Source: an optimization exercise on an open RTL-to-GDS flow (aim: small area). Production flows keep margins and buffers that such runs may drop.
The RTL was checked by simulation tests, not by an equivalence proof against the original design.
The series may have gaps, and a smaller design here may also do less where the tests do not look.

**Run 1: top view of the die**

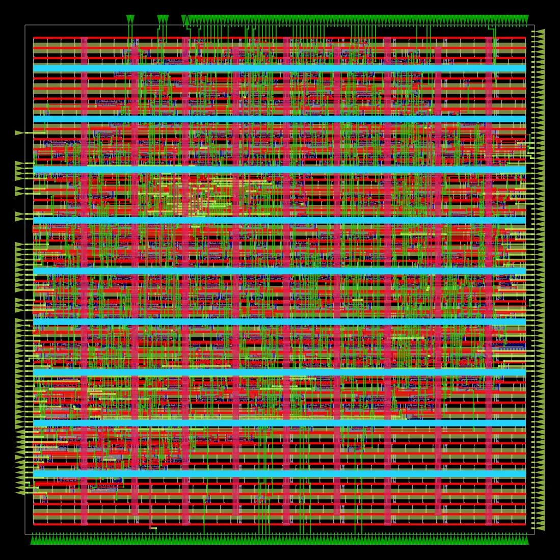
**Run 1: wires at chosen ports, followed through buffers**

(3 px per um)
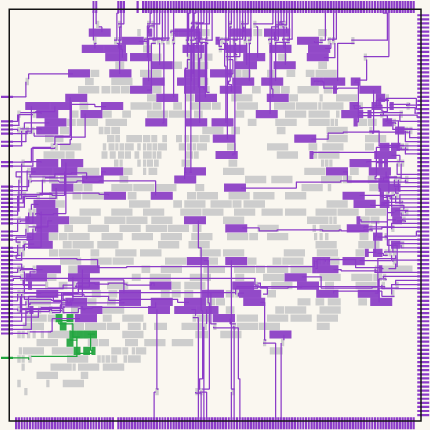
**Run 1: logic cells by family**

(4 px per um)
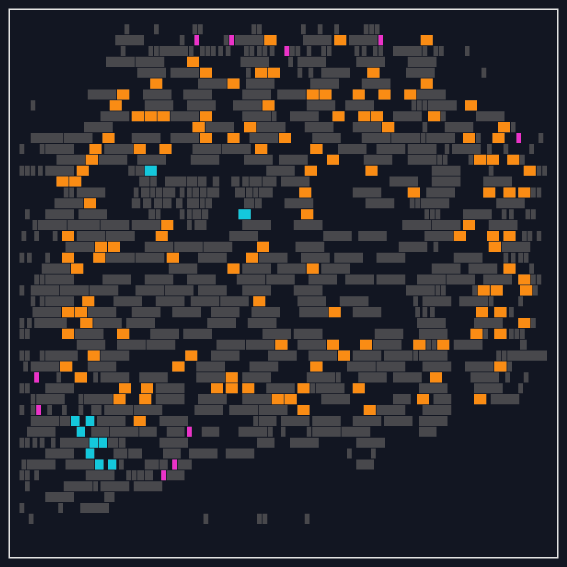
**Run 1: signal metal coverage by tile**

(3 px per um) The die is cut into 27 by 27 equal tiles; white is low, dark blue is high, scaled to the fullest tile. Values are wire area over tile area, all layers added.
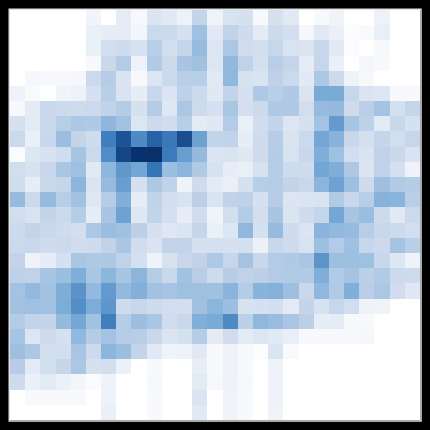
## flow/flow/run.sh

```bash
#!/bin/bash
set -euo pipefail
cat >> config.mk <<'EOT'
export BUFFER_PORTS_ARGS = -buffer_cell sky130_fd_sc_hd__buf_1
export REMOVE_ABC_BUFFERS = 1
EOT
RES=orfs/results/$FLOW_PLATFORM/fast/base
bash standard.sh synth > flow_synth.log 2>&1
cp $RES/1_2_yosys.v flow_synth_netlist.v
python3 flow/downsize.py $FLOW_HOME/platforms/$FLOW_PLATFORM/lib/sky130_fd_sc_hd__tt_025C_1v80.lib $RES/1_2_yosys.v > flow_downsize.log 2>&1
touch $RES/1_2_yosys.v
bash standard.sh > flow_make.log 2>&1
```

## flow/flow/downsize.py

```python
#!/usr/bin/env python3
"""Set every combinational cell of the synthesized netlist to the smallest
variant of its cell family (same function and pins, e.g. a21oi_2 -> a21oi_1).
The layout flow's own repair then upsizes only where timing, slew or load need
it. Flip-flops and don't-use cells are left alone. Usage: downsize.py LIB NETLIST"""
import re, sys

lib_path, net_path = sys.argv[1], sys.argv[2]
lib = open(lib_path).read()

area, pins, dontuse = {}, {}, set()
for m in re.finditer(r'cell \("(sky130_fd_sc_hd__\w+)"\)\s*\{', lib):
    name = m.group(1)
    end = lib.find('\n    cell (', m.end())
    blk = lib[m.end(): end if end > 0 else len(lib)]
    a = re.search(r'\barea\s*:\s*([\d.]+)', blk)
    if a:
        area[name] = float(a.group(1))
    pins[name] = tuple(sorted(re.findall(r'pin \("(\w+)"\)', blk)))
    if re.search(r'dont_use\s*:\s*true', blk):
        dontuse.add(name)

fam = {}
for name in area:
    m = re.match(r'(sky130_fd_sc_hd__\w+?)_(\d+)$', name)
    if m:
        fam.setdefault((m.group(1), pins[name]), []).append(name)

def smallest(cell):
    m = re.match(r'(sky130_fd_sc_hd__\w+?)_(\d+)$', cell)
    if not m or cell not in area:
        return cell
    base = m.group(1)
    if re.search(r'__(df|dl|sdf|edf|conb|clk|tap|fill|decap|diode)', cell):
        return cell
    cands = [c for c in fam.get((base, pins[cell]), []) if c not in dontuse]
    if not cands:
        return cell
    return min(cands, key=lambda c: (area[c], int(c.rsplit('_', 1)[1])))

net = open(net_path).read()
count = 0
def sub(m):
    global count
    new = smallest(m.group(1))
    if new != m.group(1):
        count += 1
    return new + m.group(2)
net = re.sub(r'\b(sky130_fd_sc_hd__\w+)(\s+\S+\s*\()', sub, net)
open(net_path, 'w').write(net)
print(f"downsize.py: {count} cells set to their smallest variant")
```

## flow/standard.sh

```bash
#!/bin/bash
# synth_recipe.tcl (not shown) runs the flow's synth.tcl, then flattens the netlist and writes it again
# the make line also repeats each setting of config.mk as NAME=value (left out here)
make -C /OpenROAD-flow-scripts/flow DESIGN_CONFIG=/design/flow/config.mk WORK_HOME=/design/flow/orfs CLKGATE_MAP_FILE= SYNTH_SCRIPT=/design/flow/synth_recipe.tcl "${@:-finish}"
```

## flow/config.mk

```make
export PLATFORM = sky130hd
export DESIGN_NAME = fast
export DESIGN_NICKNAME = fast
export VERILOG_FILES = /design/flow/design.v
export SDC_FILE = /design/flow/constraint.sdc
export NUM_CORES = 4
export LEC_CHECK = 0
export CAP_MARGIN = 40
export CORE_MARGIN = 2
export CORE_UTILIZATION = 40
export CTS_BUF_LIST = sky130_fd_sc_hd__clkbuf_4
export GPL_TIMING_DRIVEN = 0
export SLEW_MARGIN = 40
export SYNTH_HIERARCHICAL = 1
export BUFFER_PORTS_ARGS = -buffer_cell sky130_fd_sc_hd__buf_1
export REMOVE_ABC_BUFFERS = 1
```

## flow/constraint.sdc

```tcl
create_clock -name core_clock -period 12.0 [get_ports {clk}]
set_input_delay 2.4000 -clock core_clock [delete_from_list [all_inputs] [get_ports {clk}]]
set_output_delay 2.4000 -clock core_clock [all_outputs]
set_load 0.01 [all_outputs]
```

## flow/design.v

```verilog
module fast (
   input bit clk,
   input bit rst_n,
   input logic [391:0] in_data,
   output logic [12:0] out_pixel
);
wire nc0;
wire nc1;
wire nc2;
wire nc3;
wire nc4;
wire nc5;
wire nc6;
wire x7;
wire k8;
wire s9;
wire c10;
wire s11;
wire c12;
wire s13;
wire c14;
wire s15;
wire c16;
wire s17;
wire c18;
wire s19;
wire c20;
wire s21;
wire c22;
wire a23;
wire p24;
wire d25;
wire d26;
wire d27;
wire d28;
wire d29;
wire d30;
wire d31;
wire x32;
wire k33;
wire s34;
wire c35;
wire s36;
wire c37;
wire s38;
wire c39;
wire s40;
wire c41;
wire s42;
wire c43;
wire s44;
wire c45;
wire s46;
wire c47;
wire a48;
wire p49;
wire d50;
wire d51;
wire d52;
wire d53;
wire d54;
wire d55;
wire d56;
wire x57;
wire k58;
wire s59;
wire c60;
wire s61;
wire c62;
wire s63;
wire c64;
wire s65;
wire c66;
wire s67;
wire c68;
wire s69;
wire c70;
wire s71;
wire c72;
wire a73;
wire p74;
wire d75;
wire d76;
wire d77;
wire d78;
wire d79;
wire d80;
wire d81;
wire x82;
wire k83;
wire s84;
wire c85;
wire s86;
wire c87;
wire s88;
wire c89;
wire s90;
wire c91;
wire s92;
wire c93;
wire s94;
wire c95;
wire s96;
wire c97;
wire a98;
wire p99;
wire d100;
wire d101;
wire d102;
wire d103;
wire d104;
wire d105;
wire d106;
wire x107;
wire k108;
wire s109;
wire c110;
wire s111;
wire c112;
wire s113;
wire c114;
wire s115;
wire c116;
wire s117;
wire c118;
wire s119;
wire c120;
wire s121;
wire c122;
wire a123;
wire p124;
wire d125;
wire d126;
wire d127;
wire d128;
wire d129;
wire d130;
wire d131;
wire x132;
wire k133;
wire s134;
wire c135;
wire s136;
wire c137;
wire s138;
wire c139;
wire s140;
wire c141;
wire s142;
wire c143;
wire s144;
wire c145;
wire s146;
wire c147;
wire a148;
wire p149;
wire d150;
wire d151;
wire d152;
wire d153;
wire d154;
wire d155;
wire d156;
wire x157;
wire k158;
wire s159;
wire c160;
wire s161;
wire c162;
wire s163;
wire c164;
wire s165;
wire c166;
wire s167;
wire c168;
wire s169;
wire c170;
wire s171;
wire c172;
wire a173;
wire p174;
wire d175;
wire d176;
wire d177;
wire d178;
wire d179;
wire d180;
wire d181;
wire x182;
wire k183;
wire s184;
wire c185;
wire s186;
wire c187;
wire s188;
wire c189;
wire s190;
wire c191;
wire s192;
wire c193;
wire s194;
wire c195;
wire s196;
wire c197;
wire a198;
wire p199;
wire d200;
wire d201;
wire d202;
wire d203;
wire d204;
wire d205;
wire d206;
wire x207;
wire k208;
wire s209;
wire c210;
wire s211;
wire c212;
wire s213;
wire c214;
wire s215;
wire c216;
wire s217;
wire c218;
wire s219;
wire c220;
wire s221;
wire c222;
wire a223;
wire p224;
wire d225;
wire d226;
wire d227;
wire d228;
wire d229;
wire d230;
wire d231;
wire x232;
wire k233;
wire s234;
wire c235;
wire s236;
wire c237;
wire s238;
wire c239;
wire s240;
wire c241;
wire s242;
wire c243;
wire s244;
wire c245;
wire s246;
wire c247;
wire a248;
wire p249;
wire d250;
wire d251;
wire d252;
wire d253;
wire d254;
wire d255;
wire d256;
wire x257;
wire k258;
wire s259;
wire c260;
wire s261;
wire c262;
wire s263;
wire c264;
wire s265;
wire c266;
wire s267;
wire c268;
wire s269;
wire c270;
wire s271;
wire c272;
wire a273;
wire p274;
wire d275;
wire d276;
wire d277;
wire d278;
wire d279;
wire d280;
wire d281;
wire x282;
wire k283;
wire s284;
wire c285;
wire s286;
wire c287;
wire s288;
wire c289;
wire s290;
wire c291;
wire s292;
wire c293;
wire s294;
wire c295;
wire s296;
wire c297;
wire a298;
wire p299;
wire d300;
wire d301;
wire d302;
wire d303;
wire d304;
wire d305;
wire d306;
wire x307;
wire k308;
wire s309;
wire c310;
wire s311;
wire c312;
wire s313;
wire c314;
wire s315;
wire c316;
wire s317;
wire c318;
wire s319;
wire c320;
wire s321;
wire c322;
wire a323;
wire p324;
wire d325;
wire d326;
wire d327;
wire d328;
wire d329;
wire d330;
wire d331;
wire x332;
wire k333;
wire s334;
wire c335;
wire s336;
wire c337;
wire s338;
wire c339;
wire s340;
wire c341;
wire s342;
wire c343;
wire s344;
wire c345;
wire s346;
wire c347;
wire a348;
wire p349;
wire d350;
wire d351;
wire d352;
wire d353;
wire d354;
wire d355;
wire d356;
wire x357;
wire k358;
wire s359;
wire c360;
wire s361;
wire c362;
wire s363;
wire c364;
wire s365;
wire c366;
wire s367;
wire c368;
wire s369;
wire c370;
wire s371;
wire c372;
wire a373;
wire p374;
wire d375;
wire d376;
wire d377;
wire d378;
wire d379;
wire d380;
wire d381;
wire x382;
wire k383;
wire s384;
wire c385;
wire s386;
wire c387;
wire s388;
wire c389;
wire s390;
wire c391;
wire s392;
wire c393;
wire s394;
wire c395;
wire s396;
wire c397;
wire a398;
wire p399;
wire d400;
wire d401;
wire d402;
wire d403;
wire d404;
wire d405;
wire d406;
wire s407;
wire c408;
wire s409;
wire c410;
wire s411;
wire c412;
wire s413;
wire c414;
wire s415;
wire c416;
wire s417;
wire c418;
wire s419;
wire c420;
wire s421;
wire c422;
wire s423;
wire c424;
wire s425;
wire c426;
wire s427;
wire c428;
wire s429;
wire c430;
wire s431;
wire c432;
wire s433;
wire c434;
wire s435;
wire c436;
wire s437;
wire c438;
wire s439;
wire c440;
wire s441;
wire c442;
wire s443;
wire c444;
wire s445;
wire c446;
wire s447;
wire c448;
wire s449;
wire c450;
wire s451;
wire c452;
wire s453;
wire c454;
wire s455;
wire c456;
wire s457;
wire c458;
wire s459;
wire c460;
wire s461;
wire c462;
wire s463;
wire c464;
wire s465;
wire c466;
wire s467;
wire c468;
wire s469;
wire c470;
wire s471;
wire c472;
wire s473;
wire c474;
wire s475;
wire c476;
wire s477;
wire c478;
wire s479;
wire c480;
wire s481;
wire c482;
wire s483;
wire c484;
wire s485;
wire c486;
wire s487;
wire c488;
wire s489;
wire c490;
wire s491;
wire c492;
wire s493;
wire c494;
wire s495;
wire c496;
wire s497;
wire c498;
wire s499;
wire c500;
wire s501;
wire c502;
wire s503;
wire c504;
wire s505;
wire c506;
wire s507;
wire c508;
wire s509;
wire c510;
wire s511;
wire c512;
wire s513;
wire c514;
wire s515;
wire c516;
wire s517;
wire c518;
wire s519;
wire c520;
wire s521;
wire c522;
wire s523;
wire c524;
wire s525;
wire c526;
wire s527;
wire c528;
wire s529;
wire c530;
wire s531;
wire c532;
wire s533;
wire c534;
wire s535;
wire c536;
wire s537;
wire c538;
wire s539;
wire c540;
wire s541;
wire c542;
wire s543;
wire c544;
wire s545;
wire c546;
wire s547;
wire c548;
wire s549;
wire c550;
wire s551;
wire c552;
wire s553;
wire c554;
wire s555;
wire c556;
wire s557;
wire c558;
wire s559;
wire c560;
wire s561;
wire c562;
wire s563;
wire c564;
wire s565;
wire c566;
wire s567;
wire c568;
wire s569;
wire c570;
wire s571;
wire c572;
wire s573;
wire c574;
wire s575;
wire c576;
wire s577;
wire c578;
wire s579;
wire c580;
wire s581;
wire c582;
wire s583;
wire c584;
wire s585;
wire c586;
wire s587;
wire c588;
wire s589;
wire c590;
wire s591;
wire c592;
wire s593;
wire c594;
wire s595;
wire c596;
wire s597;
wire c598;
wire s599;
wire c600;
wire s601;
wire c602;
wire s603;
wire c604;
wire s605;
wire c606;
wire s607;
wire c608;
wire s609;
wire c610;
wire s611;
wire c612;
wire s613;
wire c614;
wire s615;
wire c616;
wire s617;
wire c618;
wire s619;
wire c620;
wire s621;
wire c622;
wire s623;
wire c624;
wire s625;
wire c626;
wire s627;
wire c628;
wire s629;
wire c630;
wire s631;
wire c632;
wire s633;
wire c634;
wire s635;
wire c636;
wire s637;
wire c638;
wire s639;
wire c640;
wire s641;
wire c642;
wire s643;
wire c644;
wire s645;
wire c646;
wire s647;
wire c648;
wire s649;
wire c650;
wire s651;
wire c652;
wire s653;
wire c654;
wire s655;
wire c656;
wire s657;
wire c658;
wire s659;
wire c660;
wire s661;
wire c662;
wire s663;
wire c664;
wire s665;
wire c666;
wire s667;
wire c668;
wire s669;
wire c670;
wire s671;
wire c672;
wire s673;
wire c674;
wire s675;
wire c676;
wire s677;
wire c678;
wire s679;
wire c680;
wire s681;
wire c682;
wire s683;
wire c684;
wire s685;
wire c686;
wire s687;
wire c688;
wire s689;
wire s690;
wire c691;
wire s692;
wire c693;
wire s694;
wire c695;
wire s696;
wire s697;
wire s698;
wire s699;
wire s700;
assign nc0 = ~in_data[193];
assign nc1 = ~in_data[194];
assign nc2 = ~in_data[195];
assign nc3 = ~in_data[196];
assign nc4 = ~in_data[197];
assign nc5 = ~in_data[198];
assign nc6 = ~in_data[199];
assign x7 = in_data[192] ^ in_data[24];
nand_cell u_k8 (.a(x7), .b(in_data[192]), .y(k8));
fa_cell u_s9 (.a(nc0), .b(in_data[25]), .c(k8), .s(s9), .co(c10));
fa_cell u_s11 (.a(nc1), .b(in_data[26]), .c(c10), .s(s11), .co(c12));
fa_cell u_s13 (.a(nc2), .b(in_data[27]), .c(c12), .s(s13), .co(c14));
fa_cell u_s15 (.a(nc3), .b(in_data[28]), .c(c14), .s(s15), .co(c16));
fa_cell u_s17 (.a(nc4), .b(in_data[29]), .c(c16), .s(s17), .co(c18));
fa_cell u_s19 (.a(nc5), .b(in_data[30]), .c(c18), .s(s19), .co(c20));
fa_cell u_s21 (.a(nc6), .b(in_data[31]), .c(c20), .s(s21), .co(c22));
assign a23 = ~c22;
assign p24 = ~(c22 | x7);
assign d25 = s9 ^ a23;
assign d26 = s11 ^ a23;
assign d27 = s13 ^ a23;
assign d28 = s15 ^ a23;
assign d29 = s17 ^ a23;
assign d30 = s19 ^ a23;
assign d31 = s21 ^ a23;
assign x32 = in_data[192] ^ in_data[32];
nand_cell u_k33 (.a(x32), .b(in_data[192]), .y(k33));
fa_cell u_s34 (.a(nc0), .b(in_data[33]), .c(k33), .s(s34), .co(c35));
fa_cell u_s36 (.a(nc1), .b(in_data[34]), .c(c35), .s(s36), .co(c37));
fa_cell u_s38 (.a(nc2), .b(in_data[35]), .c(c37), .s(s38), .co(c39));
fa_cell u_s40 (.a(nc3), .b(in_data[36]), .c(c39), .s(s40), .co(c41));
fa_cell u_s42 (.a(nc4), .b(in_data[37]), .c(c41), .s(s42), .co(c43));
fa_cell u_s44 (.a(nc5), .b(in_data[38]), .c(c43), .s(s44), .co(c45));
fa_cell u_s46 (.a(nc6), .b(in_data[39]), .c(c45), .s(s46), .co(c47));
assign a48 = ~c47;
assign p49 = ~(c47 | x32);
assign d50 = s34 ^ a48;
assign d51 = s36 ^ a48;
assign d52 = s38 ^ a48;
assign d53 = s40 ^ a48;
assign d54 = s42 ^ a48;
assign d55 = s44 ^ a48;
assign d56 = s46 ^ a48;
assign x57 = in_data[192] ^ in_data[96];
nand_cell u_k58 (.a(x57), .b(in_data[192]), .y(k58));
fa_cell u_s59 (.a(nc0), .b(in_data[97]), .c(k58), .s(s59), .co(c60));
fa_cell u_s61 (.a(nc1), .b(in_data[98]), .c(c60), .s(s61), .co(c62));
fa_cell u_s63 (.a(nc2), .b(in_data[99]), .c(c62), .s(s63), .co(c64));
fa_cell u_s65 (.a(nc3), .b(in_data[100]), .c(c64), .s(s65), .co(c66));
fa_cell u_s67 (.a(nc4), .b(in_data[101]), .c(c66), .s(s67), .co(c68));
fa_cell u_s69 (.a(nc5), .b(in_data[102]), .c(c68), .s(s69), .co(c70));
fa_cell u_s71 (.a(nc6), .b(in_data[103]), .c(c70), .s(s71), .co(c72));
assign a73 = ~c72;
assign p74 = ~(c72 | x57);
assign d75 = s59 ^ a73;
assign d76 = s61 ^ a73;
assign d77 = s63 ^ a73;
assign d78 = s65 ^ a73;
assign d79 = s67 ^ a73;
assign d80 = s69 ^ a73;
assign d81 = s71 ^ a73;
assign x82 = in_data[192] ^ in_data[160];
nand_cell u_k83 (.a(x82), .b(in_data[192]), .y(k83));
fa_cell u_s84 (.a(nc0), .b(in_data[161]), .c(k83), .s(s84), .co(c85));
fa_cell u_s86 (.a(nc1), .b(in_data[162]), .c(c85), .s(s86), .co(c87));
fa_cell u_s88 (.a(nc2), .b(in_data[163]), .c(c87), .s(s88), .co(c89));
fa_cell u_s90 (.a(nc3), .b(in_data[164]), .c(c89), .s(s90), .co(c91));
fa_cell u_s92 (.a(nc4), .b(in_data[165]), .c(c91), .s(s92), .co(c93));
fa_cell u_s94 (.a(nc5), .b(in_data[166]), .c(c93), .s(s94), .co(c95));
fa_cell u_s96 (.a(nc6), .b(in_data[167]), .c(c95), .s(s96), .co(c97));
assign a98 = ~c97;
assign p99 = ~(c97 | x82);
assign d100 = s84 ^ a98;
assign d101 = s86 ^ a98;
assign d102 = s88 ^ a98;
assign d103 = s90 ^ a98;
assign d104 = s92 ^ a98;
assign d105 = s94 ^ a98;
assign d106 = s96 ^ a98;
assign x107 = in_data[192] ^ in_data[216];
nand_cell u_k108 (.a(x107), .b(in_data[192]), .y(k108));
fa_cell u_s109 (.a(nc0), .b(in_data[217]), .c(k108), .s(s109), .co(c110));
fa_cell u_s111 (.a(nc1), .b(in_data[218]), .c(c110), .s(s111), .co(c112));
fa_cell u_s113 (.a(nc2), .b(in_data[219]), .c(c112), .s(s113), .co(c114));
fa_cell u_s115 (.a(nc3), .b(in_data[220]), .c(c114), .s(s115), .co(c116));
fa_cell u_s117 (.a(nc4), .b(in_data[221]), .c(c116), .s(s117), .co(c118));
fa_cell u_s119 (.a(nc5), .b(in_data[222]), .c(c118), .s(s119), .co(c120));
fa_cell u_s121 (.a(nc6), .b(in_data[223]), .c(c120), .s(s121), .co(c122));
assign a123 = ~c122;
assign p124 = ~(c122 | x107);
assign d125 = s109 ^ a123;
assign d126 = s111 ^ a123;
assign d127 = s113 ^ a123;
assign d128 = s115 ^ a123;
assign d129 = s117 ^ a123;
assign d130 = s119 ^ a123;
assign d131 = s121 ^ a123;
assign x132 = in_data[192] ^ in_data[272];
nand_cell u_k133 (.a(x132), .b(in_data[192]), .y(k133));
fa_cell u_s134 (.a(nc0), .b(in_data[273]), .c(k133), .s(s134), .co(c135));
fa_cell u_s136 (.a(nc1), .b(in_data[274]), .c(c135), .s(s136), .co(c137));
fa_cell u_s138 (.a(nc2), .b(in_data[275]), .c(c137), .s(s138), .co(c139));
fa_cell u_s140 (.a(nc3), .b(in_data[276]), .c(c139), .s(s140), .co(c141));
fa_cell u_s142 (.a(nc4), .b(in_data[277]), .c(c141), .s(s142), .co(c143));
fa_cell u_s144 (.a(nc5), .b(in_data[278]), .c(c143), .s(s144), .co(c145));
fa_cell u_s146 (.a(nc6), .b(in_data[279]), .c(c145), .s(s146), .co(c147));
assign a148 = ~c147;
assign p149 = ~(c147 | x132);
assign d150 = s134 ^ a148;
assign d151 = s136 ^ a148;
assign d152 = s138 ^ a148;
assign d153 = s140 ^ a148;
assign d154 = s142 ^ a148;
assign d155 = s144 ^ a148;
assign d156 = s146 ^ a148;
assign x157 = in_data[192] ^ in_data[320];
nand_cell u_k158 (.a(x157), .b(in_data[192]), .y(k158));
fa_cell u_s159 (.a(nc0), .b(in_data[321]), .c(k158), .s(s159), .co(c160));
fa_cell u_s161 (.a(nc1), .b(in_data[322]), .c(c160), .s(s161), .co(c162));
fa_cell u_s163 (.a(nc2), .b(in_data[323]), .c(c162), .s(s163), .co(c164));
fa_cell u_s165 (.a(nc3), .b(in_data[324]), .c(c164), .s(s165), .co(c166));
fa_cell u_s167 (.a(nc4), .b(in_data[325]), .c(c166), .s(s167), .co(c168));
fa_cell u_s169 (.a(nc5), .b(in_data[326]), .c(c168), .s(s169), .co(c170));
fa_cell u_s171 (.a(nc6), .b(in_data[327]), .c(c170), .s(s171), .co(c172));
assign a173 = ~c172;
assign p174 = ~(c172 | x157);
assign d175 = s159 ^ a173;
assign d176 = s161 ^ a173;
assign d177 = s163 ^ a173;
assign d178 = s165 ^ a173;
assign d179 = s167 ^ a173;
assign d180 = s169 ^ a173;
assign d181 = s171 ^ a173;
assign x182 = in_data[192] ^ in_data[368];
nand_cell u_k183 (.a(x182), .b(in_data[192]), .y(k183));
fa_cell u_s184 (.a(nc0), .b(in_data[369]), .c(k183), .s(s184), .co(c185));
fa_cell u_s186 (.a(nc1), .b(in_data[370]), .c(c185), .s(s186), .co(c187));
fa_cell u_s188 (.a(nc2), .b(in_data[371]), .c(c187), .s(s188), .co(c189));
fa_cell u_s190 (.a(nc3), .b(in_data[372]), .c(c189), .s(s190), .co(c191));
fa_cell u_s192 (.a(nc4), .b(in_data[373]), .c(c191), .s(s192), .co(c193));
fa_cell u_s194 (.a(nc5), .b(in_data[374]), .c(c193), .s(s194), .co(c195));
fa_cell u_s196 (.a(nc6), .b(in_data[375]), .c(c195), .s(s196), .co(c197));
assign a198 = ~c197;
assign p199 = ~(c197 | x182);
assign d200 = s184 ^ a198;
assign d201 = s186 ^ a198;
assign d202 = s188 ^ a198;
assign d203 = s190 ^ a198;
assign d204 = s192 ^ a198;
assign d205 = s194 ^ a198;
assign d206 = s196 ^ a198;
assign x207 = in_data[192] ^ in_data[360];
nand_cell u_k208 (.a(x207), .b(in_data[192]), .y(k208));
fa_cell u_s209 (.a(nc0), .b(in_data[361]), .c(k208), .s(s209), .co(c210));
fa_cell u_s211 (.a(nc1), .b(in_data[362]), .c(c210), .s(s211), .co(c212));
fa_cell u_s213 (.a(nc2), .b(in_data[363]), .c(c212), .s(s213), .co(c214));
fa_cell u_s215 (.a(nc3), .b(in_data[364]), .c(c214), .s(s215), .co(c216));
fa_cell u_s217 (.a(nc4), .b(in_data[365]), .c(c216), .s(s217), .co(c218));
fa_cell u_s219 (.a(nc5), .b(in_data[366]), .c(c218), .s(s219), .co(c220));
fa_cell u_s221 (.a(nc6), .b(in_data[367]), .c(c220), .s(s221), .co(c222));
assign a223 = ~c222;
assign p224 = ~(c222 | x207);
assign d225 = s209 ^ a223;
assign d226 = s211 ^ a223;
assign d227 = s213 ^ a223;
assign d228 = s215 ^ a223;
assign d229 = s217 ^ a223;
assign d230 = s219 ^ a223;
assign d231 = s221 ^ a223;
assign x232 = in_data[192] ^ in_data[352];
nand_cell u_k233 (.a(x232), .b(in_data[192]), .y(k233));
fa_cell u_s234 (.a(nc0), .b(in_data[353]), .c(k233), .s(s234), .co(c235));
fa_cell u_s236 (.a(nc1), .b(in_data[354]), .c(c235), .s(s236), .co(c237));
fa_cell u_s238 (.a(nc2), .b(in_data[355]), .c(c237), .s(s238), .co(c239));
fa_cell u_s240 (.a(nc3), .b(in_data[356]), .c(c239), .s(s240), .co(c241));
fa_cell u_s242 (.a(nc4), .b(in_data[357]), .c(c241), .s(s242), .co(c243));
fa_cell u_s244 (.a(nc5), .b(in_data[358]), .c(c243), .s(s244), .co(c245));
fa_cell u_s246 (.a(nc6), .b(in_data[359]), .c(c245), .s(s246), .co(c247));
assign a248 = ~c247;
assign p249 = ~(c247 | x232);
assign d250 = s234 ^ a248;
assign d251 = s236 ^ a248;
assign d252 = s238 ^ a248;
assign d253 = s240 ^ a248;
assign d254 = s242 ^ a248;
assign d255 = s244 ^ a248;
assign d256 = s246 ^ a248;
assign x257 = in_data[192] ^ in_data[288];
nand_cell u_k258 (.a(x257), .b(in_data[192]), .y(k258));
fa_cell u_s259 (.a(nc0), .b(in_data[289]), .c(k258), .s(s259), .co(c260));
fa_cell u_s261 (.a(nc1), .b(in_data[290]), .c(c260), .s(s261), .co(c262));
fa_cell u_s263 (.a(nc2), .b(in_data[291]), .c(c262), .s(s263), .co(c264));
fa_cell u_s265 (.a(nc3), .b(in_data[292]), .c(c264), .s(s265), .co(c266));
fa_cell u_s267 (.a(nc4), .b(in_data[293]), .c(c266), .s(s267), .co(c268));
fa_cell u_s269 (.a(nc5), .b(in_data[294]), .c(c268), .s(s269), .co(c270));
fa_cell u_s271 (.a(nc6), .b(in_data[295]), .c(c270), .s(s271), .co(c272));
assign a273 = ~c272;
assign p274 = ~(c272 | x257);
assign d275 = s259 ^ a273;
assign d276 = s261 ^ a273;
assign d277 = s263 ^ a273;
assign d278 = s265 ^ a273;
assign d279 = s267 ^ a273;
assign d280 = s269 ^ a273;
assign d281 = s271 ^ a273;
assign x282 = in_data[192] ^ in_data[224];
nand_cell u_k283 (.a(x282), .b(in_data[192]), .y(k283));
fa_cell u_s284 (.a(nc0), .b(in_data[225]), .c(k283), .s(s284), .co(c285));
fa_cell u_s286 (.a(nc1), .b(in_data[226]), .c(c285), .s(s286), .co(c287));
fa_cell u_s288 (.a(nc2), .b(in_data[227]), .c(c287), .s(s288), .co(c289));
fa_cell u_s290 (.a(nc3), .b(in_data[228]), .c(c289), .s(s290), .co(c291));
fa_cell u_s292 (.a(nc4), .b(in_data[229]), .c(c291), .s(s292), .co(c293));
fa_cell u_s294 (.a(nc5), .b(in_data[230]), .c(c293), .s(s294), .co(c295));
fa_cell u_s296 (.a(nc6), .b(in_data[231]), .c(c295), .s(s296), .co(c297));
assign a298 = ~c297;
assign p299 = ~(c297 | x282);
assign d300 = s284 ^ a298;
assign d301 = s286 ^ a298;
assign d302 = s288 ^ a298;
assign d303 = s290 ^ a298;
assign d304 = s292 ^ a298;
assign d305 = s294 ^ a298;
assign d306 = s296 ^ a298;
assign x307 = in_data[192] ^ in_data[168];
nand_cell u_k308 (.a(x307), .b(in_data[192]), .y(k308));
fa_cell u_s309 (.a(nc0), .b(in_data[169]), .c(k308), .s(s309), .co(c310));
fa_cell u_s311 (.a(nc1), .b(in_data[170]), .c(c310), .s(s311), .co(c312));
fa_cell u_s313 (.a(nc2), .b(in_data[171]), .c(c312), .s(s313), .co(c314));
fa_cell u_s315 (.a(nc3), .b(in_data[172]), .c(c314), .s(s315), .co(c316));
fa_cell u_s317 (.a(nc4), .b(in_data[173]), .c(c316), .s(s317), .co(c318));
fa_cell u_s319 (.a(nc5), .b(in_data[174]), .c(c318), .s(s319), .co(c320));
fa_cell u_s321 (.a(nc6), .b(in_data[175]), .c(c320), .s(s321), .co(c322));
assign a323 = ~c322;
assign p324 = ~(c322 | x307);
assign d325 = s309 ^ a323;
assign d326 = s311 ^ a323;
assign d327 = s313 ^ a323;
assign d328 = s315 ^ a323;
assign d329 = s317 ^ a323;
assign d330 = s319 ^ a323;
assign d331 = s321 ^ a323;
assign x332 = in_data[192] ^ in_data[112];
nand_cell u_k333 (.a(x332), .b(in_data[192]), .y(k333));
fa_cell u_s334 (.a(nc0), .b(in_data[113]), .c(k333), .s(s334), .co(c335));
fa_cell u_s336 (.a(nc1), .b(in_data[114]), .c(c335), .s(s336), .co(c337));
fa_cell u_s338 (.a(nc2), .b(in_data[115]), .c(c337), .s(s338), .co(c339));
fa_cell u_s340 (.a(nc3), .b(in_data[116]), .c(c339), .s(s340), .co(c341));
fa_cell u_s342 (.a(nc4), .b(in_data[117]), .c(c341), .s(s342), .co(c343));
fa_cell u_s344 (.a(nc5), .b(in_data[118]), .c(c343), .s(s344), .co(c345));
fa_cell u_s346 (.a(nc6), .b(in_data[119]), .c(c345), .s(s346), .co(c347));
assign a348 = ~c347;
assign p349 = ~(c347 | x332);
assign d350 = s334 ^ a348;
assign d351 = s336 ^ a348;
assign d352 = s338 ^ a348;
assign d353 = s340 ^ a348;
assign d354 = s342 ^ a348;
assign d355 = s344 ^ a348;
assign d356 = s346 ^ a348;
assign x357 = in_data[192] ^ in_data[64];
nand_cell u_k358 (.a(x357), .b(in_data[192]), .y(k358));
fa_cell u_s359 (.a(nc0), .b(in_data[65]), .c(k358), .s(s359), .co(c360));
fa_cell u_s361 (.a(nc1), .b(in_data[66]), .c(c360), .s(s361), .co(c362));
fa_cell u_s363 (.a(nc2), .b(in_data[67]), .c(c362), .s(s363), .co(c364));
fa_cell u_s365 (.a(nc3), .b(in_data[68]), .c(c364), .s(s365), .co(c366));
fa_cell u_s367 (.a(nc4), .b(in_data[69]), .c(c366), .s(s367), .co(c368));
fa_cell u_s369 (.a(nc5), .b(in_data[70]), .c(c368), .s(s369), .co(c370));
fa_cell u_s371 (.a(nc6), .b(in_data[71]), .c(c370), .s(s371), .co(c372));
assign a373 = ~c372;
assign p374 = ~(c372 | x357);
assign d375 = s359 ^ a373;
assign d376 = s361 ^ a373;
assign d377 = s363 ^ a373;
assign d378 = s365 ^ a373;
assign d379 = s367 ^ a373;
assign d380 = s369 ^ a373;
assign d381 = s371 ^ a373;
assign x382 = in_data[192] ^ in_data[16];
nand_cell u_k383 (.a(x382), .b(in_data[192]), .y(k383));
fa_cell u_s384 (.a(nc0), .b(in_data[17]), .c(k383), .s(s384), .co(c385));
fa_cell u_s386 (.a(nc1), .b(in_data[18]), .c(c385), .s(s386), .co(c387));
fa_cell u_s388 (.a(nc2), .b(in_data[19]), .c(c387), .s(s388), .co(c389));
fa_cell u_s390 (.a(nc3), .b(in_data[20]), .c(c389), .s(s390), .co(c391));
fa_cell u_s392 (.a(nc4), .b(in_data[21]), .c(c391), .s(s392), .co(c393));
fa_cell u_s394 (.a(nc5), .b(in_data[22]), .c(c393), .s(s394), .co(c395));
fa_cell u_s396 (.a(nc6), .b(in_data[23]), .c(c395), .s(s396), .co(c397));
assign a398 = ~c397;
assign p399 = ~(c397 | x382);
assign d400 = s384 ^ a398;
assign d401 = s386 ^ a398;
assign d402 = s388 ^ a398;
assign d403 = s390 ^ a398;
assign d404 = s392 ^ a398;
assign d405 = s394 ^ a398;
assign d406 = s396 ^ a398;
fa_cell u_s407 (.a(x107), .b(x132), .c(x157), .s(s407), .co(c408));
fa_cell u_s409 (.a(x182), .b(x207), .c(x232), .s(s409), .co(c410));
fa_cell u_s411 (.a(x257), .b(x282), .c(x307), .s(s411), .co(c412));
fa_cell u_s413 (.a(x32), .b(x332), .c(x357), .s(s413), .co(c414));
fa_cell u_s415 (.a(x382), .b(x57), .c(x7), .s(s415), .co(c416));
fa_cell u_s417 (.a(x82), .b(s407), .c(s409), .s(s417), .co(c418));
fa_cell u_s419 (.a(s411), .b(s413), .c(s415), .s(s419), .co(c420));
fa_cell u_s421 (.a(c408), .b(c410), .c(c412), .s(s421), .co(c422));
fa_cell u_s423 (.a(c414), .b(c416), .c(c418), .s(s423), .co(c424));
fa_cell u_s425 (.a(c420), .b(s421), .c(s423), .s(s425), .co(c426));
fa_cell u_s427 (.a(s425), .b(p124), .c(p149), .s(s427), .co(c428));
fa_cell u_s429 (.a(p174), .b(p199), .c(p224), .s(s429), .co(c430));
fa_cell u_s431 (.a(p24), .b(p249), .c(p274), .s(s431), .co(c432));
fa_cell u_s433 (.a(p299), .b(p324), .c(p349), .s(s433), .co(c434));
fa_cell u_s435 (.a(p374), .b(p399), .c(p49), .s(s435), .co(c436));
fa_cell u_s437 (.a(p74), .b(p99), .c(d100), .s(s437), .co(c438));
fa_cell u_s439 (.a(d125), .b(d150), .c(d175), .s(s439), .co(c440));
fa_cell u_s441 (.a(d200), .b(d225), .c(d25), .s(s441), .co(c442));
fa_cell u_s443 (.a(d250), .b(d275), .c(d300), .s(s443), .co(c444));
fa_cell u_s445 (.a(d325), .b(d350), .c(d375), .s(s445), .co(c446));
fa_cell u_s447 (.a(d400), .b(d50), .c(d75), .s(s447), .co(c448));
fa_cell u_s449 (.a(s427), .b(s429), .c(s431), .s(s449), .co(c450));
fa_cell u_s451 (.a(s433), .b(s435), .c(s437), .s(s451), .co(c452));
fa_cell u_s453 (.a(s439), .b(s441), .c(s443), .s(s453), .co(c454));
fa_cell u_s455 (.a(s445), .b(s447), .c(s449), .s(s455), .co(c456));
ha_cell u_s457 (.a(s451), .b(s453), .s(s457), .co(c458));
fa_cell u_s459 (.a(c422), .b(c424), .c(c426), .s(s459), .co(c460));
fa_cell u_s461 (.a(s459), .b(d101), .c(d126), .s(s461), .co(c462));
fa_cell u_s463 (.a(d151), .b(d176), .c(d201), .s(s463), .co(c464));
fa_cell u_s465 (.a(d226), .b(d251), .c(d26), .s(s465), .co(c466));
fa_cell u_s467 (.a(d276), .b(d301), .c(d326), .s(s467), .co(c468));
fa_cell u_s469 (.a(d351), .b(d376), .c(d401), .s(s469), .co(c470));
fa_cell u_s471 (.a(d51), .b(d76), .c(c428), .s(s471), .co(c472));
fa_cell u_s473 (.a(c430), .b(c432), .c(c434), .s(s473), .co(c474));
fa_cell u_s475 (.a(c436), .b(c438), .c(c440), .s(s475), .co(c476));
fa_cell u_s477 (.a(c442), .b(c444), .c(c446), .s(s477), .co(c478));
fa_cell u_s479 (.a(c448), .b(s461), .c(s463), .s(s479), .co(c480));
fa_cell u_s481 (.a(s465), .b(s467), .c(s469), .s(s481), .co(c482));
fa_cell u_s483 (.a(c450), .b(s471), .c(s473), .s(s483), .co(c484));
fa_cell u_s485 (.a(c452), .b(c454), .c(s475), .s(s485), .co(c486));
fa_cell u_s487 (.a(s477), .b(s479), .c(s481), .s(s487), .co(c488));
fa_cell u_s489 (.a(c456), .b(s483), .c(c458), .s(s489), .co(c490));
ha_cell u_s491 (.a(s485), .b(s487), .s(s491), .co(c492));
fa_cell u_s493 (.a(c460), .b(d102), .c(d127), .s(s493), .co(c494));
fa_cell u_s495 (.a(d152), .b(d177), .c(d202), .s(s495), .co(c496));
fa_cell u_s497 (.a(d227), .b(d252), .c(d27), .s(s497), .co(c498));
fa_cell u_s499 (.a(d277), .b(d302), .c(d327), .s(s499), .co(c500));
fa_cell u_s501 (.a(d352), .b(d377), .c(d402), .s(s501), .co(c502));
fa_cell u_s503 (.a(d52), .b(d77), .c(c462), .s(s503), .co(c504));
fa_cell u_s505 (.a(c464), .b(c466), .c(c468), .s(s505), .co(c506));
fa_cell u_s507 (.a(c470), .b(s493), .c(s495), .s(s507), .co(c508));
fa_cell u_s509 (.a(s497), .b(s499), .c(s501), .s(s509), .co(c510));
fa_cell u_s511 (.a(c472), .b(c474), .c(c476), .s(s511), .co(c512));
fa_cell u_s513 (.a(c478), .b(c480), .c(c482), .s(s513), .co(c514));
fa_cell u_s515 (.a(s503), .b(s505), .c(s507), .s(s515), .co(c516));
fa_cell u_s517 (.a(s509), .b(c484), .c(c486), .s(s517), .co(c518));
fa_cell u_s519 (.a(s511), .b(c488), .c(s513), .s(s519), .co(c520));
fa_cell u_s521 (.a(s515), .b(c490), .c(c492), .s(s521), .co(c522));
ha_cell u_s523 (.a(s517), .b(s519), .s(s523), .co(c524));
fa_cell u_s525 (.a(d103), .b(d128), .c(d153), .s(s525), .co(c526));
fa_cell u_s527 (.a(d178), .b(d203), .c(d228), .s(s527), .co(c528));
fa_cell u_s529 (.a(d253), .b(d278), .c(d28), .s(s529), .co(c530));
fa_cell u_s531 (.a(d303), .b(d328), .c(d353), .s(s531), .co(c532));
fa_cell u_s533 (.a(d378), .b(d403), .c(d53), .s(s533), .co(c534));
fa_cell u_s535 (.a(d78), .b(c494), .c(c496), .s(s535), .co(c536));
fa_cell u_s537 (.a(c498), .b(c500), .c(c502), .s(s537), .co(c538));
fa_cell u_s539 (.a(s525), .b(s527), .c(s529), .s(s539), .co(c540));
fa_cell u_s541 (.a(s531), .b(s533), .c(c504), .s(s541), .co(c542));
fa_cell u_s543 (.a(c506), .b(c508), .c(c510), .s(s543), .co(c544));
fa_cell u_s545 (.a(s535), .b(s537), .c(s539), .s(s545), .co(c546));
fa_cell u_s547 (.a(c512), .b(c514), .c(s541), .s(s547), .co(c548));
fa_cell u_s549 (.a(c516), .b(s543), .c(s545), .s(s549), .co(c550));
fa_cell u_s551 (.a(c518), .b(c520), .c(s547), .s(s551), .co(c552));
fa_cell u_s553 (.a(s549), .b(c522), .c(c524), .s(s553), .co(c554));
fa_cell u_s555 (.a(d104), .b(d129), .c(d154), .s(s555), .co(c556));
fa_cell u_s557 (.a(d179), .b(d204), .c(d229), .s(s557), .co(c558));
fa_cell u_s559 (.a(d254), .b(d279), .c(d29), .s(s559), .co(c560));
fa_cell u_s561 (.a(d304), .b(d329), .c(d354), .s(s561), .co(c562));
fa_cell u_s563 (.a(d379), .b(d404), .c(d54), .s(s563), .co(c564));
fa_cell u_s565 (.a(d79), .b(c526), .c(c528), .s(s565), .co(c566));
fa_cell u_s567 (.a(c530), .b(c532), .c(c534), .s(s567), .co(c568));
fa_cell u_s569 (.a(s555), .b(s557), .c(s559), .s(s569), .co(c570));
fa_cell u_s571 (.a(s561), .b(s563), .c(c536), .s(s571), .co(c572));
fa_cell u_s573 (.a(c538), .b(c540), .c(s565), .s(s573), .co(c574));
fa_cell u_s575 (.a(s567), .b(s569), .c(c542), .s(s575), .co(c576));
fa_cell u_s577 (.a(c544), .b(s571), .c(c546), .s(s577), .co(c578));
fa_cell u_s579 (.a(s573), .b(c548), .c(s575), .s(s579), .co(c580));
fa_cell u_s581 (.a(c550), .b(s577), .c(c552), .s(s581), .co(c582));
ha_cell u_s583 (.a(s579), .b(c554), .s(s583), .co(c584));
fa_cell u_s585 (.a(d105), .b(d130), .c(d155), .s(s585), .co(c586));
fa_cell u_s587 (.a(d180), .b(d205), .c(d230), .s(s587), .co(c588));
fa_cell u_s589 (.a(d255), .b(d280), .c(d30), .s(s589), .co(c590));
fa_cell u_s591 (.a(d305), .b(d330), .c(d355), .s(s591), .co(c592));
fa_cell u_s593 (.a(d380), .b(d405), .c(d55), .s(s593), .co(c594));
fa_cell u_s595 (.a(d80), .b(c556), .c(c558), .s(s595), .co(c596));
fa_cell u_s597 (.a(c560), .b(c562), .c(c564), .s(s597), .co(c598));
fa_cell u_s599 (.a(s585), .b(s587), .c(s589), .s(s599), .co(c600));
fa_cell u_s601 (.a(s591), .b(s593), .c(c566), .s(s601), .co(c602));
fa_cell u_s603 (.a(c568), .b(c570), .c(s595), .s(s603), .co(c604));
fa_cell u_s605 (.a(s597), .b(s599), .c(c572), .s(s605), .co(c606));
fa_cell u_s607 (.a(c574), .b(s601), .c(s603), .s(s607), .co(c608));
fa_cell u_s609 (.a(c576), .b(s605), .c(c578), .s(s609), .co(c610));
fa_cell u_s611 (.a(s607), .b(c580), .c(s609), .s(s611), .co(c612));
ha_cell u_s613 (.a(c582), .b(c584), .s(s613), .co(c614));
fa_cell u_s615 (.a(d106), .b(d131), .c(d156), .s(s615), .co(c616));
fa_cell u_s617 (.a(d181), .b(d206), .c(d231), .s(s617), .co(c618));
fa_cell u_s619 (.a(d256), .b(d281), .c(d306), .s(s619), .co(c620));
fa_cell u_s621 (.a(d31), .b(d331), .c(d356), .s(s621), .co(c622));
fa_cell u_s623 (.a(d381), .b(d406), .c(d56), .s(s623), .co(c624));
fa_cell u_s625 (.a(d81), .b(c586), .c(c588), .s(s625), .co(c626));
fa_cell u_s627 (.a(c590), .b(c592), .c(c594), .s(s627), .co(c628));
fa_cell u_s629 (.a(s615), .b(s617), .c(s619), .s(s629), .co(c630));
fa_cell u_s631 (.a(s621), .b(s623), .c(c596), .s(s631), .co(c632));
fa_cell u_s633 (.a(c598), .b(c600), .c(s625), .s(s633), .co(c634));
fa_cell u_s635 (.a(s627), .b(s629), .c(c602), .s(s635), .co(c636));
fa_cell u_s637 (.a(c604), .b(s631), .c(s633), .s(s637), .co(c638));
fa_cell u_s639 (.a(c606), .b(s635), .c(c608), .s(s639), .co(c640));
fa_cell u_s641 (.a(s637), .b(c610), .c(s639), .s(s641), .co(c642));
ha_cell u_s643 (.a(c612), .b(s641), .s(s643), .co(c644));
fa_cell u_s645 (.a(c616), .b(c618), .c(c620), .s(s645), .co(c646));
fa_cell u_s647 (.a(c622), .b(c624), .c(c626), .s(s647), .co(c648));
fa_cell u_s649 (.a(c628), .b(c630), .c(s645), .s(s649), .co(c650));
fa_cell u_s651 (.a(c632), .b(c634), .c(s647), .s(s651), .co(c652));
fa_cell u_s653 (.a(s649), .b(c636), .c(c638), .s(s653), .co(c654));
fa_cell u_s655 (.a(s651), .b(c640), .c(s653), .s(s655), .co(c656));
ha_cell u_s657 (.a(c642), .b(s655), .s(s657), .co(c658));
fa_cell u_s659 (.a(c646), .b(c648), .c(c650), .s(s659), .co(c660));
fa_cell u_s661 (.a(c652), .b(s659), .c(c654), .s(s661), .co(c662));
ha_cell u_s663 (.a(c656), .b(s661), .s(s663), .co(c664));
ha_cell u_s665 (.a(c660), .b(c662), .s(s665), .co(c666));
ha_cell u_s667 (.a(s417), .b(s419), .s(s667), .co(c668));
fa_cell u_s669 (.a(c668), .b(s455), .c(s457), .s(s669), .co(c670));
fa_cell u_s671 (.a(s489), .b(c670), .c(s491), .s(s671), .co(c672));
fa_cell u_s673 (.a(s521), .b(c672), .c(s523), .s(s673), .co(c674));
fa_cell u_s675 (.a(s551), .b(s553), .c(c674), .s(s675), .co(c676));
fa_cell u_s677 (.a(s581), .b(s583), .c(c676), .s(s677), .co(c678));
fa_cell u_s679 (.a(s611), .b(s613), .c(c678), .s(s679), .co(c680));
fa_cell u_s681 (.a(c614), .b(s643), .c(c680), .s(s681), .co(c682));
ha_cell u_s683 (.a(c644), .b(s657), .s(s683), .co(c684));
fa_cell u_s685 (.a(c658), .b(s663), .c(c684), .s(s685), .co(c686));
fa_cell u_s687 (.a(c664), .b(s665), .c(c686), .s(s687), .co(c688));
assign s689 = c666 ^ c688;
assign s690 = ~(c644 ^ s657);
assign c691 = c644 | s657;
fa_cell u_s692 (.a(c658), .b(s663), .c(c691), .s(s692), .co(c693));
fa_cell u_s694 (.a(c664), .b(s665), .c(c693), .s(s694), .co(c695));
assign s696 = c666 ^ c695;
assign s697 = c682 ? s690 : s683;
assign s698 = c682 ? s692 : s685;
assign s699 = c682 ? s694 : s687;
assign s700 = c682 ? s696 : s689;
wire [15:0] B = {c397, c372, c347, c322, c297, c272, c247, c222, c197, c172, c147, c122, c97, c72, c47, c22};
wire [11:0] S = {s700, s699, s698, s697, s681, s679, s677, s675, s673, s671, s669, s667};
wire is_corner;
corner_cell u_corner (.b(B), .y(is_corner));
always_ff @(posedge clk) begin
   if (~rst_n) out_pixel <= '0;
   else        out_pixel <= is_corner ? {1'b0, S} : '0;
end
endmodule
module fa_cell (input a, input b, input c, output s, output co);
assign {co, s} = {1'b0, a} + {1'b0, b} + {1'b0, c};
endmodule
module ha_cell (input a, input b, output s, output co);
assign {co, s} = {1'b0, a} + {1'b0, b};
endmodule
module corner_cell (input [15:0] b, output y);
wire [15:0] a = ~b;
wire [15:0] a2 = b & {b[0], b[15:1]};
wire [15:0] a4 = a2 & {a2[1:0], a2[15:2]};
wire [15:0] a8 = a4 & {a4[3:0], a4[15:4]};
wire [15:0] b2 = a & {a[0], a[15:1]};
wire [15:0] b4 = b2 & {b2[1:0], b2[15:2]};
wire [15:0] b8 = b4 & {b4[3:0], b4[15:4]};
assign y = (|(a8 & {a8[0], a8[15:1]})) | (|(b8 & {b8[0], b8[15:1]}));
endmodule
module inv_cell (input a, output y);
assign y = ~a;
endmodule
module nand_cell (input a, input b, output y);
assign y = ~(a & b);
endmodule
module or_cell (input a, input b, output y);
assign y = a | b;
endmodule
```

==> results.cfg, run 1 <==
[status]
run_status = timing/DRC/antenna clean

[detailed_routing]
routed.top_layer = met4
finalWirelength_um = 18700
wirelength_met1_um = 7700
wl_per_cell_um = 21.1
drt_iter0_drc = 318
dr_wl_met2_um = 9220
detailroute.wirelength.met3_um = 1320
route.antenna.remaining_nets = 0
route.detailed.drc = 0

[synth]
synth_top_cell_area_share_pct = 68.7
synthMostInstantiatedCell = fa_1
ys_dominant_reg_cell = dfxtp_1
synth_enable_flop_cells = 0
largest_family_of_logic_cells_by_synthesized_area = adder cells
synth-warning-count = 7
post_synth.cell_area_avg_sq_um = 13.4
synthMuxAreaShare_pct = 0.563
synth-seq-cells = 12
synth-compound-area-share_pct = 2.45
synthSimpleGateAreaFrac_pct = 4.54
post_synth_fa_ha_maj_area_fraction_pct = 70.8
synth_top_cell_by_area = fa_1

[worst_setup_path]
crit_required_ns = 12.19
library_cell_appearing_most_often_on_the_critical_path = fa_1
crit_chain = buf_2 > buf_16 > xor2_1 > nand2_1 > fa_1 > fa_1 > fa_1 > fa_1 > fa_1 > fa_1 > fa_1 > nor2_1 > fa_1 > fa_1 > fa_1 > fa_1 > fa_1 > fa_1 > fa_1 > fa_1 > fa_1 > fa_1 > mux2i_1 > mux2i_1
timing.critical_path.depth = 24
worst_setup_path_startpoint = in_data[192]
crit_fanout = 27
path_class = primary input to flip-flop
cp-endpoint = out_pixel[11]
endpoint_kind = flip-flop
critical-path-max-stage-delay_ns = 0.72
cp.buffers_inverters = 2
critPathSlowestCell = fa_1
cp-start-kind = primary input

[timing]
hold_viol = 0
fin_tns_setup_ns = 0
hold_slack_ns = 2.56
timing_limited_maximum_frequency_mhz = 87.5
slew-limit-headroom_pct = 44.3
post-route-min-period_ns = 11.43
final-max-slew-violation-count = 0
layout_worst_path_cycle_share_pct = 95.2

[clock_network]
tritoncts_clock_tree = done
post_cts.resized_instances = 0
clock_tree.htree_level_count = 1
postCtsSetupRepairBufs = 0
cts-root-to-sink-buffers = 2
cts_hold_repair.buffers = 0

[global_route]
grtUsageTotal_pct = 21.8
first_pass_grt_wire_length_um = 30000
globalRoute.busiestLayer = met2
grt_antenna_before_repair = 2
first_global_vias = 5419
grt.met1_usage_pct = 30.3
met2_layer_usage_reported_by_global_route_pct = 36.4
grt_start_max_net_pins = 28

[final_layout]
combined_area_of_the_multi_input_logic_cells_sq_um = 6710
non_clock_buffer_count = 150
clkCellAreaFrac_pct = 0.286
nNetsFinal = 1310
largest_register = out_pixel
final_core_utilization_pct = 45.7
drive_above_1_share_pct = 2.58
layout.area.seq_sq_um = 240
nNonClkInverters = 10
share_of_the_final_layout_cell_area_in_sequential_cells_pct = 3.05
clockBufferCount = 3
largest_cell_class = multi-input gates

[place]
placement.cell_area_sq_um = 7840

[hold_path]
path_category_of_the_worst_min_delay_check = primary input to flip-flop
origin_of_the_worst_min_delay_path = rst_n
hold_path_end = out_pixel[11]

[floorplan]
core.rowCount = 48
die_area_sq_um = 18700
tap_cells = 225

[job]
max_cap_violations = 0
## Picture notes: 'top view of the die'
die boundary width: 137 um
final instance area: 7880 sq um
Post-Layout Cell Count: 885

## Picture notes: 'wires at chosen ports, followed through buffers'
| color | port | bits | direction | edge | end cells | buffers | wire |
|---|---|---|---|---|---|---|---|
| green | rst_n | 1 | input | left | 11 | 1 | 60.5 um |
| purple | in_data | 392 | input | 144 bottom, 105 top, 99 right, 44 left | 151 | 137 | 4,170 um |
total of buffers placed on input and output ports: 149
number of top-level pins: 407

## Picture notes: 'logic cells by family'
| color | family | cells | most used |
|---|---|---|---|
| orange | XOR/XNOR gates | 128 | xnor2_1 |
| cyan | AND and OR gates | 10 | and3_1 |
| magenta | inverters | 10 | inv_2 |
most frequent standard cell in the layout excluding fill and tap cells: fa_1
multi-input combinational area share: 85.1%

## Picture notes: 'signal metal coverage by tile'
emptiest ninth of the die: bottom right
fullest tile: 0.76
nearly empty tiles: 17%
mean over tiles: 0.16
tiles over half the peak: 4.3%

**Run 1: the metal 3 layer**

(3 px per um)
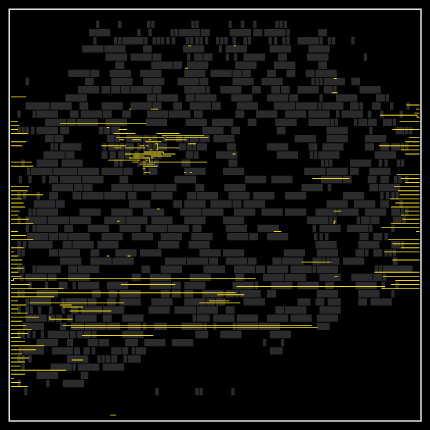

==> run 2: changes to the inputs <==
--- a/flow/design.v
+++ b/flow/design.v
@@ -1167,14 +1167,191 @@
 assign {co, s} = {1'b0, a} + {1'b0, b};
 endmodule
 module corner_cell (input [15:0] b, output y);
-wire [15:0] a = ~b;
-wire [15:0] a2 = b & {b[0], b[15:1]};
-wire [15:0] a4 = a2 & {a2[1:0], a2[15:2]};
-wire [15:0] a8 = a4 & {a4[3:0], a4[15:4]};
-wire [15:0] b2 = a & {a[0], a[15:1]};
-wire [15:0] b4 = b2 & {b2[1:0], b2[15:2]};
-wire [15:0] b8 = b4 & {b4[3:0], b4[15:4]};
-assign y = (|(a8 & {a8[0], a8[15:1]})) | (|(b8 & {b8[0], b8[15:1]}));
+wire cw00;
+wire cw01;
+wire cw02;
+wire cw03;
+wire cw04;
+wire cw05;
+wire cw06;
+wire cw07;
+wire cw08;
+wire cw09;
+wire cw10;
+wire cw11;
+wire cw12;
+wire cw13;
+wire cw14;
+wire cw15;
+wire cw16;
+wire cw17;
+wire cw18;
+wire cw19;
+wire cw20;
+wire cw21;
+wire cw22;
+wire cw23;
+wire cw24;
+wire cw25;
+wire cw26;
+wire cw27;
+wire cw28;
+wire cw29;
+wire cw30;
+wire cw31;
+wire cw32;
+wire cw33;
+wire cw34;
+wire cw35;
+wire cw36;
+wire cw37;
+wire cw38;
+wire cw39;
+wire cw40;
+wire cw41;
+wire cw42;
+wire cw43;
+wire cw44;
+wire cw45;
+wire cw46;
+wire cw47;
+wire cw48;
+wire cw49;
+wire cw50;
+wire cw51;
+wire cw52;
+wire cw53;
+wire cw54;
+wire cw55;
+wire cw56;
+wire cw57;
+wire cw58;
+wire cw59;
+wire cw60;
+wire cw61;
+wire cw62;
+wire cw63;
+wire cw64;
+wire cw65;
+wire cw66;
+wire cw67;
+wire cw68;
+wire cw69;
+wire cw70;
+wire cw71;
+wire cw72;
+wire cw73;
+wire cw74;
+wire cw75;
+wire cw76;
+wire cw77;
+wire cw78;
+wire cw79;
+wire cw80;
+wire cw81;
+wire cw82;
+wire cw83;
+wire cw84;
+wire cw85;
+wire cw86;
+wire cw87;
+wire cw88;
+wire cw89;
+wire cw90;
+wire cw91;
+wire cw92;
+wire cw93;
+wire cw94;
+g_and3 u47 (.a(b[13]), .b(b[14]), .c(b[15]), .x(cw00));
+g_clkinv u48 (.a(b[0]), .y(cw01));
+g_nand2 u49 (.a(b[1]), .b(b[2]), .y(cw02));
+g_nor2 u50 (.a(cw01), .b(cw02), .y(cw03));
+g_and2 u51 (.a(cw03), .b(cw00), .x(cw04));
+g_clkinv u52 (.a(b[6]), .y(cw05));
+g_clkinv u53 (.a(b[7]), .y(cw06));
+g_clkinv u54 (.a(b[8]), .y(cw07));
+g_nor2 u55 (.a(cw06), .b(cw07), .y(cw08));
+g_nand2 u56 (.a(cw08), .b(b[9]), .y(cw09));
+g_nand2 u57 (.a(b[0]), .b(b[9]), .y(cw10));
+g_o221ai u58 (.a1(b[7]), .a2(b[14]), .b1(b[15]), .b2(cw08), .c1(cw03), .y(cw11));
+g_nand3 u59 (.a(cw11), .b(cw09), .c(cw10), .y(cw12));
+g_nand2 u60 (.a(cw12), .b(cw00), .y(cw13));
+g_o21ai u61 (.a1(cw05), .a2(cw09), .b1(cw13), .y(cw14));
+g_a32oi u62 (.a1(cw14), .a2(b[10]), .a3(b[11]), .b1(b[3]), .b2(cw04), .y(cw15));
+g_a21oi u63 (.a1(b[11]), .a2(b[13]), .b1(b[4]), .y(cw16));
+g_a21oi u64 (.a1(b[13]), .a2(b[14]), .b1(b[5]), .y(cw17));
+g_o21ai u65 (.a1(b[1]), .a2(b[8]), .b1(b[12]), .y(cw18));
+g_a21oi u66 (.a1(cw11), .a2(cw09), .b1(cw05), .y(cw19));
+g_clkinv u67 (.a(b[4]), .y(cw20));
+g_clkinv u68 (.a(b[5]), .y(cw21));
+g_nand2 u69 (.a(b[3]), .b(b[10]), .y(cw22));
+g_nand3 u70 (.a(b[1]), .b(b[2]), .c(b[3]), .y(cw23));
+g_nor2 u71 (.a(b[2]), .b(b[11]), .y(cw24));
+g_a2111oi u72 (.a1(cw23), .a2(cw22), .b1(cw20), .c1(cw21), .d1(cw24), .y(cw25));
+g_o21ai u73 (.a1(cw04), .a2(cw19), .b1(cw25), .y(cw26));
+g_nor3 u74 (.a(b[0]), .b(b[1]), .c(b[15]), .y(cw27));
+g_nand3 u75 (.a(cw27), .b(cw22), .c(cw24), .y(cw28));
+g_nor3 u76 (.a(b[2]), .b(b[3]), .c(b[4]), .y(cw29));
+g_nand2 u77 (.a(cw27), .b(cw29), .y(cw30));
+g_nor3 u78 (.a(b[9]), .b(b[10]), .c(b[11]), .y(cw31));
+g_o21ai u79 (.a1(cw01), .a2(cw06), .b1(cw31), .y(cw32));
+g_nand3 u80 (.a(cw28), .b(cw30), .c(cw32), .y(cw33));
+g_o21ai u81 (.a1(b[6]), .a2(b[7]), .b1(b[15]), .y(cw34));
+g_nor3 u82 (.a(b[12]), .b(b[13]), .c(b[14]), .y(cw35));
+g_o2111ai u83 (.a1(cw07), .a2(cw27), .b1(cw34), .c1(cw35), .d1(cw33), .y(cw36));
+g_a21oi u84 (.a1(b[6]), .a2(b[13]), .b1(cw30), .y(cw37));
+g_nand2 u85 (.a(b[4]), .b(b[13]), .y(cw38));
+g_nand2 u86 (.a(cw31), .b(cw38), .y(cw39));
+g_o21ai u87 (.a1(b[9]), .a2(b[10]), .b1(b[1]), .y(cw40));
+g_nand3 u88 (.a(cw29), .b(cw10), .c(cw40), .y(cw41));
+g_a2111oi u89 (.a1(cw41), .a2(cw39), .b1(b[6]), .c1(b[7]), .d1(b[8]), .y(cw42));
+g_o21ai u90 (.a1(b[6]), .a2(b[7]), .b1(b[14]), .y(cw43));
+g_o21ai u91 (.a1(b[3]), .a2(b[4]), .b1(b[12]), .y(cw44));
+g_o2111ai u92 (.a1(cw37), .a2(cw42), .b1(cw21), .c1(cw43), .d1(cw44), .y(cw45));
+g_and3 u93 (.a(cw45), .b(cw26), .c(cw36), .x(cw46));
+g_o41ai u94 (.a1(cw16), .a2(cw17), .a3(cw18), .a4(cw15), .b1(cw46), .y(y));
+endmodule
+module g_a2111oi (input a1, input a2, input b1, input c1, input d1, output y);
+assign y = (~a1&~b1&~c1&~d1) | (~a2&~b1&~c1&~d1);
+endmodule
+module g_a21oi (input a1, input a2, input b1, output y);
+assign y = (~a1&~b1) | (~a2&~b1);
+endmodule
+module g_a32oi (input a1, input a2, input a3, input b1, input b2, output y);
+assign y = (~a1&~b1) | (~a1&~b2) | (~a2&~b1) | (~a3&~b1) | (~a2&~b2) | (~a3&~b2);
+endmodule
+module g_and2 (input a, input b, output x);
+assign x = (a&b);
+endmodule
+module g_and3 (input a, input b, input c, output x);
+assign x = (a&b&c);
+endmodule
+module g_clkinv (input a, output y);
+assign y = (~a);
+endmodule
+module g_nand2 (input a, input b, output y);
+assign y = (~a) | (~b);
+endmodule
+module g_nand3 (input a, input b, input c, output y);
+assign y = (~a) | (~b) | (~c);
+endmodule
+module g_nor2 (input a, input b, output y);
+assign y = (~a&~b);
+endmodule
+module g_nor3 (input a, input b, input c, output y);
+assign y = (~a&~b&~c);
+endmodule
+module g_o2111ai (input a1, input a2, input b1, input c1, input d1, output y);
+assign y = (~a1&~a2) | (~b1) | (~c1) | (~d1);
+endmodule
+module g_o21ai (input a1, input a2, input b1, output y);
+assign y = (~a1&~a2) | (~b1);
+endmodule
+module g_o221ai (input a1, input a2, input b1, input b2, input c1, output y);
+assign y = (~b1&~b2) | (~a1&~a2) | (~c1);
+endmodule
+module g_o41ai (input a1, input a2, input a3, input a4, input b1, output y);
+assign y = (~a1&~a2&~a3&~a4) | (~b1);
 endmodule
 module inv_cell (input a, output y);
 assign y = ~a;
**Run 2: the metal 3 layer**

(3 px per um)
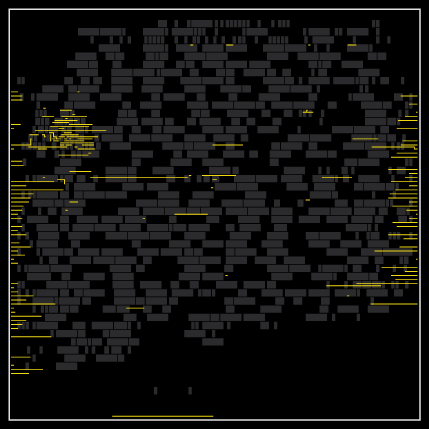
main direction: horizontal
nets with wire on the layer: 121
share of all routed wire: 4.3%

**Run 2: logic cells by family**

(4 px per um)
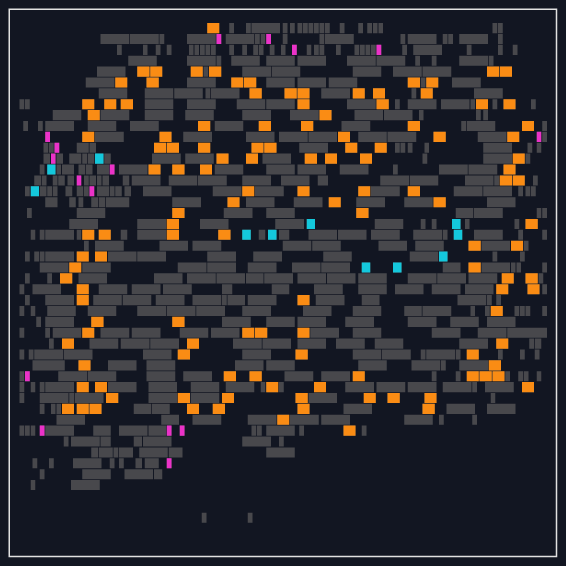
| color | family | cells | most used |
|---|---|---|---|
| magenta | inverters | 16 | inv_1 |
| orange | XOR/XNOR gates | 128 | xnor2_1 |
| cyan | AND and OR gates | 11 | and3_1 |

==> run 2 against run 1 <==
Effect of this change:
- worst hold slack improved by 0.072 ns
- design area fell by 0.32%
- sequential share of layout area barely moved
- die area fell by 0.42%
- flip-flop and latch count did not move
- via count fell by 2.0%
- global-route usage rose by 0.29 points
- worst setup slack got worse by 0.0072 ns
- area after synthesis fell by 0.43%
- synthesized cell count rose by 0.38%
- fmax barely moved
- cell count rose by 0.45%
- critical endpoint unchanged
==> results.cfg, run 2 <==
[timing]
layout_worst_path_cycle_share_pct = 95.3
fin_tns_setup_ns = 0
hold_slack_ns = 2.63
hold_viol = 0
timing_limited_maximum_frequency_mhz = 87.5
fin_ws_ns = 0.565
slew-limit-headroom_pct = 48.1
final-max-slew-violation-count = 0
setup_viol = 0
post-route-min-period_ns = 11.43
worst-slew-pin-transition_ns = 0.776
grt_setup_unrepaired = false

[final_layout]
largest_cell_class = multi-input gates
n_fill_cell = 1606
combined_area_of_the_multi_input_logic_cells_sq_um = 6650
mostFrequentLayoutCells = 243 x fa_1, 148 x buf_1, 112 x xnor2_1, 25 x nand2_1, 21 x nor2_1
diodes_inserted = 1
non_clock_buffer_count = 152
nNonClkInverters = 16
share_of_the_final_layout_cell_area_in_sequential_cells_pct = 3.06
clockBufferCount = 3
layout.area.seq_sq_um = 240
final_core_utilization_pct = 45.6
nMultiInputCombCells = 479
final_design_area_no_fill_sq_um = 7860
final_common_cell = fa_1
largest_register = out_pixel
syn_to_final_growth_pct = 12.0
multi_input_combinational_area_share_pct = 84.6
drive_above_1_share_pct = 2.41
final-nonclk-buf-share_pct = 7.61
sequential_cell_total = 12
nNetsFinal = 1314
layout_top_registers = out_pixel x12
clkCellAreaFrac_pct = 0.334
flip_flop_count_of_the_largest_register_all_copies_and_words_added = 12

[detailed_routing]
wl_per_cell_um = 21.0
dr_wl_met2_um = 9790
detail_route.vias_per_cell = 4.96
dr.pass1.iters = 8
drt_iter0_drc = 219
route.vias.total = 4408
finalWirelength_um = 18700
detailroute.wirelength.met3_um = 801
routed.top_layer = met4
wirelength_met1_um = 7590
route.antenna.remaining_nets = 0
route.detailed.drc = 0

[synth]
synth-warning-count = 7
syn_inst = 528
syn-cell-area_sq_um = 7020
post_synth.cell_area_avg_sq_um = 13.3

[floorplan]
die_width_um = 136
coreArea_sq_um = 17200
core.rowCount = 48
ioPinCount = 407
tap_cells = 225
start_util_pct = 40.7

[place]
dp.cells = 884
post-place-ws_ns = 0.176
place_congestion = 0.881
placement.cell_area_sq_um = 7830
dpl.hpwl_um = 17500
numPortBuffers = 149

[clock_network]
postCtsSetupRepairBufs = 0
cts.clk_slew.worst_paths_ns = 0.11
tritoncts_clock_tree = done
cts_hold_repair.buffers = 0
post_cts.resized_instances = 0
clock_tree.htree_level_count = 1
cts-root-to-sink-buffers = 2
cts_made_buffers = 3
tritoncts_num_sinks = 12
cts-root-buf = clkbuf_4

[status]
run_status = timing/DRC/antenna clean

[global_route]
first_pass_grt_wire_length_um = 29900
first_global_vias = 5402
grt.met1_usage_pct = 28.8
met2_layer_usage_reported_by_global_route_pct = 39.5
grt_antenna_before_repair = 1
grtUsageTotal_pct = 22.1
grt_start_max_net_pins = 26
grt_overflow_total = 0
global_route.usage.met3_pct = 2.05
globalRoute.busiestLayer = met2

[worst_setup_path]
crit_fanout = 25
timing.critical_path.depth = 24
worst_setup_path_startpoint = in_data[192]
crit_chain = buf_2 > buf_16 > xor2_1 > nand2_1 > fa_1 > fa_1 > fa_1 > fa_1 > fa_1 > fa_1 > fa_1 > nor2_1 > fa_1 > fa_1 > fa_1 > fa_1 > fa_1 > fa_1 > fa_1 > fa_1 > fa_1 > fa_1 > mux2i_1 > mux2i_1
cp-start-kind = primary input
path_class = primary input to flip-flop
timing.critical_path.arrival_ns = 11.69
critical-path-max-stage-delay_ns = 0.68
cp.buffers_inverters = 2
critPathSlowestCell = fa_1
endpoint_kind = flip-flop
cp-endpoint = out_pixel[11]
critPathTopFamily = adder cells
crit_required_ns = 12.25
library_cell_appearing_most_often_on_the_critical_path = fa_1

[job]
max_cap_violations = 0

[hold_path]
path_category_of_the_worst_min_delay_check = primary input to flip-flop
worstHoldPathCells = 3
origin_of_the_worst_min_delay_path = rst_n
hold_path_end = out_pixel[11]
**Run 2: top view of the die**

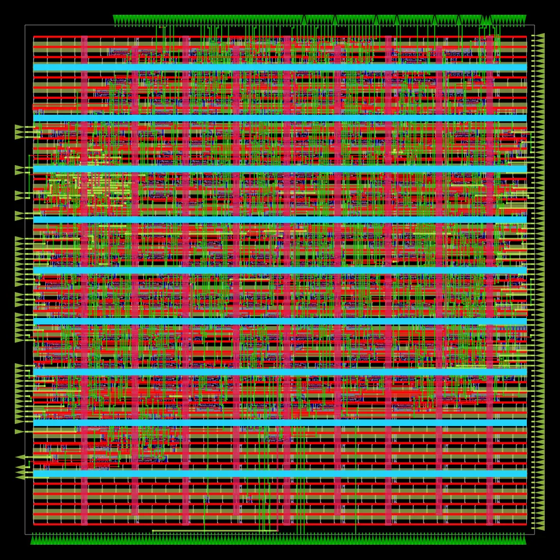
vertical die dimension: 136 um
Post-Layout Cell Count: 889
area of the die: 18,600 sq um

**Run 2: wires at chosen ports, followed through buffers**

(3 px per um)
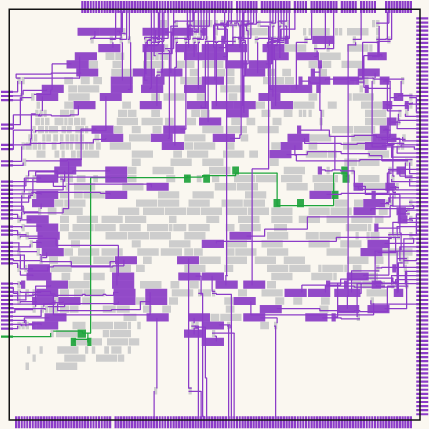

==> run 3: changes to the inputs <==
--- a/flow/design.v
+++ b/flow/design.v
@@ -699,12 +699,9 @@
 wire s692;
 wire c693;
 wire s694;
-wire c695;
+wire s695;
 wire s696;
 wire s697;
-wire s698;
-wire s699;
-wire s700;
 assign nc0 = ~in_data[193];
 assign nc1 = ~in_data[194];
 assign nc2 = ~in_data[195];
@@ -1138,21 +1135,19 @@
 fa_cell u_s677 (.a(s581), .b(s583), .c(c676), .s(s677), .co(c678));
 fa_cell u_s679 (.a(s611), .b(s613), .c(c678), .s(s679), .co(c680));
 fa_cell u_s681 (.a(c614), .b(s643), .c(c680), .s(s681), .co(c682));
-ha_cell u_s683 (.a(c644), .b(s657), .s(s683), .co(c684));
-fa_cell u_s685 (.a(c658), .b(s663), .c(c684), .s(s685), .co(c686));
+fa_cell u_s683 (.a(c644), .b(s657), .c(c682), .s(s683), .co(c684));
+ha_cell u_s685 (.a(c658), .b(s663), .s(s685), .co(c686));
 fa_cell u_s687 (.a(c664), .b(s665), .c(c686), .s(s687), .co(c688));
 assign s689 = c666 ^ c688;
-assign s690 = ~(c644 ^ s657);
-assign c691 = c644 | s657;
-fa_cell u_s692 (.a(c658), .b(s663), .c(c691), .s(s692), .co(c693));
-fa_cell u_s694 (.a(c664), .b(s665), .c(c693), .s(s694), .co(c695));
-assign s696 = c666 ^ c695;
-assign s697 = c682 ? s690 : s683;
-assign s698 = c682 ? s692 : s685;
-assign s699 = c682 ? s694 : s687;
-assign s700 = c682 ? s696 : s689;
+assign s690 = ~(c658 ^ s663);
+assign c691 = c658 | s663;
+fa_cell u_s692 (.a(c664), .b(s665), .c(c691), .s(s692), .co(c693));
+assign s694 = c666 ^ c693;
+assign s695 = c684 ? s690 : s685;
+assign s696 = c684 ? s692 : s687;
+assign s697 = c684 ? s694 : s689;
 wire [15:0] B = {c397, c372, c347, c322, c297, c272, c247, c222, c197, c172, c147, c122, c97, c72, c47, c22};
-wire [11:0] S = {s700, s699, s698, s697, s681, s679, s677, s675, s673, s671, s669, s667};
+wire [11:0] S = {s697, s696, s695, s683, s681, s679, s677, s675, s673, s671, s669, s667};
 wire is_corner;
 corner_cell u_corner (.b(B), .y(is_corner));
 always_ff @(posedge clk) begin
**Run 3: wires at chosen ports, followed through buffers**

(3 px per um)
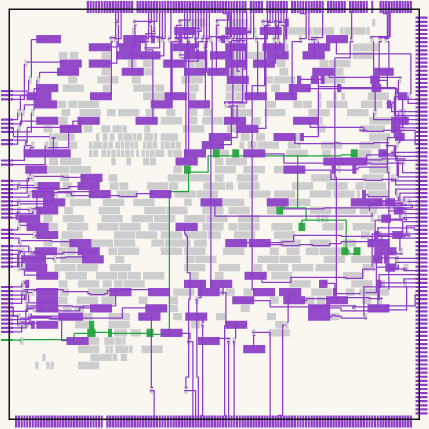
| color | port | bits | direction | edge | end cells | buffers | wire |
|---|---|---|---|---|---|---|---|
| green | rst_n | 1 | input | left | 12 | 1 | 243 um |
| purple | in_data | 392 | input | 143 bottom, 109 top, 98 right, 42 left | 151 | 137 | 4,150 um |

**Run 3: logic cells by family**

(4 px per um)
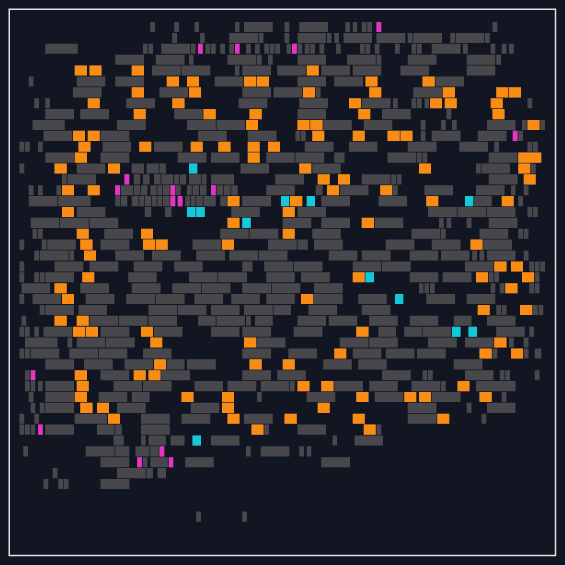
| color | family | cells | most used |
|---|---|---|---|
| orange | XOR/XNOR gates | 128 | xnor2_1 |
| cyan | AND and OR gates | 12 | and3_1 |
| magenta | inverters | 16 | inv_1 |
Post-Layout Cell Count: 887
multi-input combinational area share: 84.6%

==> run 3 against run 2 <==
Effect of this change:
- cell count down 0.22%
- critical path type unchanged
- non-clock buffer count unchanged
- fmax down 2.3%
- area after synthesis down 0.39%
- wire length about the same
==> results.cfg, run 3 <==
[final_layout]
layout_top_registers = out_pixel x12
non_clock_buffer_count = 152
layout.area.seq_sq_um = 240
nNetsFinal = 1311
combined_area_of_the_multi_input_logic_cells_sq_um = 6640
n_fill_cell = 1631
syn_to_final_growth_pct = 12.3
mostFrequentLayoutCells = 238 x fa_1, 148 x buf_1, 112 x xnor2_1, 25 x nand2_1, 20 x nor2_1
sequential_cell_total = 12
clkCellAreaFrac_pct = 0.335
nNonClkInverters = 16
drive_above_1_share_pct = 3.18

[place]
post-place-ws_ns = -0.162
dp.cells = 882
numPortBuffers = 149
dpl.hpwl_um = 17300
place_congestion = 0.881

[detailed_routing]
drt_iter0_drc = 314
detailroute.wirelength.met3_um = 863
dr.pass1.iters = 5
finalWirelength_um = 18700
wirelength_met1_um = 7440
detail_route.vias_per_cell = 4.94
wl_per_cell_um = 21.0

[hold_path]
origin_of_the_worst_min_delay_path = rst_n
path_category_of_the_worst_min_delay_check = primary input to flip-flop

[worst_setup_path]
cp-endpoint = out_pixel[11]
crit_fanout = 26
path_class = primary input to flip-flop
library_cell_appearing_most_often_on_the_critical_path = fa_1
critPathSlowestCell = fa_1
critPathTopFamily = adder cells
crit_required_ns = 12.26
timing.critical_path.arrival_ns = 11.96

[global_route]
met2_layer_usage_reported_by_global_route_pct = 39.2
global_route.usage.met3_pct = 2.05
first_pass_grt_wire_length_um = 29800
first_global_vias = 5382
grt_overflow_total = 0
grt_start_max_net_pins = 27

[floorplan]
ioPinCount = 407
die_area_sq_um = 18500
core.rowCount = 48
start_util_pct = 40.7
tap_cells = 225

[clock_network]
cts_made_buffers = 3
cts.clk_slew.worst_paths_ns = 0.12
cts-root-to-sink-buffers = 2
tritoncts_num_sinks = 12
tritoncts_clock_tree = done
cts_hold_repair.buffers = 0

[timing]
timing_limited_maximum_frequency_mhz = 85.5
fin_tns_setup_ns = 0
post-route-min-period_ns = 11.70
hold_viol = 0

[status]
run_status = timing/DRC/antenna clean

[job]
max_cap_violations = 0

[synth]
syn_inst = 526
**Run 3: the metal 3 layer**

(3 px per um)
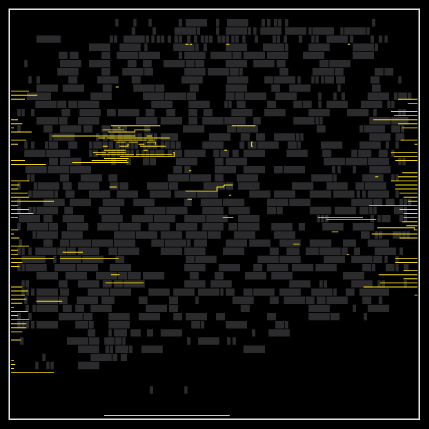
longest straight run: 41.6 um
wire length on this layer: 863 um
share of all routed wire: 4.6%
nets with wire on the layer: 121

**Run 3: top view of the die**

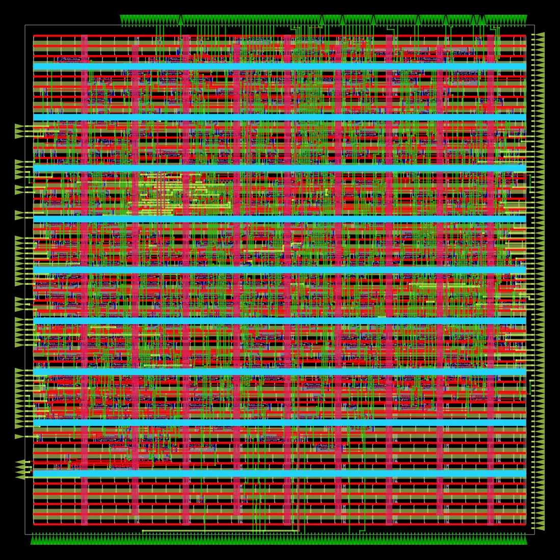

==> run 4: changes to the inputs <==
--- a/flow/design.v
+++ b/flow/design.v
@@ -1,4 +1,8 @@
-module fast (
+module fast #(
+   parameter PIXEL_DEPTH = 8,
+   parameter KERNEL_SIZE = 7,
+   parameter PPC = 1
+) (
    input bit clk,
    input bit rst_n,
    input logic [391:0] in_data,
**Run 4: top view of the die**

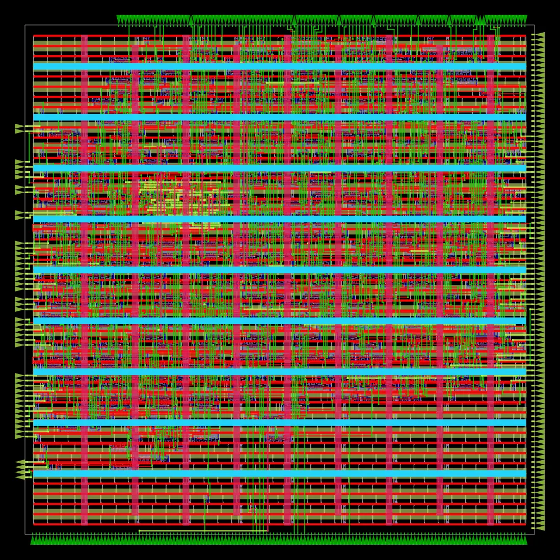
area of the die: 18,500 sq um
vertical die dimension: 136 um

**Run 4: signal metal coverage by tile**

(3 px per um) The die is cut into 27 by 27 equal tiles; white is low, dark blue is high, scaled to the fullest tile. Values are wire area over tile area, all layers added.
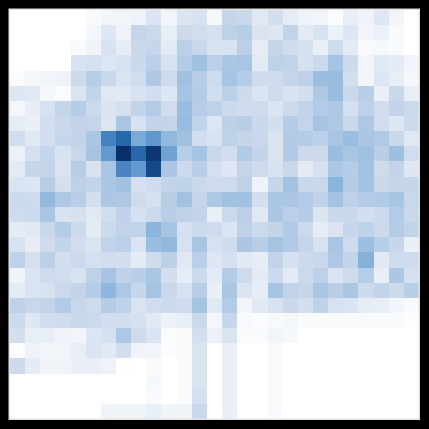
mean over tiles: 0.16
emptiest ninth of the die: bottom right
nearly empty tiles: 17%
fullest tile: 0.84
tiles over half the peak: 1.5%
via count of the routed design: 4,379
GRT Util Overall: 22.1%

**Run 4: wires at chosen ports, followed through buffers**

(3 px per um)
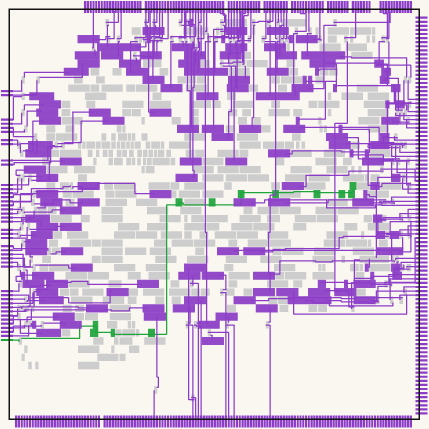
| color | port | bits | direction | edge | end cells | buffers | wire |
|---|---|---|---|---|---|---|---|
| green | rst_n | 1 | input | left | 12 | 1 | 173 um |
| purple | in_data | 392 | input | 143 bottom, 110 top, 98 right, 41 left | 151 | 137 | 4,120 um |

==> run 4 against run 3 <==
Effect of this change:
- worst hold slack worse by 0.094 ns
- critical endpoint unchanged
- utilization about the same
- worst setup slack better by 0.057 ns
- wire length down 0.39%
- first-iteration DRC count down 18%
- global-route usage up 0.059 points
- cell count down 0.11%
- area after synthesis unchanged
==> results.cfg, run 4 <==
[status]
run_status = timing/DRC/antenna clean

[timing]
layout_worst_path_cycle_share_pct = 97.0
worst-slew-pin-transition_ns = 0.853
fin_tns_setup_ns = 0
grt_setup_unrepaired = false
slew-limit-headroom_pct = 43.0
post-route-min-period_ns = 11.64
hold_viol = 0
timing_limited_maximum_frequency_mhz = 85.9
setup_viol = 0
fin_ws_ns = 0.356
final-max-slew-violation-count = 0
hold_slack_ns = 2.57

[final_layout]
diodes_inserted = 1
flip_flop_count_of_the_largest_register_all_copies_and_words_added = 12
multi_input_combinational_area_share_pct = 84.7
syn_to_final_growth_pct = 12.3
stdcell_count = 886
clkCellAreaFrac_pct = 0.335
clockBufferCount = 3
combined_area_of_the_multi_input_logic_cells_sq_um = 6650
non_clock_buffer_count = 151
mostFrequentLayoutCells = 235 x fa_1, 148 x buf_1, 112 x xnor2_1, 25 x nand2_1, 20 x nor2_1
largest_register = out_pixel
sequential_cell_total = 12
share_of_the_final_layout_cell_area_in_sequential_cells_pct = 3.06
final_common_cell = fa_1
final_design_area_no_fill_sq_um = 7850
layout_top_registers = out_pixel x12
nMultiInputCombCells = 477
final-nonclk-buf-share_pct = 7.56
nNetsFinal = 1310
layout.area.seq_sq_um = 240
largest_cell_class = multi-input gates
drive_above_1_share_pct = 3.48
nNonClkInverters = 16
final_core_utilization_pct = 45.7
n_fill_cell = 1618

[floorplan]
coreArea_sq_um = 17200
die_width_um = 136
tap_cells = 225
start_util_pct = 40.7
core.rowCount = 48
ioPinCount = 407

[worst_setup_path]
cp-endpoint = out_pixel[11]
critPathSlowestCell = fa_1
cp-start-kind = primary input
crit_fanout = 26
critical-path-max-stage-delay_ns = 0.67
crit_required_ns = 12.27
timing.critical_path.depth = 25
library_cell_appearing_most_often_on_the_critical_path = fa_1
timing.critical_path.arrival_ns = 11.92
cp.buffers_inverters = 2
path_class = primary input to flip-flop
endpoint_kind = flip-flop
worst_setup_path_startpoint = in_data[192]
critPathTopFamily = adder cells

[synth]
syn_inst = 526
synth-warning-count = 7
post_synth.cell_area_avg_sq_um = 13.3
syn-cell-area_sq_um = 6990

[place]
dpl.hpwl_um = 17400
post-place-ws_ns = -0.198
numPortBuffers = 149
dp.cells = 881
place_congestion = 0.887
placement.cell_area_sq_um = 7790

[detailed_routing]
wl_per_cell_um = 21.0
drt_iter0_drc = 257
route.antenna.remaining_nets = 0
dr_wl_met2_um = 9980
routed.top_layer = met4
detailroute.wirelength.met3_um = 813
finalWirelength_um = 18600
detail_route.vias_per_cell = 4.94
route.detailed.drc = 0
wirelength_met1_um = 7370
dr.pass1.iters = 5

[clock_network]
clock_tree.htree_level_count = 1
cts_made_buffers = 3
postCtsSetupRepairBufs = 0
cts-root-buf = clkbuf_4
tritoncts_clock_tree = done
cts-root-to-sink-buffers = 2
post_cts.resized_instances = 0
cts.clk_slew.worst_paths_ns = 0.12
cts_hold_repair.buffers = 0
tritoncts_num_sinks = 12

[hold_path]
hold_path_end = out_pixel[9]
path_category_of_the_worst_min_delay_check = primary input to flip-flop
worstHoldPathCells = 3
origin_of_the_worst_min_delay_path = rst_n

[global_route]
first_pass_grt_wire_length_um = 30000
grt_overflow_total = 0
grt_antenna_before_repair = 1
grt.met1_usage_pct = 28.9
global_route.usage.met3_pct = 2.01
first_global_vias = 5295
met2_layer_usage_reported_by_global_route_pct = 39.9
globalRoute.busiestLayer = met2
grt_start_max_net_pins = 27

[job]
max_cap_violations = 0

[separate check: timing with driven ports]
Ports are ideal in the flow. The routed layouts listed here were re-timed in OpenROAD.
Step 1, drivers: a clkbuf_16 drives clk and a buf_2 each remaining input, both assumed.
Step 2 adds t to the input delays and takes it off the output delays; t is the mean of the earliest and latest rising clock arrival at the registers after step 1. Input paths then give back, and output paths get back, about the clock's delay inside the block.
Slacks: no drivers / after step 1 / after step 2; pairs: no drivers / after step 1.
| run | t (ns) | setup WS [ns] | worst register clock-pin slew, ns | pins driven straight from the clock port |
|---|---|---|---|---|
| run 1 | 0.290 | 0.572 / 0.572 / 0.282 | 0.07 / 0.07 | 1 |
| run 2 | 0.339 | 0.565 / 0.577 / 0.238 | 0.11 / 0.11 | 1 |
| run 3 | 0.343 | 0.299 / 0.312 / -0.031 | 0.12 / 0.12 | 1 |
| run 4 | 0.355 | 0.356 / 0.371 / 0.016 | 0.12 / 0.12 | 1 |
Met with ideal ports but missed after step 2: setup timing in run 3. The setup slack of run 4, which loses most, moves by +0.015 ns with the drivers and by -0.340 ns with both steps.
